Background: an optimization exercise with open tools, aiming at small area, a short achievable clock period and few clock cycles. Do not read the settings as production practice. Function was checked by simulation only, so behaviour that the tests miss may differ from the original. Some runs may be left out. An edit can pass the tests and still lose a function that they never use.

===== flow/run.sh =====
#!/bin/bash
# synth_recipe.tcl (not shown) runs the flow's synth.tcl, then flattens the netlist and writes it again
# the make line also repeats each setting of config.mk as NAME=value (left out here)
make -C /OpenROAD-flow-scripts/flow DESIGN_CONFIG=/design/flow/config.mk WORK_HOME=/design/flow/orfs CLKGATE_MAP_FILE= SYNTH_SCRIPT=/design/flow/synth_recipe.tcl finish

===== flow/config.mk =====
export PLATFORM = sky130hd
export DESIGN_NAME = softmax
export DESIGN_NICKNAME = softmax
export VERILOG_FILES = /design/flow/design.v
export SDC_FILE = /design/flow/constraint.sdc
export NUM_CORES = 4
export LEC_CHECK = 0
export CAP_MARGIN = 20
export CORE_MARGIN = 2
export CORE_UTILIZATION = 40
export PLACE_DENSITY = 0.6
export SLEW_MARGIN = 20

===== flow/constraint.sdc =====
create_clock -name core_clock -period 15.0 [get_ports {clk}]
set_input_delay 3.0000 -clock core_clock [delete_from_list [all_inputs] [get_ports {clk}]]
set_output_delay 3.0000 -clock core_clock [all_outputs]
set_load 0.01 [all_outputs]

===== flow/design.v =====
module softmax #(parameter
	ARITH_TYPE = 1,
	DATA_WIDTH = 32,
	INTEGER = 10,
	FRACTION = 22,
    E=8,
    M=23 )
    (
input  wire                  clk,
input  wire                  reset,
input  wire                  softmax_enable,
input  wire [DATA_WIDTH-1:0] in1,
input  wire [DATA_WIDTH-1:0] in2,
input  wire [DATA_WIDTH-1:0] in3,
input  wire [DATA_WIDTH-1:0] in4,
input  wire [DATA_WIDTH-1:0] max_input,
output wire [DATA_WIDTH-1:0] softmax_out_1,
output wire [DATA_WIDTH-1:0] softmax_out_2,
output wire [DATA_WIDTH-1:0] softmax_out_3,
output wire [DATA_WIDTH-1:0] softmax_out_4,
output reg                   softmax_output_ready
    );
localparam [2:0] LAST = 3'd6;
reg [2:0] cnt;    
always @(posedge clk or posedge reset) begin
    if (reset) begin
        cnt <= 3'd0;
        softmax_output_ready <= 1'b0;
    end else begin
        if (softmax_enable)
            cnt <= 3'd1;
        else if (cnt != 3'd0 && cnt != LAST)
            cnt <= cnt + 3'd1;
        else
            cnt <= 3'd0;
        softmax_output_ready <= (cnt == LAST);
    end
end
reg [30:0] xin;
always @(*) begin
    case (cnt[1:0])
    2'd0: xin = in1[30:0];
    2'd1: xin = in2[30:0];
    2'd2: xin = in3[30:0];
    default: xin = in4[30:0];
    endcase
end
wire [30:0] x = max_input[30:0] - xin;
reg        s1_sat;
reg [6:0]  s1_idx;
reg [18:0] s1_r;
always @(posedge clk) begin
    s1_sat <= |x[30:26];
    s1_idx <= x[25:19];
    s1_r   <= x[18:0];
end
wire [37:0] sq_full = s1_r * s1_r;
reg        s2_sat;
reg [6:0]  s2_idx;
reg [18:0] s2_r;
reg [15:0] s2_sq;
always @(posedge clk) begin
    s2_sat <= s1_sat;
    s2_idx <= s1_idx;
    s2_r   <= s1_r;
    s2_sq  <= sq_full[37:22];
end
wire [34:0] cu_full = s2_r * s2_sq;
wire [12:0] cu = cu_full[34:22];
wire [15:0] cu5 = {cu, 2'b00} + cu;                  
wire [18:0] d = s2_r - {4'd0, s2_sq[15:1]} + {8'd0, cu5[15:5]};
reg        s3_sat;
reg [6:0]  s3_idx;
reg [18:0] s3_d;
always @(posedge clk) begin
    s3_sat <= s2_sat;
    s3_idx <= s2_idx;
    s3_d   <= d;
end
reg [22:0] p12;
always @(*) begin
    case ({s3_sat, s3_idx})
    8'd0: p12 = 23'h400000;
    8'd1: p12 = 23'h387ad4;
    8'd2: p12 = 23'h31d7df;
    8'd3: p12 = 23'h2bfc8c;
    8'd4: p12 = 23'h26d165;
    8'd5: p12 = 23'h2241b9;
    8'd6: p12 = 23'h1e3b40;
    8'd7: p12 = 23'h1aadde;
    8'd8: p12 = 23'h178b56;
    8'd9: p12 = 23'h14c71a;
    8'd10: p12 = 23'h125617;
    8'd11: p12 = 23'h102e85;
    8'd12: p12 = 23'h0e47c3;
    8'd13: p12 = 23'h0c9a33;
    8'd14: p12 = 23'h0b1f1c;
    8'd15: p12 = 23'h09d091;
    8'd16: p12 = 23'h08a955;
    8'd17: p12 = 23'h07a4c9;
    8'd18: p12 = 23'h06bedc;
    8'd19: p12 = 23'h05f3f2;
    8'd20: p12 = 23'h0540e1;
    8'd21: p12 = 23'h04a2da;
    8'd22: p12 = 23'h041764;
    8'd23: p12 = 23'h039c52;
    8'd24: p12 = 23'h032fb6;
    8'd25: p12 = 23'h02cfdc;
    8'd26: p12 = 23'h027b46;
    8'd27: p12 = 23'h0230a1;
    8'd28: p12 = 23'h01eec0;
    8'd29: p12 = 23'h01b49e;
    8'd30: p12 = 23'h018150;
    8'd31: p12 = 23'h015409;
    8'd32: p12 = 23'h012c15;
    8'd33: p12 = 23'h0108d2;
    8'd34: p12 = 23'h00e9b4;
    8'd35: p12 = 23'h00ce3e;
    8'd36: p12 = 23'h00b602;
    8'd37: p12 = 23'h00a09f;
    8'd38: p12 = 23'h008dbf;
    8'd39: p12 = 23'h007d17;
    8'd40: p12 = 23'h006e64;
    8'd41: p12 = 23'h00616b;
    8'd42: p12 = 23'h0055f8;
    8'd43: p12 = 23'h004bde;
    8'd44: p12 = 23'h0042f4;
    8'd45: p12 = 23'h003b16;
    8'd46: p12 = 23'h003425;
    8'd47: p12 = 23'h002e04;
    8'd48: p12 = 23'h00289c;
    8'd49: p12 = 23'h0023d6;
    8'd50: p12 = 23'h001fa0;
    8'd51: p12 = 23'h001be9;
    8'd52: p12 = 23'h0018a1;
    8'd53: p12 = 23'h0015bc;
    8'd54: p12 = 23'h00132e;
    8'd55: p12 = 23'h0010ed;
    8'd56: p12 = 23'h000ef0;
    8'd57: p12 = 23'h000d2e;
    8'd58: p12 = 23'h000ba2;
    8'd59: p12 = 23'h000a44;
    8'd60: p12 = 23'h00090f;
    8'd61: p12 = 23'h0007fe;
    8'd62: p12 = 23'h00070e;
    8'd63: p12 = 23'h00063a;
    8'd64: p12 = 23'h00057f;
    8'd65: p12 = 23'h0004d9;
    8'd66: p12 = 23'h000447;
    8'd67: p12 = 23'h0003c7;
    8'd68: p12 = 23'h000355;
    8'd69: p12 = 23'h0002f1;
    8'd70: p12 = 23'h000298;
    8'd71: p12 = 23'h00024a;
    8'd72: p12 = 23'h000205;
    8'd73: p12 = 23'h0001c8;
    8'd74: p12 = 23'h000192;
    8'd75: p12 = 23'h000163;
    8'd76: p12 = 23'h000139;
    8'd77: p12 = 23'h000114;
    8'd78: p12 = 23'h0000f4;
    8'd79: p12 = 23'h0000d7;
    8'd80: p12 = 23'h0000be;
    8'd81: p12 = 23'h0000a7;
    8'd82: p12 = 23'h000093;
    8'd83: p12 = 23'h000082;
    8'd84: p12 = 23'h000073;
    8'd85: p12 = 23'h000065;
    8'd86: p12 = 23'h000059;
    8'd87: p12 = 23'h00004f;
    8'd88: p12 = 23'h000046;
    8'd89: p12 = 23'h00003d;
    8'd90: p12 = 23'h000036;
    8'd91: p12 = 23'h000030;
    8'd92: p12 = 23'h00002a;
    8'd93: p12 = 23'h000025;
    8'd94: p12 = 23'h000021;
    8'd95: p12 = 23'h00001d;
    8'd96: p12 = 23'h000019;
    8'd97: p12 = 23'h000016;
    8'd98: p12 = 23'h000013;
    8'd99: p12 = 23'h000011;
    8'd100: p12 = 23'h00000f;
    8'd101: p12 = 23'h00000d;
    8'd102: p12 = 23'h00000b;
    8'd103: p12 = 23'h00000a;
    8'd104: p12 = 23'h000009;
    8'd105: p12 = 23'h000007;
    8'd106: p12 = 23'h000007;
    8'd107: p12 = 23'h000006;
    8'd108: p12 = 23'h000005;
    8'd109: p12 = 23'h000004;
    8'd110: p12 = 23'h000004;
    8'd111: p12 = 23'h000003;
    8'd112: p12 = 23'h000003;
    8'd113: p12 = 23'h000002;
    8'd114: p12 = 23'h000002;
    8'd115: p12 = 23'h000002;
    8'd116: p12 = 23'h000001;
    8'd117: p12 = 23'h000001;
    8'd118: p12 = 23'h000001;
    8'd119: p12 = 23'h000001;
    8'd120: p12 = 23'h000001;
    8'd121: p12 = 23'h000000;
    8'd122: p12 = 23'h000000;
    8'd123: p12 = 23'h000000;
    8'd124: p12 = 23'h000000;
    8'd125: p12 = 23'h000000;
    8'd126: p12 = 23'h000000;
    8'd127: p12 = 23'h000000;
    default: p12 = 23'd0;
    endcase
end
wire [22:0] oi = 23'h400000 - {4'd0, s3_d};
wire [45:0] res_full = p12 * oi;
reg [22:0] o1, o2, o3, o4;
always @(posedge clk) begin
    o4 <= res_full[44:22];
    o3 <= o4;
    o2 <= o3;
    o1 <= o2;
end
assign softmax_out_1 = {9'd0, o1};
assign softmax_out_2 = {9'd0, o2};
assign softmax_out_3 = {9'd0, o3};
assign softmax_out_4 = {9'd0, o4};
endmodule

### Signal wires on met4, run 1

Drawn at 1.5 px/um. Supply wires on this layer in gray.
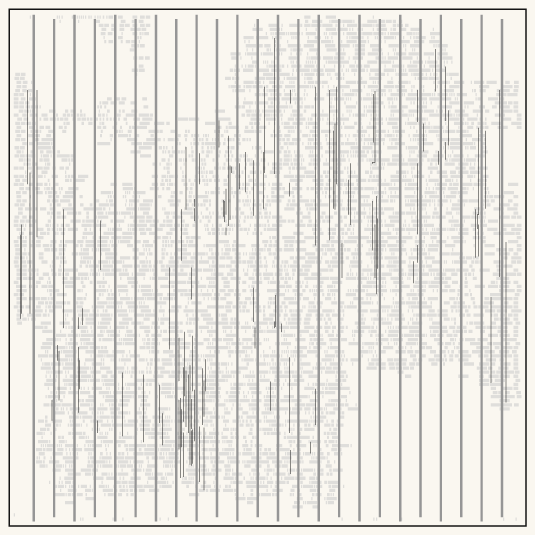
- longest straight run: 124 um
- main direction: vertical
- share of all routed wire: 3.0%
- wire length on this layer: 3,660 um
- nets with wire on the layer: 79

### Cell placement, run 1

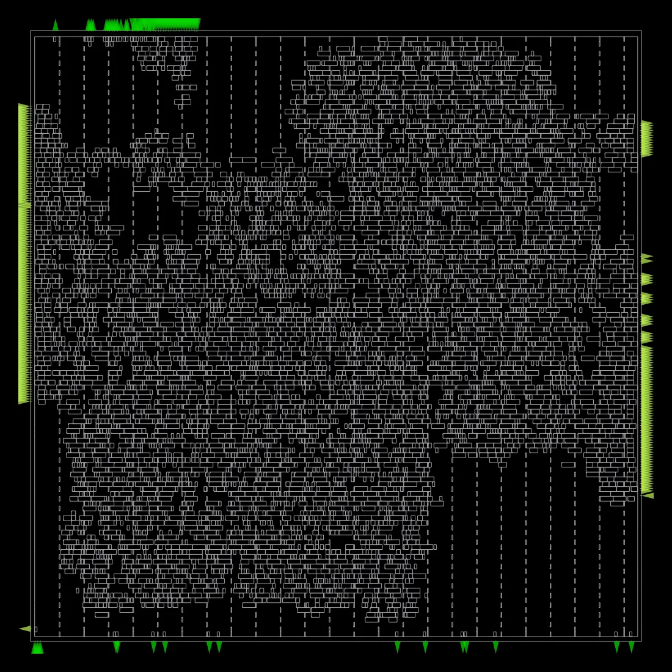
fill count: 11.2k
flip-flop and latch count: 209
post-layout util: 44.6%
# rows: 124

==> results.yml, run 1 <==
synthesis:
  yosys.cell_count.top_type: "inv_1"
  synth_seq_cells: 209
  synthTopCellsByArea: "fa_1 40%, ha_1 13%, inv_1 9.4%, dfxtp_1 8.9%, nand2_1 5.7%"
  synth.distinct_cells: 80
  async_reset_ff_share_pct: 1.91
  yosysTopAreaCell: "fa_1"
  yosysWarningCount: 1
  synth-edff-count: 0
  yosys.area.top_type_share_pct: 40.4
  netlist_area_sq_um: 46100
  synthTopCellsByCount: "1,150 x inv_1, 930 x fa_1, 702 x nand2_1"
  syn-mean-instance-area_sq_um: 8.82
  yosysSeqAreaShare_pct: 9.12
  ys.flop_type: "dfxtp_1"
  synth_cells: 5223
global_route:
  grt_usage_pct: 21.4
  grt_pass1_wl_mm: 200
  grt_pass1_vias: 37300
  grt_max_degree: 93
  antenna_found_initial: 2
  overflow: 0
critical_path:
  rr_worst_depth: 39
  cp_max_fo: 17
  slowest_delay_ns: 0.99
  critPathRequiredTime_ns: 15.49
  slowest_stage: "dfxtp_1"
  startpoint_type: "register"
  end_kind: "register"
  cp_common_cell: "fa_1"
  critPathKind: "reg -> reg"
  arrival_ns: 11.59
route:
  drc: 0
  dr.pass1.iters: 6
  via_per_inst: 5.07
  wirelength_mm: 124
  wl_per_cell_um: 18.0
  drt_iter0_markers: 2242
  ant_nets: 0
  vias: 34900
timing:
  fmaxAchievable_ghz: 0.0901
  period_minus_slack_ns: 11.10
  timing.slew.headroom_pct: 25.9
  worst_pin_slew_ns: 1.11
  setup-violations-final: 0
  tns_ns: 0
  fin_skew_ns: 0.0440
  slew_violations: 0
  period_share_pct: 74.0
  hold_slack_ns: 0.320
  hold_viol_final: 0
  rsz0062_at_grt: "no"
floorplan:
  die_h_um: 343
  die_w_um: 343
  ios: 292
  start_util_pct: 40.3
  core_sq_um: 114000
  dieArea_sq_um: 118000
finish:
  areaGrowthSynthToFinish_pct: 10.6
  regArea_sq_um: 4210
  drive_gt1_share_pct: 3.22
  fin_nets: 6926
  multiInputGateArea_sq_um: 36600
cts:
  cts_setup_buffers: 0
  cts_htree_levels: 1
  holdBufCountCts: 0
  cts-resized-gates: 0
  cts.sinks: 209
  cts_root_buf: "clkbuf_16"
  cts_tree: "yes"
  cts_buffer_depth: 3
  numCtsBuffers: 24
  clkTransAtPathRegs_ns: 0.08
  clk_latency_ns: 0.58
placed_design:
  place_hpwl_mm: 96.8
  gp_routability_congestion: 0.914
  numPortBuffers: 250
run_status:
  status: "finished clean"
worst_hold_path:
  hp-class: "reg -> reg"
  hold-path-cell-count: 0
job:
  maxCapViolCount: 0
Testbench counts for the RTL of run 1, summed over its fixed seeds: cycles 16,808.
### A small window of the routed layout, run 1

Region (66, 238) to (106, 278) um. Cells in gray, sequential cells in the stronger gray; small squares are vias.
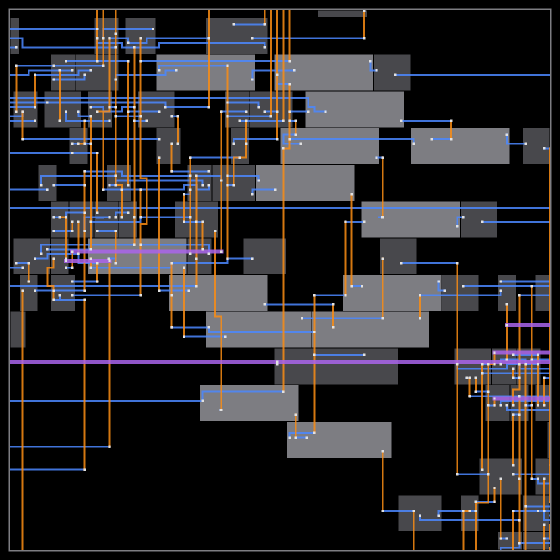
- orange: metal 2
- blue: metal 1
- purple: metal 3
- most frequent: dfxtp_1 (11), o21ai_0 (8), a21oi_1 (6)
- netlist names of flops here include: `s1_idx` (7), `s2_idx` (7)
- sequential cells in the window: 14
- cells with their middle in the window: 62

==> run 1: routing by layer <==
layer,GRT usage [%],vias up,wire (um)
li1,-,16100,-
met1,28.8,17300,53400
met5,0,-,0
met3,2.98,230,8190
met2,36.0,1253,58300
met4,5.82,0,3660
==> run 1: stage by stage <==
| stage | setup WS [ns] | area (sq um) | std cells |
|---|---|---|---|
| after global placement | 4.13 | 50200 | 6835 |
| final | 3.90 | 51000 | 6881 |
| after detailed placement | 4.05 | 50200 | 6835 |
| after global routing | 3.08 | 51000 | 6879 |
| after CTS | 4.00 | 51000 | 6879 |
| after floorplan | 5.53 | 46200 | 5258 |
==> run 1: cell usage in the layout (no fill, tap or decap), drive strengths merged, types with 39 or more instances in the layout <==
| master | instances |
|---|---|
| a21oi | 137 |
| nor2 | 295 |
| nand2b | 49 |
| nand2 | 702 |
| xor2 | 49 |
| fa | 930 |
| xnor2 | 93 |
| nor2b | 48 |
| clkdlybuf4s50 | 250 |
| and2 | 217 |
| nor3 | 39 |
| ha | 484 |
| buf | 81 |
| inv | 1158 |
| o21ai | 141 |
| dfxtp | 205 |
==> run 1: path summary, 6_finish.rpt <==
| check | startpoint | end | slack (ns) |
|---|---|---|---|
| min | s1_idx[5]$_DFF_P_ | s2_idx[5]$_DFF_P_ | 0.32 |
| max reg2reg | s2_r[11]$_DFF_P_ | s3_d[18]$_DFF_P_ | 3.90 |
| max | s2_r[11]$_DFF_P_ | s3_d[18]$_DFF_P_ | 3.90 |
| max in group asynchronous | reset | softmax_output_ready$_DFF_PP0_ | 12.25 |
| min in group asynchronous | reset | cnt[0]$_DFF_PP0_ | 2.60 |
| min reg2reg | s1_idx[5]$_DFF_P_ | s2_idx[5]$_DFF_P_ | 0.32 |
==> run 1: cells by family (layout without fill, tap and decap cells) <==
logic type	count (synthesis)	after routing	share of synthesized area (%)
compound gates	559	559	7.96
other cells	1	38	0.00814
mux	10	10	0.277
buf+inv	1423	1532	11.9
flops	209	209	9.12
xor+xnor	142	142	2.77
fa+ha+maj	1414	1414	53.5
simple gates	1465	1465	14.4
==> run 1: worst max-delay path, delay by kind of cell (launching register included) <==
family                     cells  cell delay [ns]
AOI/OAI and AO/OA             17             4.20
buffers and inverters          4             0.21
xor gates and xnor gates       3             0.69
adders and majority gates     10             4.40
and+or+nand+nor                5             0.54
DFF                            1             0.99
==> run 1: area by class of cell <==
class | count | share of cell area [%]
repair buffers | 331 | 6.10
clock inverters | 15 | 0.255
multi-input cells | 3626 | 71.8
clock buffers | 29 | 1.30
well taps | 1512 | 3.71
flip-flops and latches | 209 | 8.26
diodes | 2 | 0.00982
inverters | 1157 | 8.52
### Wire density map, run 1

Drawn at 1 px/um. The die is cut into 34 by 34 equal tiles; dark blue is low, red is high, scaled to the fullest tile. Values are wire area over tile area, all layers added.
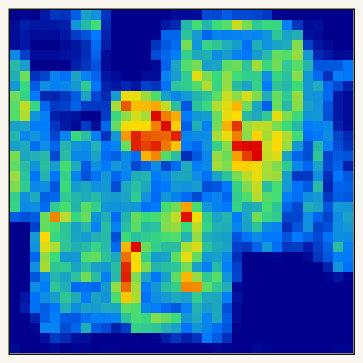

## Run 2: large edit since run 1, in outline
flow/design.v: 227 -> 2109 lines; modules unchanged: 0
  softmax: edited, 227 -> 2109 lines
### Wire density map, run 2

Drawn at 1 px/um. The die is cut into 31 by 31 equal tiles; dark blue is low, red is high, scaled to the fullest tile. Values are wire area over tile area, all layers added.
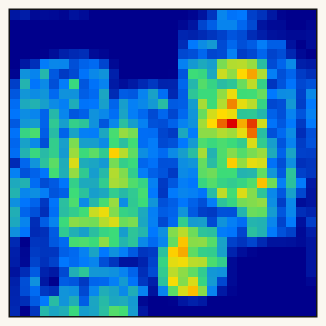
- emptiest ninth of the die: lower right
- fullest tile: 0.71
- mean over tiles: 0.18

### A small window of the routed layout, run 2

Region (57, 210) to (97, 250) um. Cells in gray, sequential cells in the stronger gray; small squares are vias.
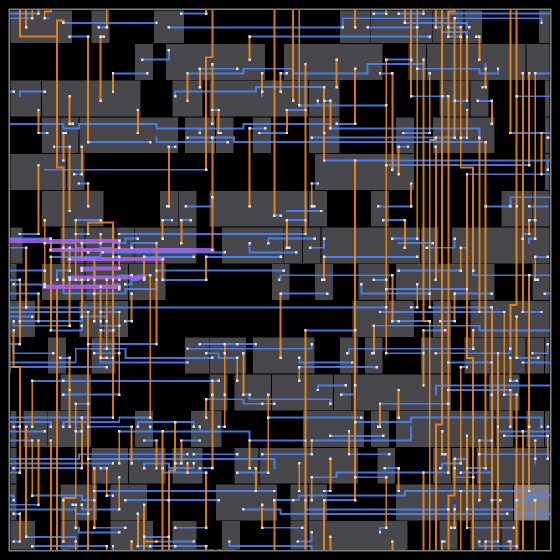
- orange: metal 2
- blue: metal 1
- purple: metal 3
- sequential cells in the window: 0
- most frequent: inv_1 (34), fa_1 (20), and2_1 (13)
- cells with their middle in the window: 112

==> results.yml, run 2 <==
run_status:
  status: "finished clean"
timing:
  timing.slew.headroom_pct: 18.5
  fin_skew_ns: 0.0293
  period_minus_slack_ns: 8.07
  hold_viol_final: 0
  slew_violations: 0
  setup-violations-final: 0
  worst_pin_slew_ns: 1.22
  tns_ns: 0
  period_share_pct: 53.8
  fmaxAchievable_ghz: 0.124
  rsz0062_at_grt: "no"
  setup_slack_ns: 6.93
cts:
  cts_buffer_depth: 3
  numCtsBuffers: 36
  clkTransAtPathRegs_ns: 0.06
  cts_tree: "yes"
  holdBufCountCts: 0
  cts_setup_buffers: 0
  cts_htree_levels: 2
  cts.sinks: 272
  clk_latency_ns: 0.58
  cts_root_buf: "clkbuf_16"
  cts-resized-gates: 0
synthesis:
  synth_seq_cells: 272
  synth_compound_area_share_pct: 17.5
  async_reset_ff_share_pct: 1.84
  ys.flop_type: "dfxtp_1"
  synth_cells: 4108
  synth_fa_ha_area_share_pct: 36.4
  muxShareOfSynthArea_pct: 0.370
  yosysTopAreaCell: "fa_1"
  yosys.area.top_type_share_pct: 27.2
  synth-edff-count: 0
  synthTopCellsByArea: "fa_1 27%, dfxtp_1 15%, xnor2_1 9.9%, ha_1 9.3%, a22oi_1 7.1%"
  yosys.area_share.xor_xnor_pct: 11.0
  syn-mean-instance-area_sq_um: 8.88
  synth_top_family_by_area: "adder cells"
  synth-simple-area-share_pct: 9.11
  yosysSeqAreaShare_pct: 15.0
  synthTopCellsByCount: "644 x inv_1, 495 x fa_1, 414 x xnor2_1"
  netlist_area_sq_um: 36500
  yosys.cell_count.top_type: "inv_1"
  synth.distinct_cells: 86
  yosysWarningCount: 1
floorplan:
  ios: 292
  core_sq_um: 90100
  die_w_um: 306
  std_cell_rows: 110
  die_h_um: 306
  start_util_pct: 40.5
  dieArea_sq_um: 93600
route:
  dr.pass1.iters: 7
  drc: 0
  vias: 29300
  ant_nets: 0
  via_per_inst: 5.44
  drt_iter0_markers: 2844
  wl_per_cell_um: 19.7
  wirelength_mm: 106
global_route:
  grt_pass1_vias: 30000
  antenna_found_initial: 0
  grt_pass1_wl_mm: 169
  overflow: 0
  grt_usage_pct: 22.6
  grt_max_degree: 90
finish:
  mostFrequentLayoutCells: "644 x inv_1, 495 x fa_1, 414 x xnor2_1"
  fin_nets: 5109
  drive_gt1_share_pct: 4.68
  final_common_cell: "inv_1"
  antenna_cells: 0
  final_area_sq_um: 41100
  areaGrowthSynthToFinish_pct: 12.5
placed_design:
  dpl_cell_area_sq_um: 39800
  dpl_worst_slack_ns: 6.92
  gp_routability_congestion: 0.904
  numPortBuffers: 250
  place_hpwl_mm: 77.2
critical_path:
  critPathRequiredTime_ns: 15.45
  arrival_ns: 8.52
  startpoint_type: "register"
  cp_max_fo: 21
  end_kind: "register"
  critPathKind: "reg -> reg"
worst_hold_path:
  hp-class: "reg -> reg"
job:
  maxCapViolCount: 0
Testbench counts for the RTL of run 2, summed over its fixed seeds: cycles 16,808.
### Cell placement, run 2

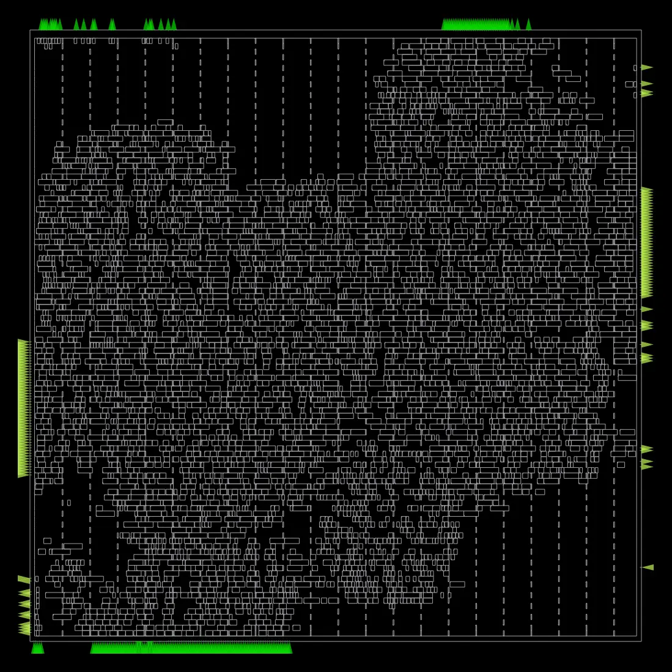
sequential cell area share: 13.3%
fill count: 8,725

### The metal 2 layer, run 2

Drawn at 1 px/um.
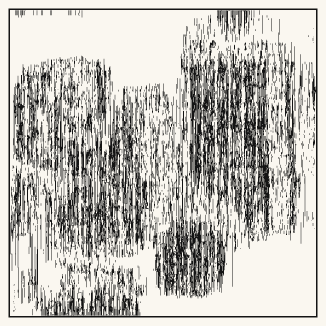
- main direction: vertical
- share of all routed wire: 48%

run 2: cell count changes in the layout (fill, tap and decap cells not counted), moves of 16 or more:
| cell | previous run | this run |
|---|---|---|
| a21o_1 | 33 | 49 |
| ha_1 | 484 | 270 |
| nor2_1 | 295 | 155 |
| a22oi_1 | 5 | 343 |
| a22o_1 | 3 | 23 |
| dfxtp_1 | 202 | 264 |
| and2_1 | 217 | 81 |
| a21oi_1 | 137 | 161 |
| o21ai_0 | 139 | 119 |
| nand2_1 | 702 | 256 |
| inv_1 | 1150 | 644 |
| nand2b_1 | 49 | 15 |
| fa_1 | 930 | 495 |
| xnor2_1 | 84 | 414 |
run 2: final timing paths:
check	start	to	slack [ns]	cells after the start
worst max register to register	s2_sq[9]$_DFF_P_	s3_d[13]$_DFF_P_	6.93	23
max in group asynchronous	reset	cnt[1]$_DFF_PP0_	12.18	2
worst max-delay path	s2_sq[9]$_DFF_P_	s3_d[13]$_DFF_P_	6.93	23
min in group asynchronous	reset	cnt[2]$_DFF_PP0_	2.63	2
worst min-delay path	o3[2]$_DFF_P_	o2[2]$_DFF_P_	0.34	0
worst min register to register	o3[2]$_DFF_P_	o2[2]$_DFF_P_	0.34	0
run 2: layout make-up:
type / count / area, sq um
fill: 8725 / 49100
multi-input combinational: 2881 / 27300
sequential: 272 / 5470
timing repair buffer: 329 / 3100
inverter: 661 / 2480
tap: 1176 / 1470
clock buffer: 42 / 963
clock inverter: 22 / 279
run 2: cells by family (layout without fill, tap and decap cells):
| family | after synthesis | after routing |
|---|---|---|
| compound gates | 910 | 910 |
| xor+xnor | 458 | 458 |
| fa+ha+maj | 765 | 765 |
| buf+inv | 990 | 1054 |
| flops | 272 | 272 |
| mux | 12 | 12 |
| other cells | 1 | 36 |
| simple gates | 700 | 700 |
run 2: metal layers:
| metal | vias up | GRT usage (%) | part of all wire [%] |
|---|---|---|---|
| met5 | - | 0 | 0 |
| met4 | 0 | 7.25 | 3.0 |
| met3 | 184 | 3.28 | 7.0 |
| met2 | 1214 | 38.5 | 48 |
| met1 | 14300 | 29.4 | 42 |
| li1 | 13500 | - | - |
run 2: worst max-delay path: stages, from the launching register on:
cell	delay (ns)
dfxtp_1	1.01
a22oi_1	0.24
xnor2_1	0.21
fa_1	0.58
fa_1	0.55
inv_1	0.05
fa_1	0.48
fa_1	0.57
inv_1	0.05
ha_1	0.30
a21o_1	0.24
a211oi_1	0.22
nor4b_1	0.36
a31oi_1	0.34
or2_2	0.41
fa_1	0.49
ha_1	0.22
or3_1	0.34
o21ba_2	0.24
a211oi_4	0.36
a21oi_4	0.14
a21oi_1	0.28
o21ai_1	0.13
xor2_1	0.16
run 2: through the flow:
stage                     utilization (%)  cells  hold WS [ns]
after floorplan                         -   4143         0.354
after global placement               44.1   5318         0.333
after detailed placement             44.1   5318         0.335
after CTS                            45.5   5382         0.346
after global routing                 45.5   5383         0.351
final                                45.5   5383         0.343
==> run 3: changes to the inputs <==
--- a/flow/config.mk
+++ b/flow/config.mk
@@ -6,4 +6,5 @@
 export NUM_CORES = 4
 export LEC_CHECK = 0
+export ABC_AREA = 1
 export CAP_MARGIN = 20
 export CORE_MARGIN = 2
### Wire density map, run 3

Drawn at 1 px/um. The die is cut into 31 by 31 equal tiles; dark blue is low, red is high, scaled to the fullest tile. Values are wire area over tile area, all layers added.
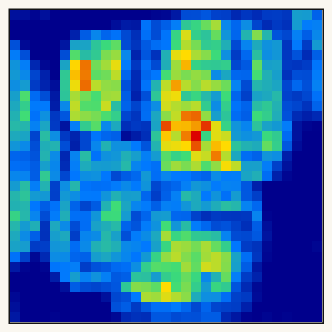
- emptiest ninth of the die: lower right
- fullest tile: 0.76
- nearly empty tiles: 19%
- mean over tiles: 0.20
- tiles over half the peak: 15%

### The metal 2 layer, run 3

Drawn at 1 px/um.
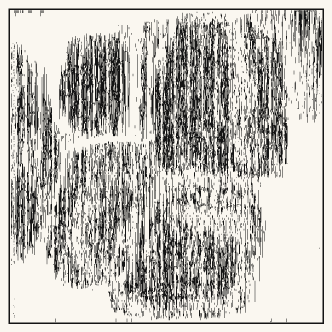
- main direction: vertical
- longest straight run: 90.8 um
- wire length on this layer: 54.5 mm
- share of all routed wire: 46%

### Cell placement, run 3

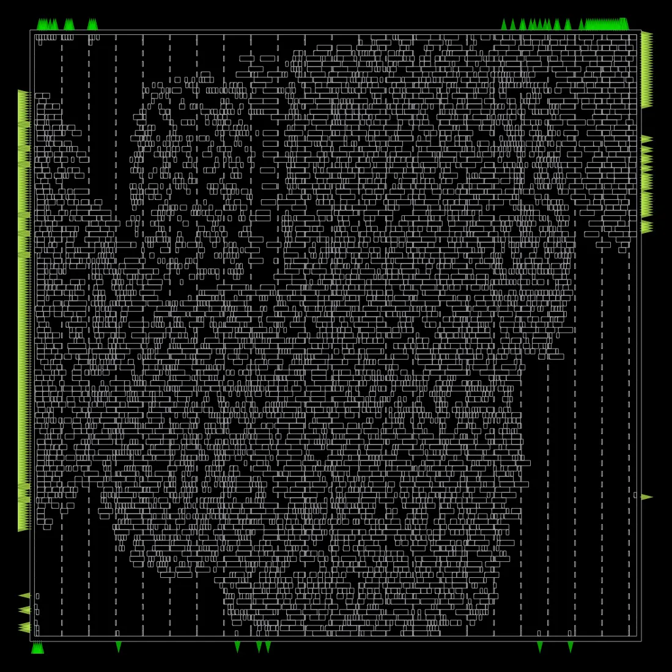
fill count: 9,465
Non-Filler Instances: 6,232
sequential cell area share: 12.8%
Tapcell Cnt: 1,265
Core ar.: 94,600 sq um

### A small window of the routed layout, run 3

Region (58, 214) to (98, 254) um. Cells in gray, sequential cells in the stronger gray; small squares are vias.
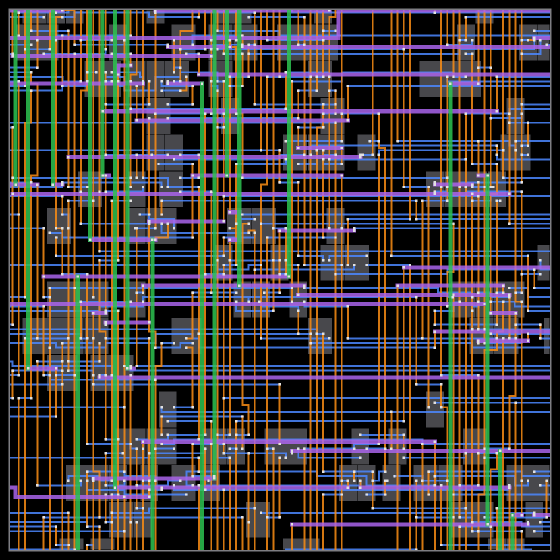
- green: metal 4
- blue: metal 1
- purple: metal 3
- orange: metal 2
- cells with their middle in the window: 84
- sequential cells in the window: 0
- most frequent: o21ai_0 (17), nand2_1 (16), nor2_1 (12)

==> results.yml, run 3 <==
cts:
  clk_latency_ns: 0.60
  cts-resized-gates: 0
  cts_tree: "yes"
  cts.sinks: 272
  cts_htree_levels: 1
  holdBufCountCts: 0
  numCtsBuffers: 30
  cts_setup_buffers: 0
  cts_buffer_depth: 3
  clkTransAtPathRegs_ns: 0.06
  cts_root_buf: "clkbuf_16"
route:
  dr.pass1.iters: 6
  via_per_inst: 5.30
  vias: 33000
  ant_nets: 0
  drc: 0
  wirelength_mm: 119
  wl_per_cell_um: 19.1
  drt_iter0_markers: 2714
job:
  maxCapViolCount: 0
synthesis:
  muxShareOfSynthArea_pct: 0
  synthTopCellsByCount: "1,007 x inv_1, 668 x nand2_1, 495 x fa_1"
  synth_fa_ha_area_share_pct: 34.9
  yosys.area_share.xor_xnor_pct: 10.4
  yosysWarningCount: 1
  synth-simple-area-share_pct: 11.8
  synth_cells: 4829
  yosys.cell_count.top_type: "inv_1"
  synth_top_family_by_area: "adder cells"
  synth_seq_cells: 272
  yosysTopAreaCell: "fa_1"
  ys.flop_type: "dfxtp_1"
  syn-mean-instance-area_sq_um: 7.88
  netlist_area_sq_um: 38100
  synth_compound_area_share_pct: 14.9
  async_reset_ff_share_pct: 1.84
  synthTopCellsByArea: "fa_1 26%, dfxtp_1 14%, xor2_1 10%, inv_1 9.9%, ha_1 8.9%"
  yosysSeqAreaShare_pct: 14.4
  synth.distinct_cells: 62
  yosys.area.top_type_share_pct: 26.0
  synth-edff-count: 0
placed_design:
  dpl_worst_slack_ns: 8.01
  gp_routability_congestion: 0.959
  place_hpwl_mm: 91.2
  dpl_cell_area_sq_um: 41500
  numPortBuffers: 250
floorplan:
  std_cell_rows: 113
  start_util_pct: 40.2
  die_w_um: 312
  dieArea_sq_um: 97600
  ios: 292
  die_h_um: 312
timing:
  worst_pin_slew_ns: 1.24
  fin_skew_ns: 0.0198
  fmaxAchievable_ghz: 0.142
  setup_slack_ns: 7.96
  timing.slew.headroom_pct: 17.2
  period_minus_slack_ns: 7.04
  slew_violations: 0
  setup-violations-final: 0
  tns_ns: 0
  period_share_pct: 46.9
  hold_viol_final: 0
  rsz0062_at_grt: "no"
run_status:
  status: "finished clean"
finish:
  antenna_cells: 0
  fin_nets: 5873
  drive_gt1_share_pct: 3.85
  multiInputGateArea_sq_um: 27600
  mostFrequentLayoutCells: "1,007 x inv_1, 668 x nand2_1, 495 x fa_1"
  regArea_sq_um: 5470
  final_common_cell: "inv_1"
  areaGrowthSynthToFinish_pct: 12.1
  final_area_sq_um: 42700
worst_hold_path:
  hold-path-cell-count: 0
  hp-class: "reg -> reg"
  holdCritStartpoint: "o2[4]$_DFF_P_"
  hold_path_end: "o1[4]$_DFF_P_"
global_route:
  grt_usage_pct: 24.1
  antenna_found_initial: 0
  grt_pass1_vias: 34000
  grt_max_degree: 61
  overflow: 0
  grt_pass1_wl_mm: 188
critical_path:
  cp_max_fo: 19
  slowest_stage: "clkinv_1"
  worstReg2RegEnd: "s3_d[12]$_DFF_P_"
  rr_worst_depth: 26
  end_kind: "register"
  slowest_delay_ns: 0.63
  arrival_ns: 7.49
  critPathRequiredTime_ns: 15.46
  timing.rr.start: "s2_sq[1]$_DFF_P_"
  startpoint_type: "register"
  critPathKind: "reg -> reg"
  r2r_setup_slack_ns: 7.96
run 3: worst max path at each step:
stage / start / end / slack, ns / depth (start not counted)
global route: s2_sq[1]$_DFF_P_ / s3_d[12]$_DFF_P_ / 7.57 / 26
CTS: s2_sq[1]$_DFF_P_ / s3_d[12]$_DFF_P_ / 7.96 / 26
floorplan: s2_r[17]$_DFF_P_ / s3_d[12]$_DFF_P_ / 9.09 / 27
finish: s2_sq[1]$_DFF_P_ / s3_d[12]$_DFF_P_ / 7.96 / 26
detailed placement: s2_sq[1]$_DFF_P_ / s3_d[12]$_DFF_P_ / 8.01 / 26
global placement: s2_sq[1]$_DFF_P_ / s3_d[12]$_DFF_P_ / 8.08 / 26
run 3: through the flow:
step / utilization (%) / hold WS [ns] / instances
2_1_floorplan: - / 0.346 / 4864
5_1_grt: 45.1 / 0.352 / 6232
3_5_place_dp: 43.9 / 0.334 / 6178
4_1_cts: 45.1 / 0.348 / 6232
6_report: 45.1 / 0.347 / 6232
3_3_place_gp: 43.9 / 0.333 / 6178
run 3: logic make-up (layout without fill, tap and decap cells):
logic type / after synthesis / in the layout
compound gates: 919 / 919
flops: 272 / 272
other cells: 1 / 36
fa+ha+maj: 765 / 765
simple gates: 1101 / 1101
buf+inv: 1317 / 1420
xor+xnor: 454 / 454
run 3: worst max-delay path: cells and delay by family, from the launching register on:
kind / cells / cell delay, ns
adders and majority gates: 7 / 3.31
AOI/OAI and AO/OA: 6 / 1.28
buffers and inverters: 6 / 0.95
and+or+nand+nor: 6 / 0.65
DFF: 1 / 0.54
xor gates and xnor gates: 1 / 0.17
run 3: area by class of cell:
class,instances,area share [%]
multi-input combinational,3275,64.6
sequential,272,12.8
inverter,1056,9.31
timing repair buffer,310,6.92
tap,1265,3.71
clock buffer,37,1.97
clock inverter,17,0.634
run 3: layer usage:
layer | vias to the layer above | track usage [%] | wire length (um)
met3 | 291 | 4.09 | 10200
met5 | - | 0 | 0
met4 | 0 | 8.49 | 4610
li1 | 15400 | - | -
met2 | 1583 | 40.2 | 54500
met1 | 15700 | 31.5 | 49600
==> run 4: changes to the inputs <==
==> flow/flow/run.sh (new file) <==
#!/bin/bash
# Layout flow: the standard ORFS flow, unchanged, with its timing repair
# asked to leave extra setup slack (the design is signed off at the design's
# clock period as usual; the margin only makes repair_timing work harder on
# the critical register-to-register paths).
set -euo pipefail
MARGIN=$(cat flow/margin.txt 2>/dev/null || echo 8)
bash standard.sh SETUP_SLACK_MARGIN=$MARGIN finish > flow_make.log 2>&1
==> flow/flow/margin.txt (new file) <==
8
==> flow/standard.sh (new file) <==
#!/bin/bash
# synth_recipe.tcl (not shown) runs the flow's synth.tcl, then flattens the netlist and writes it again
# the make line also repeats each setting of config.mk as NAME=value (left out here)
make -C /OpenROAD-flow-scripts/flow DESIGN_CONFIG=/design/flow/config.mk WORK_HOME=/design/flow/orfs CLKGATE_MAP_FILE= SYNTH_SCRIPT=/design/flow/synth_recipe.tcl "${@:-finish}"
removed: flow/run.sh
==> results.yml, run 4 <==
synthesis:
  yosysSeqAreaShare_pct: 14.4
  netlist_area_sq_um: 38100
  ys.flop_type: "dfxtp_1"
  yosysWarningCount: 1
  yosys.cell_count.top_type: "inv_1"
  synth_seq_cells: 272
  synth-edff-count: 0
  yosys.area.top_type_share_pct: 26.0
  synthTopCellsByCount: "1,007 x inv_1, 668 x nand2_1, 495 x fa_1"
  synth_cells: 4829
  async_reset_ff_share_pct: 1.84
  syn-mean-instance-area_sq_um: 7.88
  synthTopCellsByArea: "fa_1 26%, dfxtp_1 14%, xor2_1 10%, inv_1 9.9%, ha_1 8.9%"
  yosysTopAreaCell: "fa_1"
  synth.distinct_cells: 62
finish:
  drive_gt1_share_pct: 4.20
  mostFrequentLayoutCells: "1,005 x inv_1, 668 x nand2_1, 495 x fa_1"
  final_area_sq_um: 42800
  antenna_cells: 0
  fin_nets: 5885
  areaGrowthSynthToFinish_pct: 12.3
  final_common_cell: "inv_1"
timing:
  setup-violations-final: 0
  period_minus_slack_ns: 6.68
  tns_ns: 0
  timing.slew.headroom_pct: 18.9
  fin_skew_ns: 0.0212
  rsz0062_at_grt: "no"
  slew_violations: 0
  hold_viol_final: 0
  worst_pin_slew_ns: 1.21
  fmaxAchievable_ghz: 0.150
  period_share_pct: 44.5
critical_path:
  cp_common_cell: "fa_1"
  critPathKind: "reg -> reg"
  slowest_stage: "dfxtp_1"
  slowest_delay_ns: 0.61
  critPathBufInv: 7
  startpoint_type: "register"
  end_kind: "register"
  cp_max_fo: 11
  cp_top_family: "adder cells"
  critPathRequiredTime_ns: 15.48
  path_cells: "clkinvlp_4 -> buf_4 -> o22ai_1 -> xor2_1 -> fa_1 -> inv_1 -> fa_1 -> fa_1 -> inv_1 -> fa_1 -> fa_1 -> inv_1 -> fa_1 -> fa_1 -> inv_1 -> ha_1 -> a21oi_1 -> inv_1 -> a31oi_1 -> o21ai_0 -> a31oi_1 -> nand2_1 -> nand2_1 -> nand2_1"
  arrival_ns: 7.16
global_route:
  overflow: 0
  grt_usage_pct: 24.1
  grt_pass1_wl_mm: 188
  antenna_found_initial: 0
  grt_max_degree: 61
  grt_pass1_vias: 34000
route:
  dr.pass1.iters: 5
  vias: 33000
  wirelength_mm: 119
  drt_iter0_markers: 2650
  drc: 0
  via_per_inst: 5.29
  wl_per_cell_um: 19.1
  ant_nets: 0
cts:
  cts_htree_levels: 1
  numCtsBuffers: 30
  cts_buffer_depth: 3
  cts_tree: "yes"
  cts.sinks: 272
  clk_latency_ns: 0.60
  clkTransAtPathRegs_ns: 0.06
  cts_root_buf: "clkbuf_16"
placed_design:
  dpl_cell_area_sq_um: 41500
  numPortBuffers: 250
  gp_routability_congestion: 0.959
  place_hpwl_mm: 91.2
job:
  maxCapViolCount: 0
floorplan:
  ios: 292
  die_h_um: 312
  start_util_pct: 40.2
  die_w_um: 312
  dieArea_sq_um: 97600
  core_sq_um: 94600
  std_cell_rows: 113
worst_hold_path:
  hp-class: "reg -> reg"
run_status:
  status: "finished clean"
## run 4: cell type report
cell class                      instances  area, sq um
Clock inverter                         17          270
Sequential cell                       272         5470
Fill cell                            9454        51800
Inverter                             1056         3980
Clock buffer                           37          838
Tap cell                             1265         1580
Timing Repair Buffer                  322         3040
Multi-Input combinational cell       3275        27600
## run 4: repair_timing
| item | 4_1_cts | 5_1_grt |
|---|---|---|
| setup endpoints to repair | 1 | 9 |
| cloned | 0 | 0 |
| endpoints found under the hold margin | 0 | 0 |
| hold buffers | 0 | 0 |
| resized for setup | 1 | 6 |
| buffers inserted | 0 | 12 |
## run 4: kinds of logic after synthesis
| kind of cell | synth area share [%] |
|---|---|
| other cells | 0.00985 |
| simple gates | 11.8 |
| buf+inv | 13.5 |
| flops | 14.4 |
| compound gates | 14.9 |
| fa+ha+maj | 34.9 |
| xor+xnor | 10.4 |
## run 4: worst reg2reg max path, delay by kind of cell, from the launching register on
| family | cells | cell delay, ns |
|---|---|---|
| fa+ha+maj | 8 | 3.65 |
| xor+xnor | 1 | 0.12 |
| compound gates | 5 | 1.19 |
| simple gates | 3 | 0.20 |
| flops | 1 | 0.61 |
| buf+inv | 7 | 0.78 |
## run 4: worst paths after layout
| path | depth (start not counted) | from | slack, ns | endpoint |
|---|---|---|---|---|
| worst max-delay path | 24 | s2_sq[15]$_DFF_P_ | 8.32 | s3_d[18]$_DFF_P_ |
| worst min register to register | 0 | o2[4]$_DFF_P_ | 0.35 | o1[4]$_DFF_P_ |
| max in group asynchronous | 2 | reset | 12.24 | cnt[0]$_DFF_PP0_ |
| worst max register to register | 24 | s2_sq[15]$_DFF_P_ | 8.32 | s3_d[18]$_DFF_P_ |
| worst min-delay path | 0 | o2[4]$_DFF_P_ | 0.35 | o1[4]$_DFF_P_ |
| min in group asynchronous | 2 | reset | 2.60 | cnt[1]$_DFF_PP0_ |
## run 4: metrics by stage
step | worst slack [ns] | utilization, % | hold slack (ns) | std cells
finish | 8.32 | 45.2 | 0.347 | 6244
global placement | 8.08 | 43.9 | 0.333 | 6178
global route | 8.01 | 45.2 | 0.352 | 6244
detailed placement | 8.01 | 43.9 | 0.334 | 6178
floorplan | 9.09 | - | 0.346 | 4864
CTS | 8.12 | 45.1 | 0.348 | 6232
## run 4: per-layer routing
layer	global-route usage (%)	share of wire (%)	up-vias
met1	31.5	42	15800
li1	-	-	15400
met2	40.2	46	1500
met5	0	0	-
met3	4.09	8.2	280
met4	8.49	3.8	0
### The metal 2 layer, run 4

Drawn at 1 px/um.
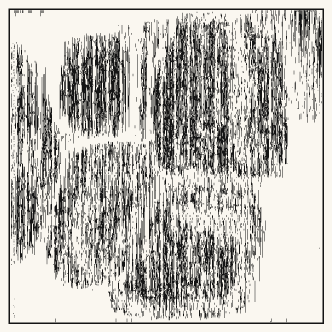
- share of all routed wire: 46%
- longest straight run: 72.4 um

### A small window of the routed layout, run 4

Region (58, 214) to (98, 254) um. Cells in gray, sequential cells in the stronger gray; small squares are vias.
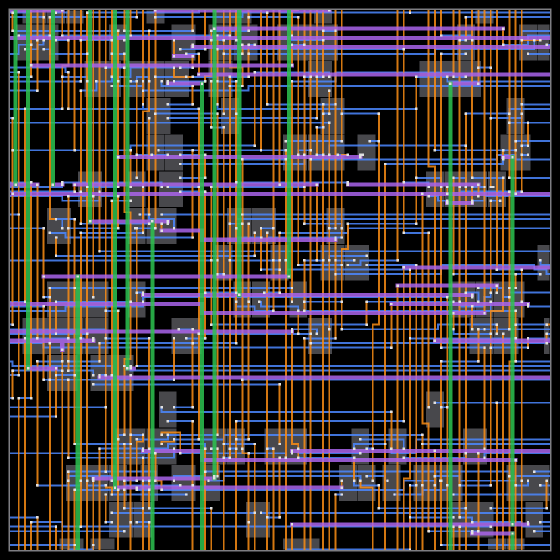

### Wire density map, run 4

Drawn at 1 px/um. The die is cut into 31 by 31 equal tiles; dark blue is low, red is high, scaled to the fullest tile. Values are wire area over tile area, all layers added.
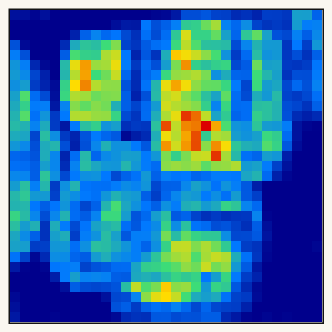
- nearly empty tiles: 19%
- fullest tile: 0.75
- emptiest ninth of the die: lower right
- mean over tiles: 0.20
- tiles over half the peak: 15%

### Signal wires on met4, run 4

Drawn at 1.5 px/um. Supply wires on this layer in gray.
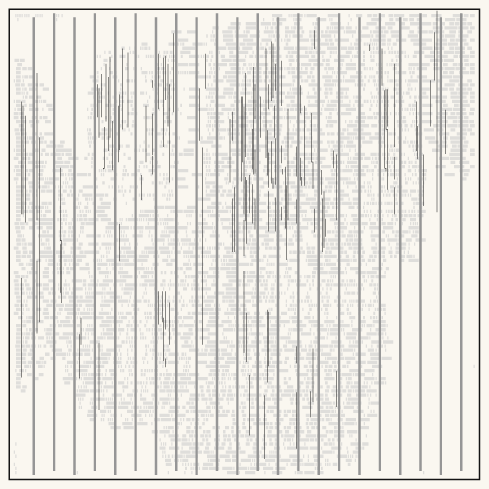
- longest straight run: 134 um
- share of all routed wire: 3.8%
- nets with wire on the layer: 99
- main direction: vertical

==> run 5: changes to the inputs <==
==> flow/flow/margin.txt (replaced) <==
10
==> results.yml, run 5 <==
cts:
  cts.sinks: 272
  cts_root_buf: "clkbuf_16"
  numCtsBuffers: 31
  cts_buffer_depth: 3
  cts_htree_levels: 1
  holdBufCountCts: 0
critical_path:
  slowest_delay_ns: 0.56
  arrival_ns: 6.31
  slowest_stage: "fa_1"
  r2r_setup_slack_ns: 9.16
  end_kind: "register"
  critPathBufInv: 7
  worstSetupStartpoint: "s2_sq[13]$_DFF_P_"
  startpoint_type: "register"
  critPathRequiredTime_ns: 15.48
  cp_max_fo: 8
  cp_num_cells: 30
  cp_common_cell: "fa_1"
  cp_top_family: "adder cells"
  rr_worst_depth: 30
placed_design:
  gp_routability_congestion: 0.921
  place_hpwl_mm: 92.1
synthesis:
  yosysWarningCount: 1
  async_reset_ff_share_pct: 1.84
  syn-mean-instance-area_sq_um: 7.88
  synth_fa_ha_area_share_pct: 34.9
  ys.flop_type: "dfxtp_1"
  synth-simple-area-share_pct: 11.8
  synth-edff-count: 0
  synth_top_family_by_area: "adder cells"
  synth_compound_area_share_pct: 14.9
  synth_seq_cells: 272
  yosys.cell_count.top_type: "inv_1"
  yosysTopAreaCell: "fa_1"
  yosysSeqAreaShare_pct: 14.4
  yosys.area.top_type_share_pct: 26.0
  muxShareOfSynthArea_pct: 0
  synth_cells: 4829
  synthTopCellsByArea: "fa_1 26%, dfxtp_1 14%, xor2_1 10%, inv_1 9.9%, ha_1 8.9%"
  netlist_area_sq_um: 38100
route:
  top_layer: "met4"
  drc: 0
  wl_per_cell_um: 19.6
  drt_iter0_markers: 2920
  vias: 33900
  wl_met3_mm: 11.3
finish:
  final_common_cell: "inv_1"
  instances_no_fill: 6333
  drive_gt1_share_pct: 11.0
  antenna_cells: 0
  areaGrowthSynthToFinish_pct: 17.7
  fin_nets: 5972
worst_hold_path:
  hp-class: "reg -> reg"
timing:
  fmaxAchievable_ghz: 0.171
  period_share_pct: 38.9
  tns_ns: 0
  setup-violations-final: 0
  timing.slew.headroom_pct: 38.2
  rsz0062_at_grt: "yes"
  hold_slack_ns: 0.347
  hold_viol_final: 0
  slew_violations: 0
  worst_pin_slew_ns: 0.925
global_route:
  grt_usage_pct: 25.0
  grt_max_degree: 61
  grt_pass1_wl_mm: 195
  overflow: 0
job:
  maxCapViolCount: 0
floorplan:
  dieArea_sq_um: 97600
  std_cell_rows: 113
  core_sq_um: 94600
  start_util_pct: 40.2
  die_h_um: 312
  ios: 292
run_status:
  status: "finished clean"
==> run 5: cell families after synthesis <==
| kind of cell | after synthesis |
|---|---|
| buf+inv | 1317 |
| simple gates | 1101 |
| compound gates | 919 |
| fa+ha+maj | 765 |
| xor+xnor | 454 |
| flops | 272 |
| other cells | 1 |
==> run 5: worst min path at each step <==
stage / from / end / slack [ns] / cells after the start
2_1_floorplan: s1_r[0]$_DFF_P_ / s2_r[0]$_DFF_P_ / 0.34 / 0
3_3_place_gp: o2[20]$_DFF_P_ / o1[20]$_DFF_P_ / 0.33 / 0
3_5_place_dp: o2[6]$_DFF_P_ / o1[6]$_DFF_P_ / 0.34 / 0
4_1_cts: o2[0]$_DFF_P_ / o1[0]$_DFF_P_ / 0.35 / 0
5_1_grt: o2[0]$_DFF_P_ / o1[0]$_DFF_P_ / 0.35 / 0
6_report: o2[0]$_DFF_P_ / o1[0]$_DFF_P_ / 0.35 / 0
==> run 5: cell type report <==
cell class | count | area [sq um]
fillers | 9324 | 49800
repair inverters | 10 | 70.1
clock buffers | 40 | 900
multi-input cells | 3275 | 28500
repair buffers | 398 | 3800
clock inverters | 17 | 243
inverters | 1056 | 4140
flip-flops and latches | 272 | 5580
well taps | 1265 | 1580
==> run 5: routing by layer <==
layer	up-vias	GRT usage [%]
met5	-	0
met4	0	10.4
met3	343	4.49
met1	16200	32.8
met2	1720	40.8
li1	15600	-
==> run 5: worst reg2reg max path: cells and delay by family (launching register included) <==
kind / cells / cell delay (ns)
fa+ha+maj: 7 / 3.07
simple gates: 12 / 0.96
buf+inv: 7 / 0.85
compound gates: 3 / 0.39
flops: 1 / 0.37
xor+xnor: 1 / 0.10
==> run 5: per-stage QoR <==
stage / utilization [%] / setup slack, ns / area, sq um
floorplan: - / 9.75 / 38900
global placement: 44.2 / 8.50 / 41800
detailed placement: 44.2 / 8.49 / 41800
CTS: 46.6 / 9.27 / 44100
global route: 47.4 / 8.94 / 44800
finish: 47.4 / 9.16 / 44800
==> run 5: repair_timing <==
action / CTS / global route
gates resized for setup: 174 / 109
setup endpoints to repair: 70 / 56
pin swaps: 30 / 47
setup buffers: 65 / 28
gates cloned: 9 / 3
### A small window of the routed layout, run 5

Region (58, 214) to (98, 254) um. Cells in gray, sequential cells in the stronger gray; small squares are vias.
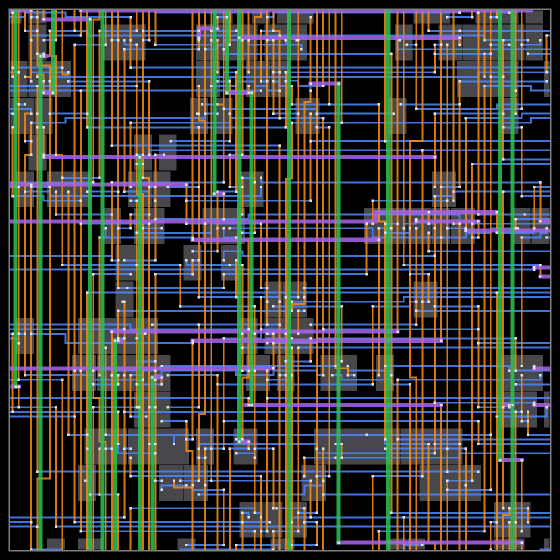
- purple: metal 3
- blue: metal 1
- orange: metal 2
- green: metal 4
- most frequent: nand2_1 (14), nor2_1 (13), o21ai_0 (13)
- sequential cells in the window: 0
- cells with their middle in the window: 83

### The metal 2 layer, run 5

Drawn at 1 px/um.
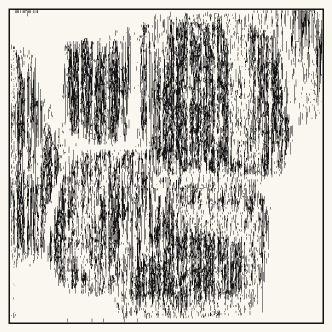
- nets with wire on the layer: 4,890
- longest straight run: 144 um
- main direction: vertical
- wire length on this layer: 56.1 mm
- share of all routed wire: 45%

### Signal wires on met4, run 5

Drawn at 1.5 px/um. Supply wires on this layer in gray.
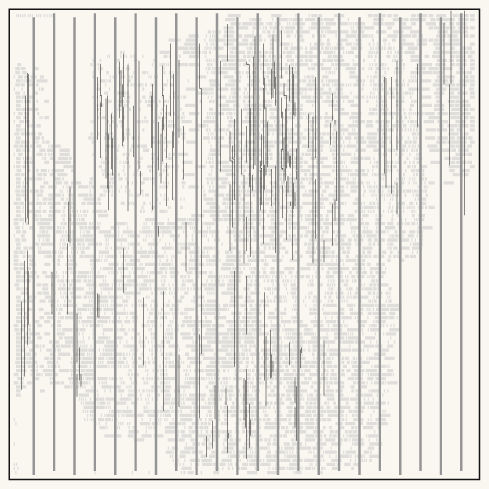
- main direction: vertical
- nets with wire on the layer: 121
- share of all routed wire: 4.8%

### Wire density map, run 5

Drawn at 1 px/um. The die is cut into 31 by 31 equal tiles; dark blue is low, red is high, scaled to the fullest tile. Values are wire area over tile area, all layers added.
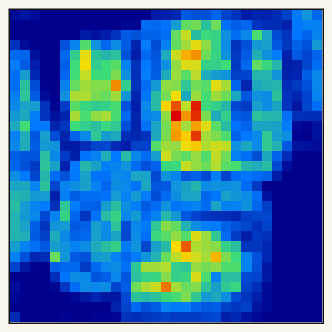
- fullest tile: 0.82
- nearly empty tiles: 18%
- mean over tiles: 0.21
- tiles over half the peak: 15%
- emptiest ninth of the die: lower right

==> run 6: too many edits to list; what changed since run 5 <==
flow/design.v: 2109 -> 2697 lines; modules unchanged: 0
  softmax: edited, 2109 -> 2689 lines
  sm_fa: new, 4 lines
  sm_ha: new, 4 lines
==> module sm_ha as of run 6 <==
module sm_ha (input wire a, input wire b, output wire s, output wire co);
assign s = a ^ b;
assign co = a & b;
endmodule
==> module sm_fa as of run 6 <==
module sm_fa (input wire a, input wire b, input wire c, output wire s, output wire co);
assign s = a ^ b ^ c;
assign co = (a & b) | (c & (a ^ b));
endmodule
==> flow/flow/run.sh (replaced) <==
#!/bin/bash
# Layout flow: the standard ORFS flow (standard.sh, unchanged) with two
# settings passed on to make:
#  - BUFFER_PORTS_ARGS: every input and output port still gets its buffer, a
#    buf_1 (the smallest buffer) instead of the cell buffer_ports picks.
# make's full output goes to flow_make.log; ORFS keeps each step's log under
# orfs/logs.
set -euo pipefail
MARGIN=$(cat flow/margin.txt)
bash standard.sh "SETUP_SLACK_MARGIN=$MARGIN" \
  "BUFFER_PORTS_ARGS=-buffer_cell sky130_fd_sc_hd__buf_1" finish > flow_make.log 2>&1
--- a/flow/config.mk
+++ b/flow/config.mk
@@ -12,2 +12,4 @@
 export PLACE_DENSITY = 0.6
 export SLEW_MARGIN = 20
+export SYNTH_HIERARCHICAL = 1
+export SYNTH_MINIMUM_KEEP_SIZE = 0
### Sequential cells grouped by signal name, run 6

Drawn at 2 px/um. Other sequential cells in the stronger gray, the rest of the logic in the fainter gray.
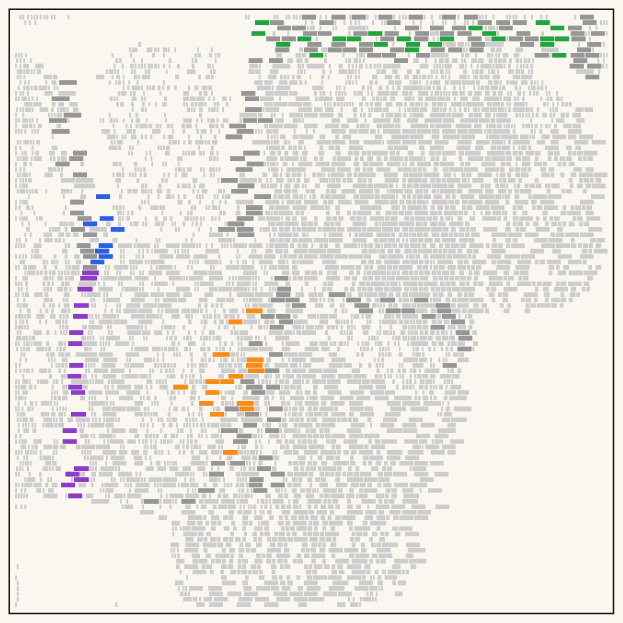
- purple: `s1_r` (flops 19)
- blue: `s2_si` (flops 8)
- orange: `s2_sq` (flops 16)
- green: `o3` (flops 23)
- not colored: 167

### Signal wires on met4, run 6

Drawn at 1.5 px/um. Supply wires on this layer in gray.
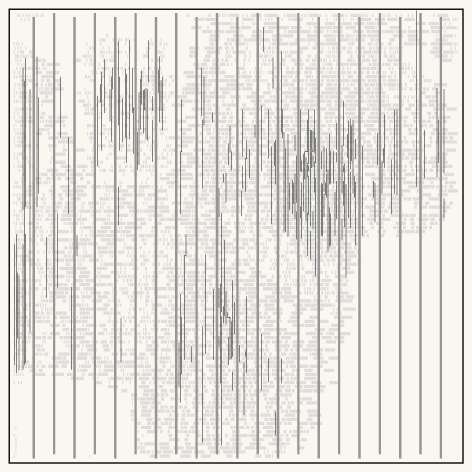
- nets with wire on the layer: 170
- share of all routed wire: 5.5%
- wire length on this layer: 6,710 um
- main direction: vertical
- longest straight run: 189 um

### Wire density map, run 6

Drawn at 1 px/um. The die is cut into 30 by 30 equal tiles; dark blue is low, red is high, scaled to the fullest tile. Values are wire area over tile area, all layers added.
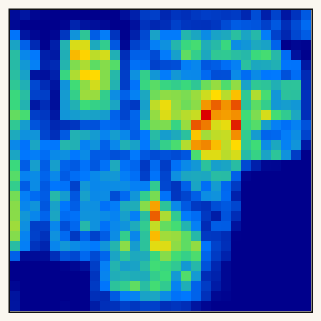
- mean over tiles: 0.23
- nearly empty tiles: 21%
- emptiest ninth of the die: lower right
- fullest tile: 0.88

### Cell placement, run 6

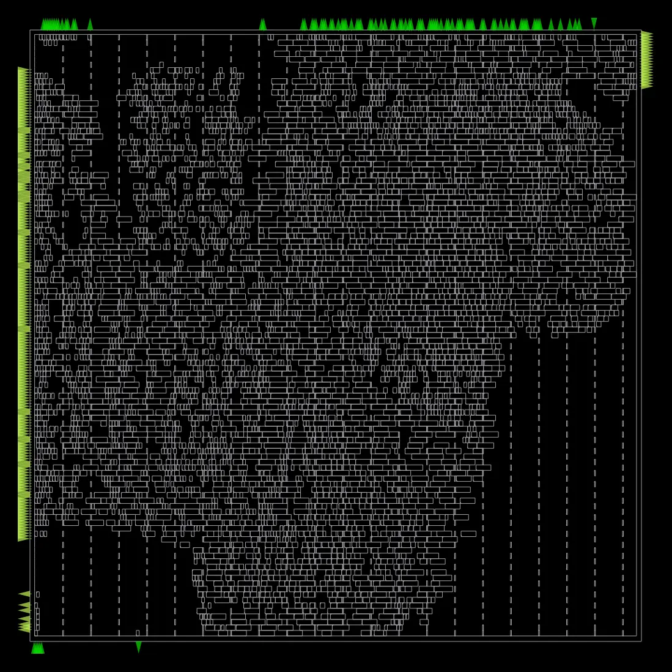
Non-Filler Instances: 5,869
Tapcell Cnt: 1,165

==> results.yml, run 6 <==
global_route:
  grt_pass1_vias: 33100
  grt_max_degree: 61
  grt_usage_pct: 26.0
  grt_pass1_wl_mm: 186
  overflow: 0
floorplan:
  start_util_pct: 40.2
  dieArea_sq_um: 90900
  ios: 292
  die_h_um: 301
  std_cell_rows: 109
timing:
  fin_skew_ns: 0.0212
  setup-violations-final: 0
  period_share_pct: 37.5
  slew_violations: 0
  hold_viol_final: 0
  timing.slew.headroom_pct: 40.2
  fmaxAchievable_ghz: 0.178
  rsz0062_at_grt: "yes"
  hold_slack_ns: 0.327
  tns_ns: 0
critical_path:
  cp_common_cell: "fa_1"
  arrival_ns: 6.07
  cp_top_family: "adder cells"
  cp_max_fo: 4
  end_kind: "register"
  startpoint_type: "register"
  rr_worst_depth: 23
  critPathRequiredTime_ns: 15.46
  slowest_delay_ns: 0.57
  slowest_stage: "fa_1"
  r2r_setup_slack_ns: 9.38
  critPathBufInv: 2
worst_hold_path:
  holdCritStartpoint: "s1_idx[5]$_DFF_P_"
  hp-class: "reg -> reg"
  hold-path-cell-count: 0
  hold_path_end: "s2_si[5]$_DFF_P_"
synthesis:
  yosys.area.top_type_share_pct: 29.0
  netlist_area_sq_um: 35400
  synth-edff-count: 0
  yosysWarningCount: 7
  yosysSeqAreaShare_pct: 13.3
  async_reset_ff_share_pct: 2.15
  yosysTopAreaCell: "fa_1"
  syn-mean-instance-area_sq_um: 8.33
  synthTopCellsByArea: "fa_1 29%, dfxtp_1 13%, xor2_1 10%, ha_1 9.3%, nand2_1 7.3%"
  yosys.cell_count.top_type: "nand2_1"
  ys.flop_type: "dfxtp_1"
  synth_cells: 4249
  synth_seq_cells: 233
finish:
  utilization_pct: 48.8
  drive_gt1_share_pct: 18.6
  mostFrequentLayoutCells: "646 x nand2_1, 468 x fa_1, 422 x inv_1"
  areaGrowthSynthToFinish_pct: 21.3
  fin_nets: 5619
  final_common_cell: "nand2_1"
route:
  drc: 0
  vias: 32700
  wirelength_mm: 121
  drt_iter0_markers: 3126
  wl_per_cell_um: 20.7
  top_layer: "met4"
  wl_met3_mm: 10.8
cts:
  cts_root_buf: "clkbuf_16"
  cts_buffer_depth: 3
  numCtsBuffers: 28
  cts_htree_levels: 1
run_status:
  status: "finished clean"
job:
  maxCapViolCount: 0
placed_design:
  place_hpwl_mm: 85.0
  numPortBuffers: 250
  gp_routability_congestion: 0.930
Testbench counts for the RTL of run 6, summed over its fixed seeds: cycles 16,808.
## run 6: worst max path at each step
stage	from	endpoint	slack (ns)	cells after the start
floorplan	s2_sq[0]$_DFF_P_	s3_d[12]$_DFF_P_	9.88	24
global placement	s3_p12[5]$_SDFF_PP0_	o4[12]$_DFF_P_	8.46	22
detailed placement	s3_p12[5]$_SDFF_PP0_	o4[12]$_DFF_P_	8.44	22
CTS	s2_sq[15]$_DFF_P_	s3_d[12]$_DFF_P_	9.33	22
global route	s2_sq[15]$_DFF_P_	s3_d[12]$_DFF_P_	9.13	22
finish	s2_sq[15]$_DFF_P_	s3_d[16]$_DFF_P_	9.38	23
## run 6: repair_timing
item	4_1_cts	5_1_grt
gates resized for setup	383	216
setup endpoints to repair	54	51
hold buffers	0	0
pin swaps	93	126
setup buffers	179	97
cloned	20	1
## run 6: per-module statistics from Yosys (local to each module, per instance)
module	cells	times used	flip-flops and latches	cell area, sq um
sm_ha	1	88	0	12.5
sm_fa	1	510	0	20.0
softmax	3651	1	233	24100
## run 6: cells by family (layout without fill, tap and decap cells)
kind of cell	count (synthesis)	in the layout	share of synthesized area (%)
buf+inv	777	1160	8.98
simple gates	1117	1117	12.6
compound gates	901	902	15.8
other cells	2	73	0.0212
fa+ha+maj	775	775	38.3
flops	233	233	13.3
xor+xnor	444	444	11.0
## run 6: through the flow
step / instance area (sq um) / setup slack (ns)
final: 42900 / 9.38
after global placement: 37400 / 8.46
after CTS: 41400 / 9.33
after global routing: 42900 / 9.13
after floorplan: 36200 / 9.88
after detailed placement: 37400 / 8.44
## run 6: layout make-up
cell class,instances,area (sq um)
fillers,8402,45000
repair buffers,572,3630
clock inverters,19,254
clock buffers,33,749
diodes,1,2.50
repair inverters,20,143
well taps,1165,1460
inverters,516,2150
multi-input cells,3310,29700
flip-flops and latches,233,4830
## run 6: metal layers
layer | global-route usage (%) | vias up
li1 | - | 14800
met1 | 33.8 | 15800
met2 | 42.4 | 1753
met3 | 4.43 | 404
met4 | 11.8 | 0
met5 | 0 | -
==> run 7: changes to the inputs <==
==> flow/flow/margin.txt (replaced) <==
12
### Sequential cells grouped by signal name, run 7

Drawn at 2 px/um. Other sequential cells in the stronger gray, the rest of the logic in the fainter gray.
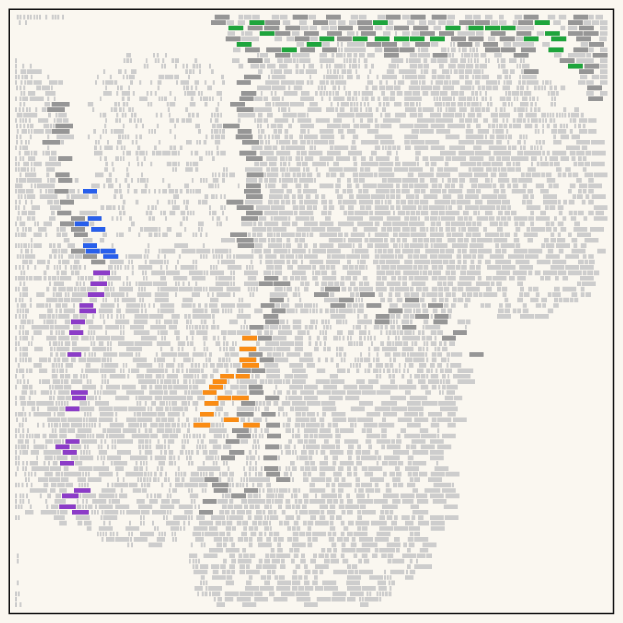
- purple: `s1_r` (flops 19)
- blue: `s2_si` (flops 8)
- green: `o3` (flops 23)
- orange: `s2_sq` (flops 16)
- not colored: 167

### Signal wires on met4, run 7

Drawn at 1.5 px/um. Supply wires on this layer in gray.
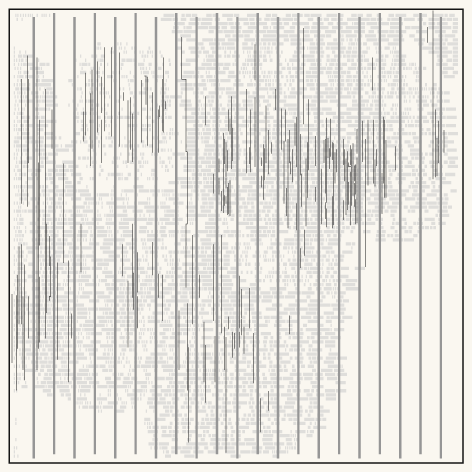
final wirelength: 125 mm
Vias: 32.9k

==> results.yml, run 7 <==
finish:
  areaGrowthSynthToFinish_pct: 29.1
  mostFrequentLayoutCells: "610 x nand2_1, 440 x fa_1, 410 x inv_1"
  drive_gt1_share_pct: 27.6
  final_area_sq_um: 45700
  final_common_cell: "nand2_1"
  fin_nets: 5638
synthesis:
  yosysSeqAreaShare_pct: 13.3
  yosysTopAreaCell: "fa_1"
  yosysWarningCount: 7
  synth_seq_cells: 233
  async_reset_ff_share_pct: 2.15
  synth_cells: 4249
  yosys.area.top_type_share_pct: 29.0
  synth.distinct_cells: 61
  netlist_area_sq_um: 35400
  syn-mean-instance-area_sq_um: 8.33
  synthTopCellsByArea: "fa_1 29%, dfxtp_1 13%, xor2_1 10%, ha_1 9.3%, nand2_1 7.3%"
  yosys.cell_count.top_type: "nand2_1"
  synth-edff-count: 0
  ys.flop_type: "dfxtp_1"
  synthTopCellsByCount: "685 x nand2_1, 512 x fa_1, 481 x inv_1"
timing:
  fin_skew_ns: 0.0204
  fmaxAchievable_ghz: 0.176
  period_minus_slack_ns: 5.68
  setup-violations-final: 0
  timing.slew.headroom_pct: 29.4
  hold_viol_final: 0
  rsz0062_at_grt: "yes"
  period_share_pct: 37.9
  worst_pin_slew_ns: 1.05
  slew_violations: 0
  tns_ns: 0
floorplan:
  dieArea_sq_um: 90900
  start_util_pct: 40.2
  die_w_um: 301
  ios: 292
  die_h_um: 301
  core_sq_um: 88000
  std_cell_rows: 109
placed_design:
  placed_cells: 5514
  place_hpwl_mm: 86.0
  dpl_cell_area_sq_um: 38300
  gp_routability_congestion: 0.940
  numPortBuffers: 250
route:
  met1_length_mm: 49.7
  drt_iter0_markers: 2730
  dr.pass1.iters: 6
  wl_met2_mm: 58.7
  ant_nets: 0
  wl_per_cell_um: 21.2
  drc: 0
  top_layer: "met4"
  via_per_inst: 5.59
  wl_met3_mm: 10.2
global_route:
  antenna_found_initial: 0
  grt_pass1_wl_mm: 191
  overflow: 0
  grt_usage_pct: 26.8
  grt_max_degree: 61
  grt_pass1_vias: 33900
cts:
  cts_root_buf: "clkbuf_16"
  cts_htree_levels: 1
  clkTransAtPathRegs_ns: 0.07
  cts_buffer_depth: 3
  numCtsBuffers: 27
  cts.sinks: 233
  clk_latency_ns: 0.58
  cts_tree: "yes"
job:
  maxCapViolCount: 0
critical_path:
  arrival_ns: 6.17
  end_kind: "register"
  critPathKind: "reg -> reg"
  startpoint_type: "register"
  critPathRequiredTime_ns: 15.49
  cp_max_fo: 7
worst_hold_path:
  hp-class: "reg -> reg"
run_status:
  status: "finished clean"
### Wire density map, run 7

Drawn at 1 px/um. The die is cut into 30 by 30 equal tiles; dark blue is low, red is high, scaled to the fullest tile. Values are wire area over tile area, all layers added.
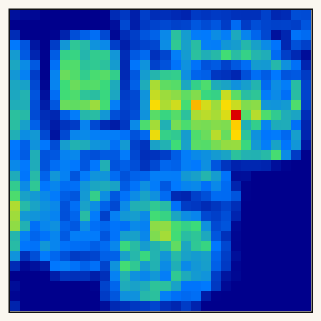
- fullest tile: 0.98
- nearly empty tiles: 19%
- densest ninth of the die: bottom center
- mean over tiles: 0.23

### Cell placement, run 7

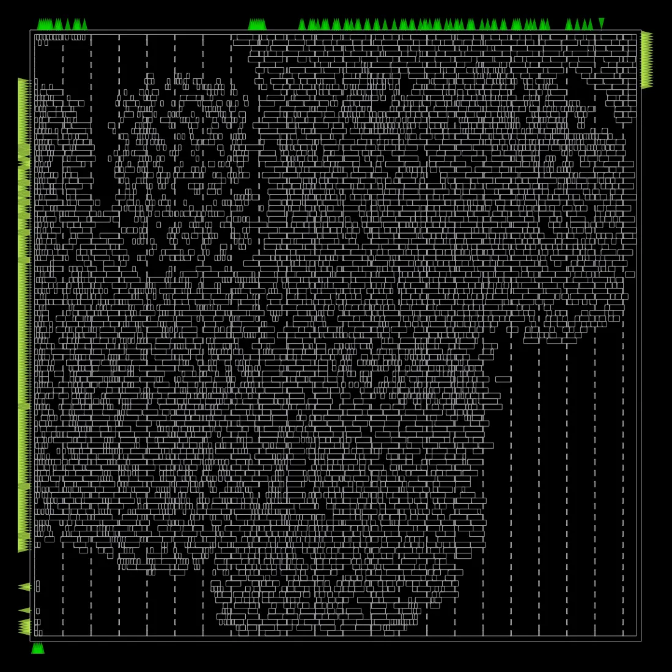
sequential cell area share: 10.9%
flip-flop and latch count: 233
Non-Filler Instances: 5,887

-- run 7: cell counts after synthesis --
Identical to the previous run, type by type.
-- run 7: what timing repair did --
action,4_1_cts,5_1_grt
gates resized for setup,652,280
setup endpoints to repair,192,187
hold buffers,0,0
pin swaps,180,170
cloned,23,0
buffers inserted,231,68
endpoints found under the hold margin,0,0
-- run 7: layout make-up --
| type | count | area, sq um |
|---|---|---|
| fill | 8040 | 42300 |
| multi-input combinational | 3309 | 31200 |
| sequential | 233 | 4960 |
| timing repair buffer | 592 | 4850 |
| inverter | 516 | 2180 |
| tap | 1165 | 1460 |
| clock buffer | 32 | 714 |
| clock inverter | 18 | 221 |
| timing repair inverter | 21 | 146 |
| antenna | 1 | 2.50 |
-- run 7: Yosys stat by module, one instance, submodules excluded --
| module | copies in the design | cell area (sq um) | cells inside |
|---|---|---|---|
| sm_fa | 510 | 20.0 | 1 |
| sm_ha | 88 | 12.5 | 1 |
| softmax | 1 | 24100 | 3651 |
-- run 7: metal layers --
| metal | global-route usage (%) | vias up |
|---|---|---|
| met3 | 4.69 | 396 |
| met5 | 0 | - |
| met4 | 11.7 | 0 |
| li1 | - | 14800 |
| met1 | 34.1 | 16000 |
| met2 | 44.7 | 1661 |
-- run 7: cells by family (layout without fill, tap and decap cells) --
| kind of cell | count (synthesis) | in the layout | share of synthesized area, % |
|---|---|---|---|
| AOI/OAI and AO/OA | 901 | 901 | 15.8 |
| xor gates and xnor gates | 444 | 444 | 11.0 |
| adders and majority gates | 775 | 775 | 38.3 |
| buffers and inverters | 777 | 1179 | 8.98 |
| DFF | 233 | 233 | 13.3 |
| other | 2 | 73 | 0.0212 |
| and+or+nand+nor | 1117 | 1117 | 12.6 |
-- run 7: critical path, stage by stage (launching register included) --
cell and delay (ns):
dfxtp_4 0.39, clkinvlp_4 0.12, buf_4 0.16, buf_6 0.14
o22ai_2 0.17, xor2_1 0.19, fa_1 0.47, fa_2 0.37
fa_1 0.51, fa_2 0.47, fa_2 0.35, fa_2 0.53
fa_2 0.45, ha_4 0.33, nand2_1 0.11, nor2_1 0.10
inv_1 0.08, o21bai_1 0.19, a21oi_2 0.08, o21bai_1 0.18
xor2_1 0.19
-- run 7: final timing paths --
kind	start	slack, ns	cells past startpoint	to
setup / recovery	s2_sq[15]$_DFF_P_	9.32	20	s3_d[13]$_DFF_P_
hold / removal	s1_idx[4]$_DFF_P_	0.32	0	s2_si[4]$_DFF_P_
setup reg to reg	s2_sq[15]$_DFF_P_	9.32	20	s3_d[13]$_DFF_P_
hold reg to reg	s1_idx[4]$_DFF_P_	0.32	0	s2_si[4]$_DFF_P_
max in group asynchronous	reset	12.46	2	cnt[1]$_DFF_PP0_
min in group asynchronous	reset	2.38	2	softmax_output_ready$_DFF_PP0_
-- run 7: stage by stage --
step,util [%],hold slack [ns],setup WS (ns)
floorplan,-,0.310,9.88
global placement,43.5,0.312,8.72
detailed placement,43.5,0.312,8.70
CTS,49.9,0.327,9.32
global route,51.9,0.328,9.17
finish,51.9,0.323,9.32
==> run 8: changes to the inputs <==
==> flow/flow/margin.txt (replaced) <==
9
### A small window of the routed layout, run 8

Region (55, 206) to (95, 246) um. Cells in gray, sequential cells in the stronger gray; small squares are vias.
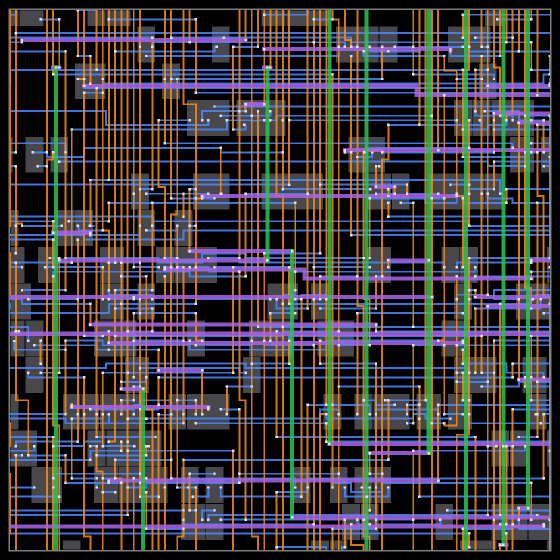
- blue: metal 1
- green: metal 4
- purple: metal 3
- orange: metal 2
- sequential cells in the window: 0
- cells with their middle in the window: 92
- most frequent: nand2_1 (21), nor2_1 (17), inv_1 (13)

### Cell placement, run 8

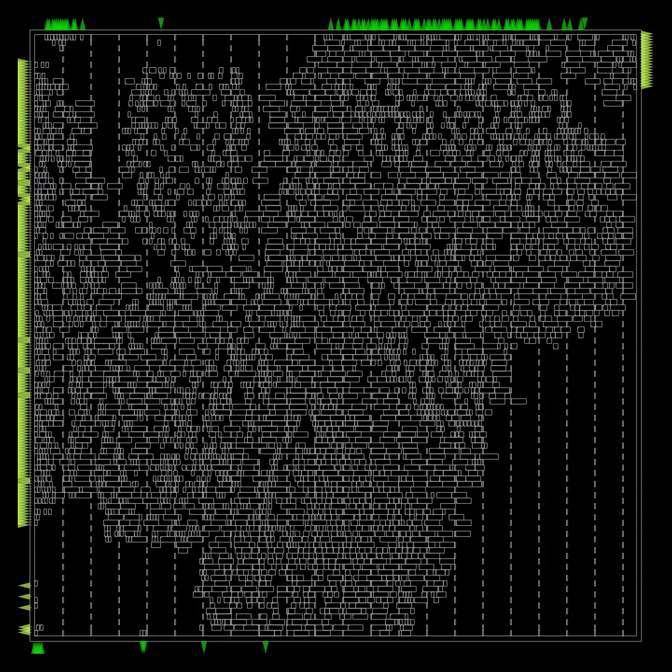
Core ar.: 88,000 sq um
# rows: 109
fill count: 8,791

### Sequential cells grouped by signal name, run 8

Drawn at 2 px/um. Other sequential cells in the stronger gray, the rest of the logic in the fainter gray.
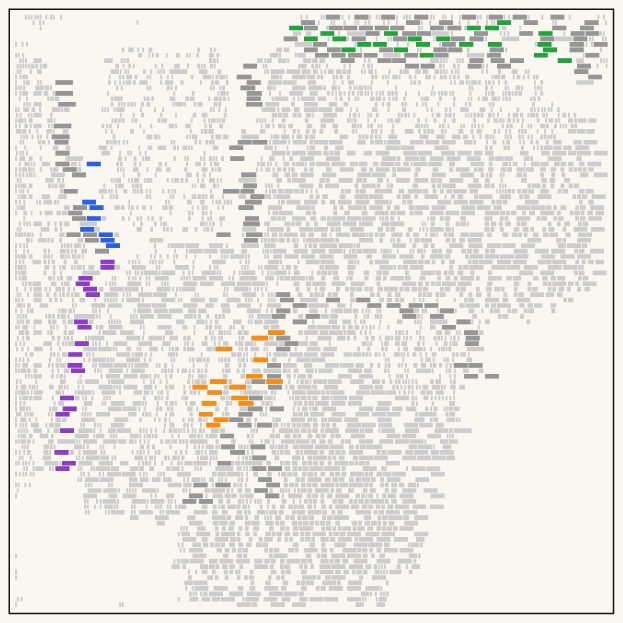
- orange: `s2_sq` (flops 16)
- purple: `s1_r` (flops 19; where middle left)
- green: `o3` (flops 23)
- blue: `s2_si` (flops 8)
- not colored: 167

### Wire density map, run 8

Drawn at 1 px/um. The die is cut into 30 by 30 equal tiles; dark blue is low, red is high, scaled to the fullest tile. Values are wire area over tile area, all layers added.
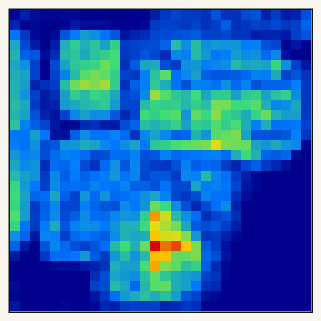
- mean over tiles: 0.21
- nearly empty tiles: 21%
- emptiest ninth of the die: lower right
- tiles over half the peak: 7.0%
- fullest tile: 0.96
- densest ninth of the die: bottom center

==> results.yml, run 8 <==
timing:
  fmaxAchievable_ghz: 0.169
  fin_skew_ns: 0.0365
  timing.slew.headroom_pct: 24.1
  tns_ns: 0
  worst_pin_slew_ns: 1.14
  rsz0062_at_grt: "yes"
  period_share_pct: 39.4
  setup-violations-final: 0
  slew_violations: 0
  hold_viol_final: 0
  period_minus_slack_ns: 5.90
critical_path:
  cp_max_fo: 5
  critPathKind: "reg -> reg"
  slowest_stage: "fa_1"
  cp_top_family: "adder cells"
  end_kind: "register"
  startpoint_type: "register"
  slowest_delay_ns: 0.50
  worstReg2RegEnd: "s3_d[18]$_DFF_P_"
  timing.rr.start: "s2_sq[12]$_DFF_P_"
  rr_worst_depth: 19
  r2r_setup_slack_ns: 9.10
  worstSetupStartpoint: "s2_sq[12]$_DFF_P_"
  critPathRequiredTime_ns: 15.47
  arrival_ns: 6.37
  path_cells: "clkinvlp_4 -> buf_4 -> o22ai_1 -> xor2_1 -> fa_1 -> fa_1 -> fa_1 -> fa_1 -> fa_1 -> fa_1 -> fa_1 -> ha_2 -> a21oi_1 -> inv_1 -> a31oi_4 -> o21ai_0 -> a31oi_1 -> nand3b_1 -> nand2_1"
  cp_common_cell: "fa_1"
  critPathBufInv: 3
placed_design:
  numPortBuffers: 250
  gp_routability_congestion: 0.940
  place_hpwl_mm: 85.1
  dpl_cell_area_sq_um: 37100
global_route:
  grt_usage_pct: 24.8
  grt_pass1_wl_mm: 179
  grt_max_degree: 61
  antenna_found_initial: 1
  grt_pass1_vias: 31900
  overflow: 0
route:
  wl_per_cell_um: 20.2
  dr.pass1.iters: 8
  via_per_inst: 5.53
  vias: 31300
  ant_nets: 0
  drt_iter0_markers: 2909
  wirelength_mm: 115
  drc: 0
synthesis:
  yosys.area.top_type_share_pct: 29.0
  async_reset_ff_share_pct: 2.15
  yosys.cell_count.top_type: "nand2_1"
  yosysWarningCount: 7
  synth_seq_cells: 233
  netlist_area_sq_um: 35400
  synthTopCellsByArea: "fa_1 29%, dfxtp_1 13%, xor2_1 10%, ha_1 9.3%, nand2_1 7.3%"
  synth.distinct_cells: 61
  synth-edff-count: 0
  ys.flop_type: "dfxtp_1"
  synthTopCellsByCount: "685 x nand2_1, 512 x fa_1, 481 x inv_1"
  yosysTopAreaCell: "fa_1"
  yosysSeqAreaShare_pct: 13.3
  synth_cells: 4249
  syn-mean-instance-area_sq_um: 8.33
cts:
  numCtsBuffers: 27
  cts.sinks: 233
  clkTransAtPathRegs_ns: 0.06
  cts_tree: "yes"
  cts_root_buf: "clkbuf_16"
  holdBufCountCts: 0
  cts_buffer_depth: 3
  cts_htree_levels: 1
  clk_latency_ns: 0.59
floorplan:
  start_util_pct: 40.2
  ios: 292
  die_h_um: 301
  die_w_um: 301
  dieArea_sq_um: 90900
finish:
  final_area_sq_um: 39400
  areaGrowthSynthToFinish_pct: 11.4
  fin_nets: 5420
  final_common_cell: "nand2_1"
  antenna_cells: 0
  drive_gt1_share_pct: 8.22
  mostFrequentLayoutCells: "682 x nand2_1, 508 x fa_1, 445 x inv_1"
job:
  maxCapViolCount: 0
worst_hold_path:
  hold_path_end: "s2_si[1]$_DFF_P_"
  holdCritStartpoint: "s1_idx[1]$_DFF_P_"
  hp-class: "reg -> reg"
  hold-path-cell-count: 0
run_status:
  status: "finished clean"
==> run 8: final cells by class <==
cell class / count / area [sq um]
fillers: 8791 / 48600
multi-input cells: 3309 / 28000
flip-flops and latches: 233 / 4760
inverters: 516 / 2100
repair buffers: 378 / 2050
well taps: 1165 / 1460
clock buffers: 31 / 701
clock inverters: 19 / 214
repair inverters: 17 / 113
==> run 8: logic make-up after synthesis <==
kind of cell	count (synthesis)	synth area share, %
AOI/OAI and AO/OA	901	15.8
xor gates and xnor gates	444	11.0
adders and majority gates	775	38.3
buffers and inverters	777	8.98
DFF	233	13.3
other	2	0.0212
and+or+nand+nor	1117	12.6
==> run 8: per-layer routing <==
layer  GRT usage (%)  wire length [um]
met5               0                 9
met4            8.99              4620
met3            3.55              9630
met2            41.6             53400
met1            32.5             46900
==> run 8: modules after synthesis, one instance, submodules excluded <==
module / flops+latches / cells inside
sm_fa: 0 / 1
softmax: 233 / 3651
sm_ha: 0 / 1
==> run 8: metrics by stage <==
| stage | worst slack, ns | instances | utilization (%) | hold WS (ns) |
|---|---|---|---|---|
| after floorplan | 9.40 | 4319 | - | 0.310 |
| after global placement | 8.60 | 5506 | 42.1 | 0.312 |
| after detailed placement | 8.59 | 5506 | 42.1 | 0.312 |
| after CTS | 8.92 | 5604 | 43.8 | 0.327 |
| after global routing | 8.84 | 5668 | 44.8 | 0.328 |
| final | 9.10 | 5668 | 44.8 | 0.325 |
==> run 8: worst max-delay path by stage <==
stage | end | cells after the start
after floorplan | s3_d[12]$_DFF_P_ | 24
after global routing | s3_d[12]$_DFF_P_ | 24
after CTS | s3_d[12]$_DFF_P_ | 24
final | s3_d[18]$_DFF_P_ | 19
after global placement | o4[15]$_DFF_P_ | 18
after detailed placement | s3_d[12]$_DFF_P_ | 24
==> run 8: repair_timing <==
item	CTS	global route
setup buffers	34	61
gates cloned	14	3
setup endpoints to repair	40	39
pin swaps	2	19
gates resized for setup	55	108
==> run 9: changes to the inputs <==
==> flow/flow/margin.txt (replaced) <==
8
==> results.yml, run 9 <==
run_status:
  status: "finished clean"
critical_path:
  worstSetupStartpoint: "s3_p12[5]$_SDFF_PP0_"
  critPathBufInv: 1
  cp_top_family: "adder cells"
  critPathRequiredTime_ns: 15.46
  cp_max_fo: 18
  cp_common_cell: "fa_1"
  timing.rr.start: "s3_p12[5]$_SDFF_PP0_"
  slowest_delay_ns: 0.70
  startpoint_type: "register"
  r2r_setup_slack_ns: 8.38
  critPathKind: "reg -> reg"
  arrival_ns: 7.08
  slowest_stage: "dfxtp_1"
  path_cells: "nor2_1 -> nor2_1 -> clkinv_1 -> o22ai_1 -> xor2_1 -> fa_1 -> fa_1 -> fa_1 -> fa_1 -> fa_1 -> ha_1 -> a21oi_1 -> a21boi_0 -> o21ai_0 -> a221oi_1 -> nand3_1 -> nor2_1 -> nor2_1"
  end_kind: "register"
synthesis:
  netlist_area_sq_um: 35400
  synth_seq_cells: 233
  yosysTopAreaCell: "fa_1"
  ys.flop_type: "dfxtp_1"
  syn-mean-instance-area_sq_um: 8.33
  yosysWarningCount: 7
  synthTopCellsByCount: "685 x nand2_1, 512 x fa_1, 481 x inv_1"
  synth_cells: 4249
  yosys.cell_count.top_type: "nand2_1"
  synth-edff-count: 0
  synthTopCellsByArea: "fa_1 29%, dfxtp_1 13%, xor2_1 10%, ha_1 9.3%, nand2_1 7.3%"
  async_reset_ff_share_pct: 2.15
  yosysSeqAreaShare_pct: 13.3
  synth.distinct_cells: 61
  yosys.area.top_type_share_pct: 29.0
timing:
  worst_pin_slew_ns: 1.22
  setup_slack_ns: 8.38
  slew_violations: 0
  hold_viol_final: 0
  fin_skew_ns: 0.0332
  rsz0062_at_grt: "no"
  timing.slew.headroom_pct: 18.8
  setup-violations-final: 0
  period_share_pct: 44.1
  fmaxAchievable_ghz: 0.151
  period_minus_slack_ns: 6.62
  tns_ns: 0
cts:
  clk_latency_ns: 0.58
  cts_tree: "yes"
  cts_root_buf: "clkbuf_16"
  numCtsBuffers: 27
  cts_buffer_depth: 3
  cts_htree_levels: 1
  cts_setup_buffers: 0
  cts.sinks: 233
  clkTransAtPathRegs_ns: 0.06
route:
  drt_iter0_markers: 2481
  wl_per_cell_um: 19.8
  via_per_inst: 5.49
  dr.pass1.iters: 5
  ant_nets: 0
  drc: 0
global_route:
  grt_pass1_vias: 31500
  grt_pass1_wl_mm: 175
  grt_usage_pct: 24.2
  grtUsageMet3_pct: 3.00
  grt_use_met2_pct: 40.6
  grt_max_degree: 61
  met1_usage_pct: 32.2
  antenna_found_initial: 1
  overflow: 0
  grt.busiest_layer: "met2"
finish:
  fill_cells: 8915
  multiInputGateArea_sq_um: 27800
  antenna_cells: 0
  final_common_cell: "nand2_1"
  final_area_sq_um: 38000
  areaGrowthSynthToFinish_pct: 7.37
  drive_gt1_share_pct: 3.35
  fin_nets: 5309
  mostFrequentLayoutCells: "685 x nand2_1, 512 x fa_1, 481 x inv_1"
job:
  maxCapViolCount: 0
placed_design:
  dpl_cell_area_sq_um: 37100
  place_hpwl_mm: 85.1
  numPortBuffers: 250
  gp_routability_congestion: 0.940
  dpl_worst_slack_ns: 8.59
floorplan:
  ios: 292
  die_h_um: 301
  std_cell_rows: 109
  core_sq_um: 88000
  dieArea_sq_um: 90900
  start_util_pct: 40.2
  die_w_um: 301
worst_hold_path:
  hp-class: "reg -> reg"
  holdCritStartpoint: "s1_idx[1]$_DFF_P_"
-- run 9: cell counts after synthesis --
Identical to the previous run, type by type.
-- run 9: timing repair --
| item | 4_1_cts | 5_1_grt |
|---|---|---|
| hold buffers | 0 | 0 |
| endpoints found under the setup margin | 0 | 1 |
| resized for setup | 0 | 1 |
-- run 9: cell families after synthesis --
family / synth area share [%]
xor+xnor: 11.0
fa+ha+maj: 38.3
simple gates: 12.6
compound gates: 15.8
other cells: 0.0212
flops: 13.3
buf+inv: 8.98
-- run 9: path summary, 6_finish.rpt --
check                                   end  cells after the start
min in group asynchronous  cnt[2]$_DFF_PP0_                      2
min reg2reg                s2_si[1]$_DFF_P_                      0
max in group asynchronous  cnt[3]$_DFF_PP0_                      2
max                          o4[15]$_DFF_P_                     18
min                        s2_si[1]$_DFF_P_                      0
max reg2reg                  o4[15]$_DFF_P_                     18
-- run 9: final cells by class --
class / instances / share of cell area (%)
well taps: 1165 / 3.84
repair buffers: 284 / 3.15
inverters: 516 / 5.12
flip-flops and latches: 233 / 12.3
clock inverters: 19 / 0.563
multi-input cells: 3309 / 73.1
clock buffers: 31 / 1.84
-- run 9: per-stage QoR --
stage,hold slack (ns),utilization (%),instances
final,0.325,43.2,5557
after global routing,0.328,43.2,5557
after CTS,0.327,43.2,5556
after detailed placement,0.312,42.1,5506
after global placement,0.312,42.1,5506
after floorplan,0.310,-,4319
-- run 9: per-layer routing --
layer / up-vias / part of all wire [%]
met1: 14800 / 43
met3: 206 / 7.2
met2: 1346 / 47
li1: 14200 / -
met4: 2 / 3.3
met5: - / 0.0082
-- run 9: Yosys stat by module (local to each module, per instance) --
module   copies in the design  cell area [sq um]
sm_fa                     510               20.0
sm_ha                      88               12.5
softmax                     1              24100
-- run 9: worst register-to-register path: cells and delay by family (launching register included) --
kind | cells | cell delay, ns
fa+ha+maj | 6 | 2.72
compound gates | 5 | 1.58
flops | 1 | 0.70
simple gates | 5 | 0.67
buf+inv | 1 | 0.61
xor+xnor | 1 | 0.23
### Sequential cells grouped by signal name, run 9

Drawn at 2 px/um. Other sequential cells in the stronger gray, the rest of the logic in the fainter gray.
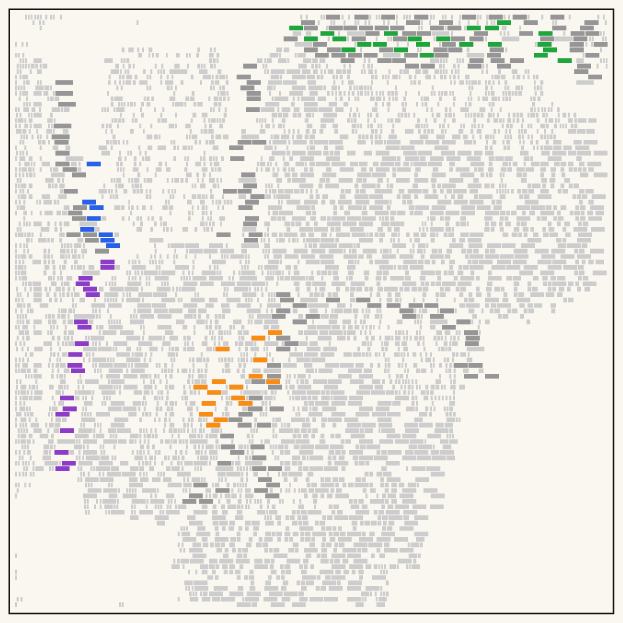
register area: 4690 sq um
sequential cell area share: 12.3%

### Cell placement, run 9

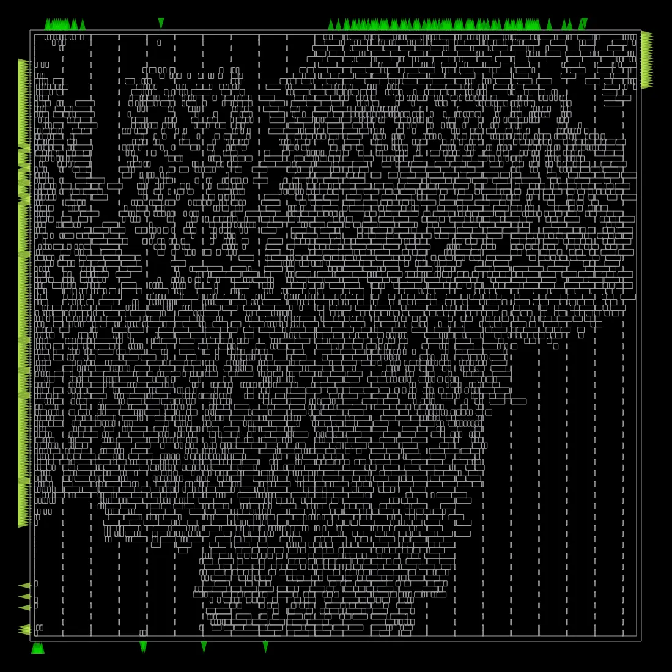
post-layout util: 43.2%
Non-Filler Instances: 5,557

### Signal wires on met4, run 9

Drawn at 1.5 px/um. Supply wires on this layer in gray.
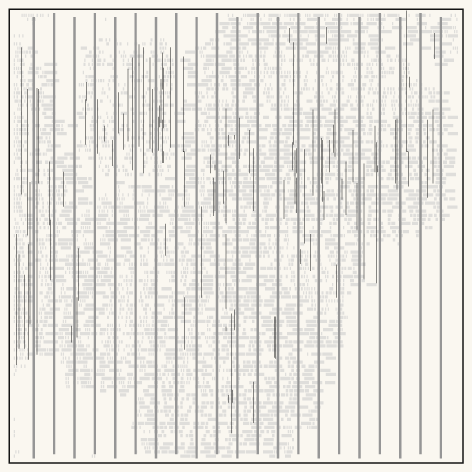
Vias: 30.5k
final wirelength: 110 mm

### Wire density map, run 9

Drawn at 1 px/um. The die is cut into 30 by 30 equal tiles; dark blue is low, red is high, scaled to the fullest tile. Values are wire area over tile area, all layers added.
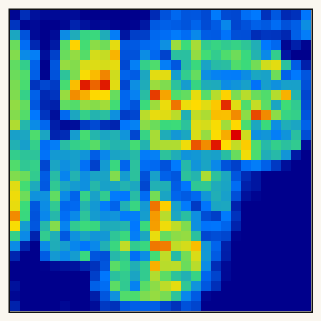
- densest ninth of the die: bottom center
- mean over tiles: 0.20
- nearly empty tiles: 19%
- tiles over half the peak: 22%

==> run 10: changes to the inputs <==
==> flow/flow/margin.txt (replaced) <==
10
--- a/flow/config.mk
+++ b/flow/config.mk
@@ -9,6 +9,6 @@
 export CAP_MARGIN = 20
 export CORE_MARGIN = 2
-export CORE_UTILIZATION = 40
-export PLACE_DENSITY = 0.6
+export CORE_UTILIZATION = 60
+export PLACE_DENSITY = 0.75
 export SLEW_MARGIN = 20
 export SYNTH_HIERARCHICAL = 1
### Cell placement, run 10

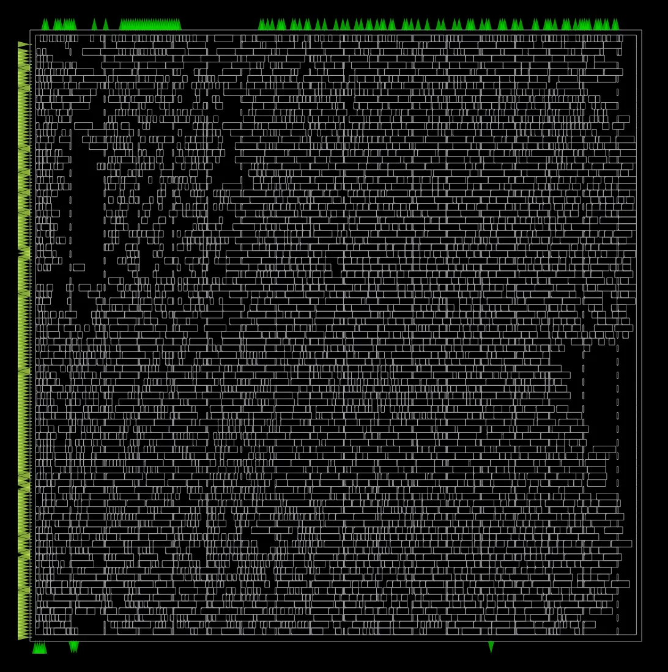
Core ar.: 58,700 sq um
Tapcell Cnt: 773
fill count: 4,164

### Wire density map, run 10

Drawn at 1.5 px/um. The die is cut into 25 by 25 equal tiles; dark blue is low, red is high, scaled to the fullest tile. Values are wire area over tile area, all layers added.
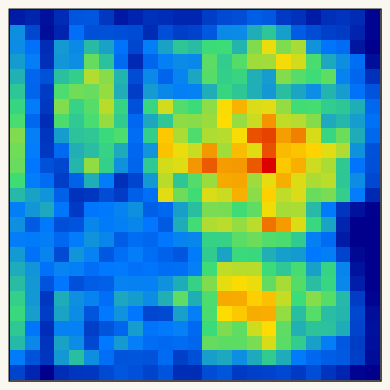
- fullest tile: 1.1
- densest ninth of the die: center
- nearly empty tiles: 2.6%
- emptiest ninth of the die: lower left
- tiles over half the peak: 28%

==> results.yml, run 10 <==
run_status:
  status: "finished clean"
cts:
  clk_latency_ns: 0.58
  numCtsBuffers: 27
  cts_tree: "yes"
  holdBufCountCts: 0
  clkTransAtPathRegs_ns: 0.06
  cts.sinks: 233
  cts_root_buf: "clkbuf_16"
  cts_buffer_depth: 3
  cts_htree_levels: 1
route:
  wirelength_mm: 132
  dr.pass1.iters: 8
  wl_per_cell_um: 24.4
  vias: 34700
  drc: 0
  ant_nets: 0
  via_per_inst: 6.39
  drt_iter0_markers: 4476
synthesis:
  yosys.area.top_type_share_pct: 29.0
  netlist_area_sq_um: 35400
  ys.flop_type: "dfxtp_1"
  synth.distinct_cells: 61
  yosysWarningCount: 7
  yosysTopAreaCell: "fa_1"
  yosysSeqAreaShare_pct: 13.3
  synth-edff-count: 0
  synthTopCellsByArea: "fa_1 29%, dfxtp_1 13%, xor2_1 10%, ha_1 9.3%, nand2_1 7.3%"
  async_reset_ff_share_pct: 2.15
  yosys.cell_count.top_type: "nand2_1"
  synthTopCellsByCount: "685 x nand2_1, 512 x fa_1, 481 x inv_1"
  synth_cells: 4249
  synth_seq_cells: 233
  syn-mean-instance-area_sq_um: 8.33
timing:
  period_share_pct: 41.8
  fin_skew_ns: 0.0278
  worst_pin_slew_ns: 0.847
  timing.slew.headroom_pct: 42.8
  tns_ns: 0
  slew_violations: 0
  hold_viol_final: 0
  fmaxAchievable_ghz: 0.160
  rsz0062_at_grt: "yes"
  hold_slack_ns: 0.326
  period_minus_slack_ns: 6.26
  setup-violations-final: 0
critical_path:
  crit_end: "s3_d[16]$_DFF_P_"
  cp_num_cells: 18
  worstReg2RegEnd: "s3_d[16]$_DFF_P_"
  cp_common_cell: "fa_1"
  cp_top_family: "adder cells"
  r2r_setup_slack_ns: 8.74
  path_cells: "clkinvlp_4 -> o22ai_1 -> xor2_1 -> ha_1 -> fa_1 -> fa_1 -> fa_1 -> fa_1 -> fa_1 -> fa_1 -> ha_4 -> a21oi_1 -> inv_2 -> a31oi_4 -> o21ai_0 -> a21oi_1 -> nand2_1 -> xor2_1"
  cp_max_fo: 10
  critPathBufInv: 2
  startpoint_type: "register"
  timing.rr.start: "s2_sq[11]$_DFF_P_"
  arrival_ns: 6.71
  rr_worst_depth: 18
  worstSetupStartpoint: "s2_sq[11]$_DFF_P_"
  slowest_stage: "fa_1"
  critPathKind: "reg -> reg"
  end_kind: "register"
  critPathRequiredTime_ns: 15.44
  slowest_delay_ns: 0.57
finish:
  fin_nets: 5571
  final_common_cell: "nand2_1"
  drive_gt1_share_pct: 18.7
  antenna_cells: 0
  regArea_sq_um: 4820
  instances_no_fill: 5427
  multiInputGateArea_sq_um: 30000
  utilization_pct: 72.2
  mostFrequentLayoutCells: "634 x nand2_1, 472 x fa_1, 420 x inv_1"
  areaGrowthSynthToFinish_pct: 19.7
placed_design:
  place_hpwl_mm: 82.2
  numPortBuffers: 250
  gp_routability_congestion: 1.01
  placed_cells: 5119
floorplan:
  std_cell_rows: 89
  dieArea_sq_um: 60900
  die_w_um: 247
  start_util_pct: 60.3
  ios: 292
  die_h_um: 247
job:
  maxCapViolCount: 0
global_route:
  grt_pass1_wl_mm: 183
  overflow: 0
  antenna_found_initial: 2
  grt_max_degree: 61
  grt_pass1_vias: 33500
  grt_usage_pct: 38.8
worst_hold_path:
  holdCritStartpoint: "s1_idx[5]$_DFF_P_"
  hp-class: "reg -> reg"
### Sequential cells grouped by signal name, run 10

Drawn at 3 px/um. Other sequential cells in the stronger gray, the rest of the logic in the fainter gray.
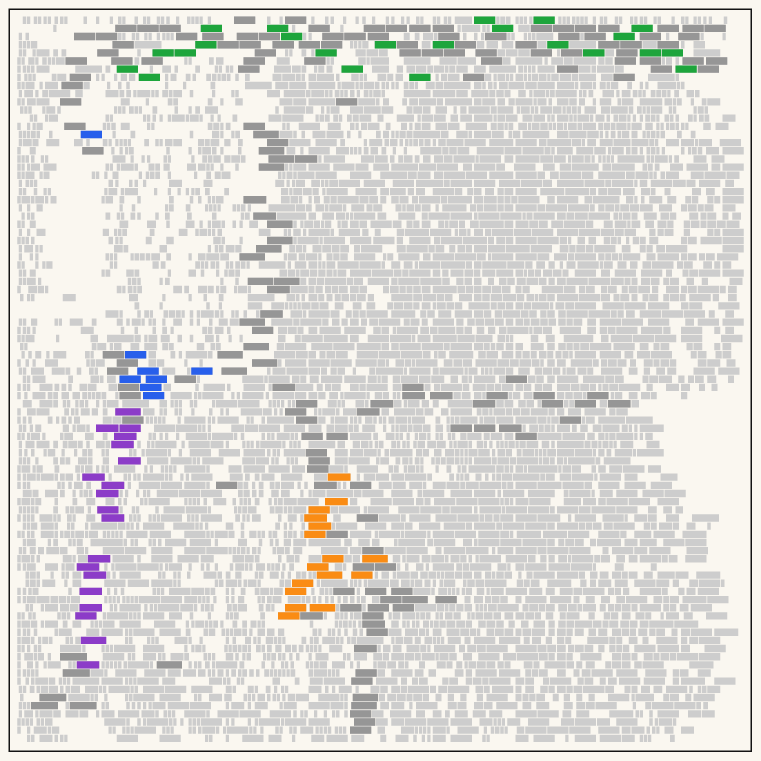
- green: `o3` (flops 23)
- purple: `s1_r` (flops 19)
- orange: `s2_sq` (flops 16; where bottom center)
- blue: `s2_si` (flops 8; where middle left)
- not colored: 167

### Signal wires on met4, run 10

Drawn at 2 px/um. Supply wires on this layer in gray.
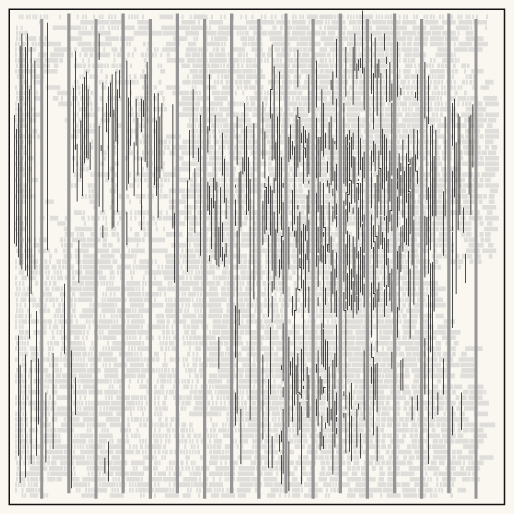
- main direction: vertical
- wire length on this layer: 11,500 um
- longest straight run: 124 um

-- run 10: cell counts after synthesis --
No cell type changed its count.
-- run 10: timing repair --
action,in CTS,in global routing
setup buffers,148,86
endpoints found under the setup margin,46,55
cloned,22,2
hold endpoints to repair,0,0
gates resized for setup,304,355
pin swaps,68,137
-- run 10: metal layers --
metal  global-route usage (%)  up-vias  part of all wire, %
met4                     22.8        8                  8.7
met5                        0        -                 0.11
met2                     60.3     2739                   44
met1                     48.8    16300                   34
li1                         -    14700                    -
met3                     10.3      948                   14
-- run 10: stage by stage --
step,setup WS (ns),cell area (sq um)
finish,8.74,42400
CTS,9.32,40200
floorplan,9.88,36200
global route,8.67,42400
global placement,8.52,36900
detailed placement,8.35,36900
-- run 10: how the worst min path moves through the flow --
| stage | slack, ns | cells past startpoint | end |
|---|---|---|---|
| 4_1_cts | 0.33 | 0 | s2_si[5]$_DFF_P_ |
| 5_1_grt | 0.33 | 0 | s2_si[2]$_DFF_P_ |
| 3_3_place_gp | 0.31 | 0 | s2_si[6]$_DFF_P_ |
| 6_report | 0.33 | 0 | s2_si[5]$_DFF_P_ |
| 3_5_place_dp | 0.31 | 0 | s2_si[2]$_DFF_P_ |
| 2_1_floorplan | 0.31 | 0 | s2_si[0]$_DFF_P_ |
-- run 10: worst register-to-register path, cell delays in order, from the launching register on --
cell	delay, ns
dfxtp_2	0.43
clkinvlp_4	0.32
o22ai_1	0.30
xor2_1	0.19
ha_1	0.28
fa_1	0.48
fa_1	0.47
fa_1	0.54
fa_1	0.41
fa_1	0.46
fa_1	0.57
ha_4	0.25
a21oi_1	0.41
inv_2	0.17
a31oi_4	0.23
o21ai_0	0.19
a21oi_1	0.18
nand2_1	0.11
xor2_1	0.16
-- run 10: area by class of cell --
type                    instances  share of cell area, %
multi-input cells            3309                   70.9
flip-flops and latches        233                   11.4
repair buffers                522                   7.78
inverters                     516                   5.10
well taps                     773                   2.28
clock buffers                  34                   1.75
repair inverters               24                  0.410
clock inverters                16                  0.393
-- run 10: Yosys stat by module, one instance, submodules excluded --
module	cells inside	times used	flip-flops and latches	area, sq um
sm_fa	1	510	0	20.0
sm_ha	1	88	0	12.5
softmax	3651	1	233	24100
-- run 10: cells by family (layout without fill, tap and decap cells) --
group           after synthesis  count (layout)  share of synthesized area, %
xor+xnor                    444             444                          11.0
buf+inv                     777            1112                          8.98
other cells                   2              72                        0.0212
flops                       233             233                          13.3
fa+ha+maj                   775             775                          38.3
compound gates              901             901                          15.8
simple gates               1117            1117                          12.6
==> run 11: too many edits to list; what changed since run 10 <==
flow/design.v: 2697 -> 3014 lines; modules unchanged: 2
  softmax: edited, 2689 -> 3006 lines
==> flow/flow/margin.txt (replaced) <==
9
--- a/flow/config.mk
+++ b/flow/config.mk
@@ -9,6 +9,6 @@
 export CAP_MARGIN = 20
 export CORE_MARGIN = 2
-export CORE_UTILIZATION = 60
-export PLACE_DENSITY = 0.75
+export CORE_UTILIZATION = 40
+export PLACE_DENSITY = 0.6
 export SLEW_MARGIN = 20
 export SYNTH_HIERARCHICAL = 1
### Cell placement, run 11

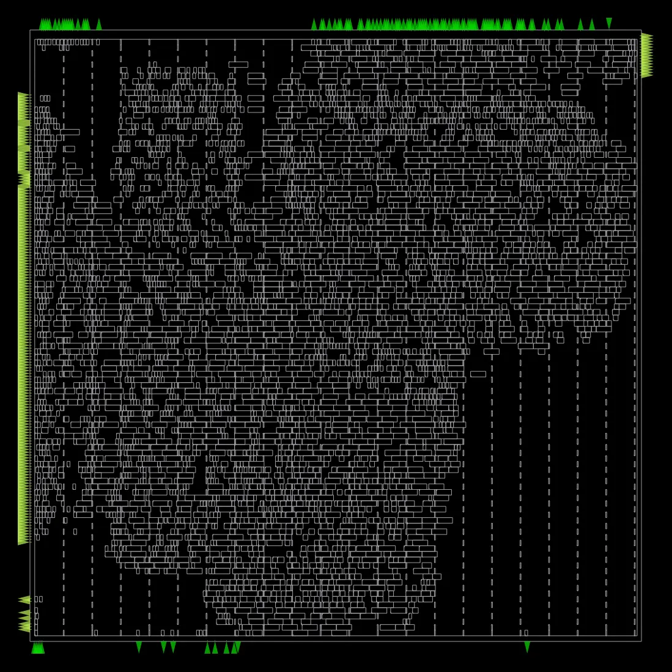
# rows: 106
Tapcell Cnt: 1,134
Non-Filler Instances: 5,334
post-layout util: 45.4%
fill count: 8,283

### Wire density map, run 11

Drawn at 1 px/um. The die is cut into 30 by 30 equal tiles; dark blue is low, red is high, scaled to the fullest tile. Values are wire area over tile area, all layers added.
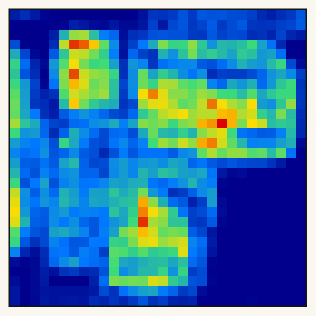
- mean over tiles: 0.21
- tiles over half the peak: 17%
- nearly empty tiles: 20%
- emptiest ninth of the die: lower right

### Sequential cells grouped by signal name, run 11

Drawn at 2 px/um. Other sequential cells in the stronger gray, the rest of the logic in the fainter gray.
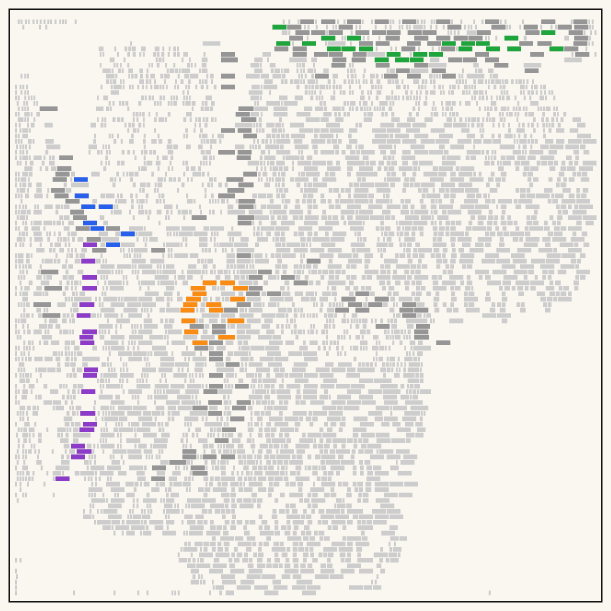
- blue: `s2_si` (flops 8)
- orange: `s2_sq` (flops 16)
- purple: `s1_r` (flops 19)
- green: `o3` (flops 23)
- not colored: 167

### Signal wires on met4, run 11

Drawn at 1.5 px/um. Supply wires on this layer in gray.
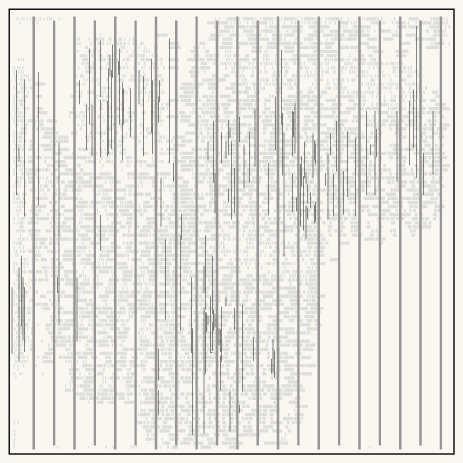
Vias: 29.5k
final wirelength: 109 mm

==> results.yml, run 11 <==
timing:
  fmaxAchievable_ghz: 0.172
  slew_violations: 0
  setup_slack_ns: 9.20
  hold_viol_final: 0
  rsz0062_at_grt: "yes"
  setup-violations-final: 0
  timing.slew.headroom_pct: 33.1
  period_minus_slack_ns: 5.80
  period_share_pct: 38.7
  fin_skew_ns: 0.0444
  tns_ns: 0
critical_path:
  end_kind: "register"
  slowest_stage: "fa_1"
  slowest_delay_ns: 0.53
  critPathRequiredTime_ns: 15.50
  critPathBufInv: 2
  cp_max_fo: 10
  path_cells: "clkinvlp_4 -> buf_4 -> o22ai_1 -> xor2_1 -> fa_1 -> fa_1 -> fa_1 -> fa_2 -> fa_1 -> fa_1 -> fa_1 -> ha_4 -> nand2_1 -> o21a_1 -> o221a_2 -> nor2_1 -> a211oi_1 -> nand2_1 -> xor2_1"
  cp_top_family: "adder cells"
  startpoint_type: "register"
  critPathKind: "reg -> reg"
  cp_common_cell: "fa_1"
synthesis:
  synth.distinct_cells: 68
  yosysSeqAreaShare_pct: 13.8
  yosys.cell_count.top_type: "nand2_1"
  synth_cells: 3956
  async_reset_ff_share_pct: 2.15
  netlist_area_sq_um: 34000
  yosysTopAreaCell: "fa_1"
  ys.flop_type: "dfxtp_1"
  synthTopCellsByArea: "fa_1 30%, dfxtp_1 13%, xor2_1 11%, ha_1 9.6%, o22ai_1 7.3%"
  yosys.area.top_type_share_pct: 30.4
floorplan:
  ios: 292
  die_h_um: 296
  start_util_pct: 40.5
  die_w_um: 296
  core_sq_um: 84000
route:
  ant_nets: 0
  drc: 0
  drt_iter0_markers: 2818
  via_per_inst: 5.52
  dr.pass1.iters: 6
global_route:
  grt_max_degree: 61
  antenna_found_initial: 0
  grt_pass1_wl_mm: 167
cts:
  cts_root_buf: "clkbuf_16"
  clkTransAtPathRegs_ns: 0.07
  cts.sinks: 233
  clk_latency_ns: 0.58
  cts_htree_levels: 1
  cts_buffer_depth: 3
run_status:
  status: "finished clean"
finish:
  final_area_sq_um: 38100
  drive_gt1_share_pct: 8.76
  final_common_cell: "nand2_1"
  fin_nets: 5121
  antenna_cells: 0
  mostFrequentLayoutCells: "564 x nand2_1, 510 x fa_1, 410 x xor2_1"
placed_design:
  dpl_worst_slack_ns: 8.27
  gp_routability_congestion: 0.927
worst_hold_path:
  hp-class: "reg -> reg"
job:
  maxCapViolCount: 0
Testbench counts for the RTL of run 11, summed over its fixed seeds: cycles 16,808.
run 11: Yosys stat by module, one instance, submodules excluded:
| module | flops+latches | cells inside | cell area [sq um] | times used |
|---|---|---|---|---|
| sm_fa | 0 | 1 | 20.0 | 510 |
| sm_ha | 0 | 1 | 12.5 | 88 |
| softmax | 233 | 3358 | 22700 | 1 |
run 11: final timing paths:
kind / start / end / slack, ns / depth (start not counted)
setup / recovery: s2_sq[15]$_DFF_P_ / s3_d[16]$_DFF_P_ / 9.20 / 19
hold / removal: s1_idx[4]$_DFF_P_ / s2_si[4]$_DFF_P_ / 0.33 / 0
setup reg to reg: s2_sq[15]$_DFF_P_ / s3_d[16]$_DFF_P_ / 9.20 / 19
hold reg to reg: s1_idx[4]$_DFF_P_ / s2_si[4]$_DFF_P_ / 0.33 / 0
max in group asynchronous: reset / cnt[2]$_DFF_PP0_ / 12.46 / 2
min in group asynchronous: reset / softmax_output_ready$_DFF_PP0_ / 2.31 / 2
run 11: worst reg2reg max path: cells and delay by family (launching register included):
family | cells | cell delay [ns]
flip-flops | 1 | 0.39
XOR/XNOR | 2 | 0.36
buffers and inverters | 2 | 0.33
adder cells (fa/ha/maj) | 8 | 3.56
AND/OR/NAND/NOR | 3 | 0.36
AO/OA/AOI/OAI | 4 | 0.74
run 11: final cells by class:
class	instances	area, sq um	share of cell area [%]
Inverter	456	1880	4.93
Multi-Input combinational cell	3064	27000	70.8
Clock inverter	14	151	0.397
Timing Repair Buffer	380	2080	5.45
Clock buffer	34	751	1.97
Tap cell	1134	1420	3.72
Timing Repair inverter	19	115	0.302
Sequential cell	233	4750	12.5
run 11: stage by stage:
step                util, %  hold WS, ns  instances
global placement       42.7        0.310       5189
global route           45.4        0.332       5334
floorplan                 -        0.310       4026
finish                 45.4        0.325       5334
detailed placement     42.7        0.312       5190
CTS                    44.4        0.324       5277
run 11: cells by family (layout without fill, tap and decap cells):
kind of cell    count (synthesis)  count (layout)  synth area share (%)
simple gates                  919             919                  10.9
flops                         233             233                  13.8
compound gates                862             862                  15.6
xor+xnor                      433             433                  11.2
other cells                     2              72                0.0221
fa+ha+maj                     778             778                  40.0
buf+inv                       729             903                  8.49
run 11: metal layers:
layer / GRT usage, % / vias up / share of wire (%)
li1: - / 13500 / -
met1: 32.2 / 14200 / 41
met2: 40.7 / 1494 / 46
met3: 3.80 / 268 / 8.8
met4: 8.39 / 0 / 3.8
met5: 0 / - / 0
run 11: what timing repair did:
action	in CTS	in global routing
cloned	11	8
buffers inserted	28	49
gates resized for setup	52	119
pin swaps	7	13
setup endpoints to repair	42	40
==> run 12: changes to the inputs <==
--- a/flow/config.mk
+++ b/flow/config.mk
@@ -10,4 +10,5 @@
 export CORE_MARGIN = 2
 export CORE_UTILIZATION = 40
+export CTS_BUF_LIST = sky130_fd_sc_hd__clkbuf_4 sky130_fd_sc_hd__clkbuf_8
 export PLACE_DENSITY = 0.6
 export SLEW_MARGIN = 20
### Cell placement, run 12

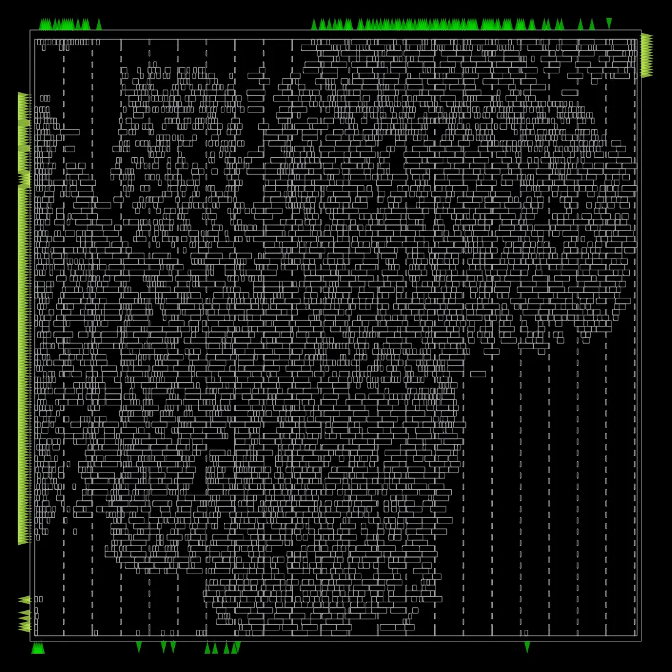
sequential cell area share: 12.5%
Core ar.: 84,000 sq um
post-layout util: 45.5%
fill count: 8,279
Non-Filler Instances: 5,368

### A small window of the routed layout, run 12

Region (54, 202) to (94, 242) um. Cells in gray, sequential cells in the stronger gray; small squares are vias.
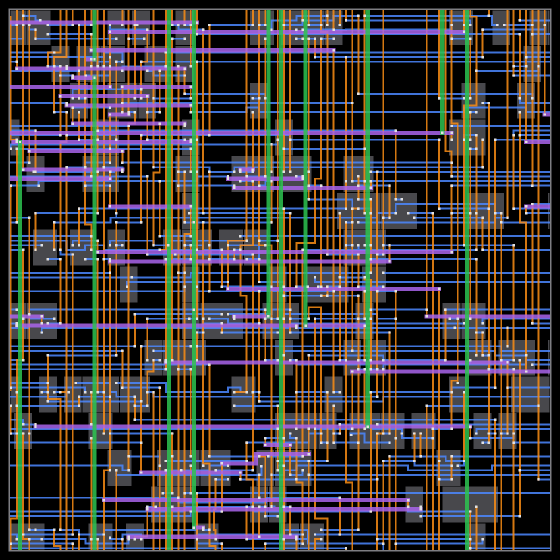
- green: metal 4
- purple: metal 3
- orange: metal 2
- blue: metal 1
- sequential cells in the window: 0
- cells with their middle in the window: 104
- most frequent: nand2_1 (20), nor2_1 (18), a21oi_1 (12)

==> results.yml, run 12 <==
run_status:
  status: "finished clean"
timing:
  worst_pin_slew_ns: 1.00
  period_minus_slack_ns: 5.85
  fin_skew_ns: 0.0577
  tns_ns: 0
  slew_violations: 0
  fmaxAchievable_ghz: 0.171
  period_share_pct: 39.0
  hold_slack_ns: 0.311
  timing.slew.headroom_pct: 33.2
  setup-violations-final: 0
  rsz0062_at_grt: "yes"
  hold_viol_final: 0
synthesis:
  synthTopCellsByArea: "fa_1 30%, dfxtp_1 13%, xor2_1 11%, ha_1 9.6%, o22ai_1 7.3%"
  yosys.area.top_type_share_pct: 30.4
  yosysWarningCount: 7
  yosysSeqAreaShare_pct: 13.8
  yosys.cell_count.top_type: "nand2_1"
  ys.flop_type: "dfxtp_1"
  yosysTopAreaCell: "fa_1"
  synth_cells: 3956
  synth_seq_cells: 233
  async_reset_ff_share_pct: 2.15
  syn-mean-instance-area_sq_um: 8.59
  synthTopCellsByCount: "569 x nand2_1, 516 x fa_1, 431 x inv_1"
  netlist_area_sq_um: 34000
  synth-edff-count: 0
  synth.distinct_cells: 68
finish:
  mostFrequentLayoutCells: "566 x nand2_1, 508 x fa_1, 409 x xor2_1"
  drive_gt1_share_pct: 9.66
  fin_nets: 5144
  areaGrowthSynthToFinish_pct: 12.2
  final_common_cell: "nand2_1"
worst_hold_path:
  hp-class: "reg -> reg"
  hold_path_end: "o3[16]$_DFF_P_"
  hold-path-cell-count: 0
  holdCritStartpoint: "o4[16]$_DFF_P_"
cts:
  cts_buffer_depth: 3
  clkTransAtPathRegs_ns: 0.06
  cts.sinks: 233
  cts_tree: "yes"
  cts_htree_levels: 2
  clk_latency_ns: 0.61
  holdBufCountCts: 0
  cts_root_buf: "clkbuf_8"
  numCtsBuffers: 39
critical_path:
  worstReg2RegEnd: "o4[21]$_DFF_P_"
  rr_worst_depth: 15
  timing.rr.start: "s3_d[14]$_DFF_P_"
  cp_max_fo: 12
  startpoint_type: "register"
  r2r_setup_slack_ns: 9.15
  critPathKind: "reg -> reg"
  arrival_ns: 6.29
  critPathRequiredTime_ns: 15.45
  end_kind: "register"
global_route:
  grt_pass1_vias: 29900
  grt_max_degree: 61
  overflow: 0
  antenna_found_initial: 1
  grt_pass1_wl_mm: 167
placed_design:
  place_hpwl_mm: 79.6
  numPortBuffers: 250
  gp_routability_congestion: 0.927
route:
  dr.pass1.iters: 6
  via_per_inst: 5.52
  drc: 0
  ant_nets: 0
  drt_iter0_markers: 2658
floorplan:
  start_util_pct: 40.5
  die_w_um: 296
  ios: 292
  std_cell_rows: 106
  die_h_um: 296
  dieArea_sq_um: 87300
job:
  maxCapViolCount: 0
### Sequential cells grouped by signal name, run 12

Drawn at 2 px/um. Other sequential cells in the stronger gray, the rest of the logic in the fainter gray.
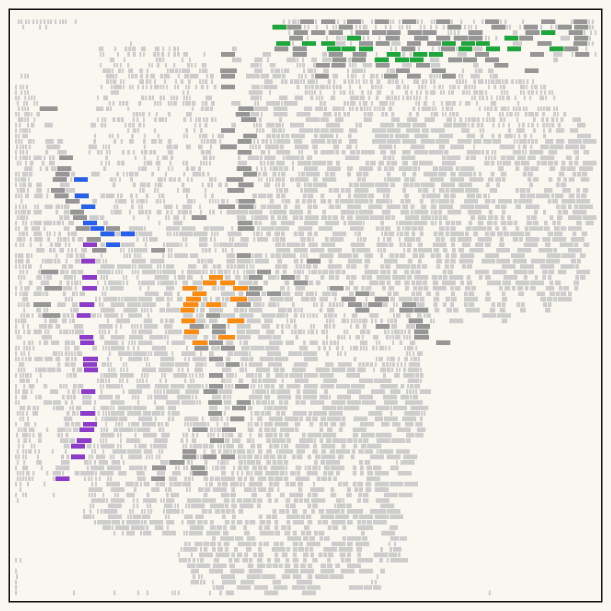
- blue: `s2_si` (flops 8)
- orange: `s2_sq` (flops 16)
- green: `o3` (flops 23)
- purple: `s1_r` (flops 19)

### Wire density map, run 12

Drawn at 1 px/um. The die is cut into 30 by 30 equal tiles; dark blue is low, red is high, scaled to the fullest tile. Values are wire area over tile area, all layers added.
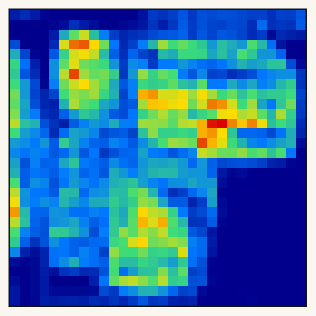
Vias: 29.6k
DR WL/cell: 20.3 um
final wirelength: 109 mm
Overall Global Routing Usage: 24.5%

==> run 12: cell counts after synthesis <==
Identical to the previous run, type by type.
==> run 12: critical path, cell delays in order (launching register included) <==
cell and delay, ns:
dfxtp_1 0.52, clkinvlp_2 0.80, o22ai_1 0.38, xor2_1 0.23, fa_1 0.49, fa_1 0.57, fa_1 0.45, fa_1 0.46
ha_1 0.45, nand2_1 0.13, nor2_1 0.26, and3_1 0.26, nand4_1 0.14, nand4_1 0.26, a21oi_1 0.15, xnor2_1 0.15
==> run 12: stage by stage <==
stage / setup WS [ns] / utilization (%) / cells / instance area [sq um]
after global routing: 8.94 / 45.5 / 5368 / 38200
after CTS: 9.00 / 44.3 / 5299 / 37200
after floorplan: 9.14 / - / 4026 / 34300
after global placement: 8.36 / 42.7 / 5189 / 35800
after detailed placement: 8.27 / 42.7 / 5190 / 35900
final: 9.15 / 45.5 / 5368 / 38200
==> run 12: what timing repair did <==
item	CTS	global route
buffers inserted	28	57
gates cloned	10	11
resized for setup	52	125
endpoints found under the setup margin	41	38
pin swaps	7	14
==> run 12: how the worst max path moves through the flow <==
stage	depth (start not counted)	start	end	slack [ns]
CTS	25	s2_rd[4]$_DFF_P_	s3_d[12]$_DFF_P_	9.00
global route	23	s3_p12[7]$_SDFF_PP0_	o4[15]$_DFF_P_	8.94
detailed placement	23	s2_sq[15]$_DFF_P_	s3_d[13]$_DFF_P_	8.27
global placement	23	s2_sq[15]$_DFF_P_	s3_d[13]$_DFF_P_	8.36
finish	15	s3_d[14]$_DFF_P_	o4[21]$_DFF_P_	9.15
floorplan	25	s2_r[9]$_DFF_P_	s3_d[12]$_DFF_P_	9.14
==> run 12: per-module statistics from Yosys (local to each module, per instance) <==
module,copies in the design,flip-flops and latches,cells,cell area (sq um)
sm_fa,510,0,1,20.0
sm_ha,88,0,1,12.5
softmax,1,233,3358,22700
==> run 12: layer usage <==
metal	up-vias	GRT usage [%]	part of all wire, %
li1	13500	-	-
met5	-	0	0
met1	14300	32.3	41
met4	0	9.14	3.9
met2	1518	40.7	46
met3	277	3.68	9.0
==> run 12: kinds of logic after synthesis <==
group                    after synthesis  synth area share (%)
buffers and inverters                729                  8.49
XOR/XNOR                             433                  11.2
AND/OR/NAND/NOR                      919                  10.9
adder cells (fa/ha/maj)              778                  40.0
flip-flops                           233                  13.8
AO/OA/AOI/OAI                        862                  15.6
other                                  2                0.0221
==> run 12: final cells by class <==
type,instances,area [sq um],area share [%]
Multi-Input combinational cell,3064,27000,70.7
Sequential cell,233,4760,12.5
Timing Repair Buffer,388,2120,5.55
Inverter,456,1900,4.97
Tap cell,1134,1420,3.72
Clock buffer,59,743,1.95
Timing Repair inverter,21,125,0.328
Clock inverter,12,124,0.325
Antenna cell,1,2.50,0.00656

## static timing again, ports no longer ideal
The flow's constraints put no driver on any port. The routed layouts listed below were extracted and timed again, unchanged, in two steps. Step 1 (the two cells are an assumption about what drives the block):
set clk [get_ports {clk}]
set_driving_cell -lib_cell sky130_fd_sc_hd__clkbuf_16 $clk
set_driving_cell -lib_cell sky130_fd_sc_hd__buf_2 [delete_from_list [all_inputs] $clk]
Step 2 moves the port delays by t, midway between the first and last clock arrival at a register: inputs arrive t later, outputs are due t later. That takes back most of the time a late clock gives input paths. a / b / c = no drivers / after step 1 / after step 2; a / b = the first two.
| run | t, ns | setup WS [ns] | worst setup path at the end | latest minus earliest clock arrival (ns) | slew at the worst register clock pin (ns) |
|---|---|---|---|---|---|
| run 1 | 0.623 | 3.900 / 3.900 / 3.900 | register to register | 0.045 / 0.045 | 0.08 / 0.08 |
| run 2 | 0.629 | 6.934 / 6.934 / 6.934 | register to register | 0.029 / 0.030 | 0.07 / 0.07 |
| run 3 | 0.659 | 7.963 / 7.963 / 7.963 | register to register | 0.021 / 0.020 | 0.08 / 0.08 |
| run 4 | 0.655 | 8.320 / 8.320 / 8.320 | register to register | 0.021 / 0.022 | 0.08 / 0.08 |
| run 5 | 0.653 | 9.163 / 9.163 / 9.163 | register to register | 0.023 / 0.024 | 0.07 / 0.07 |
| run 6 | 0.649 | 9.381 / 9.381 / 9.381 | register to register | 0.023 / 0.023 | 0.07 / 0.07 |
| run 7 | 0.639 | 9.321 / 9.321 / 9.321 | register to register | 0.026 / 0.025 | 0.07 / 0.07 |
| run 8 | 0.637 | 9.097 / 9.097 / 9.097 | register to register | 0.039 / 0.039 | 0.07 / 0.07 |
| run 9 | 0.635 | 8.380 / 8.380 / 8.380 | register to register | 0.035 / 0.035 | 0.07 / 0.07 |
| run 10 | 0.627 | 8.737 / 8.737 / 8.737 | register to register | 0.030 / 0.031 | 0.06 / 0.06 |
| run 11 | 0.629 | 9.201 / 9.201 / 9.201 | register to register | 0.046 / 0.046 | 0.07 / 0.07 |
| run 12 | 0.653 | 9.154 / 9.154 / 9.154 | register to register | 0.064 / 0.064 | 0.07 / 0.07 |
After both steps setup and hold are still met in every run listed.
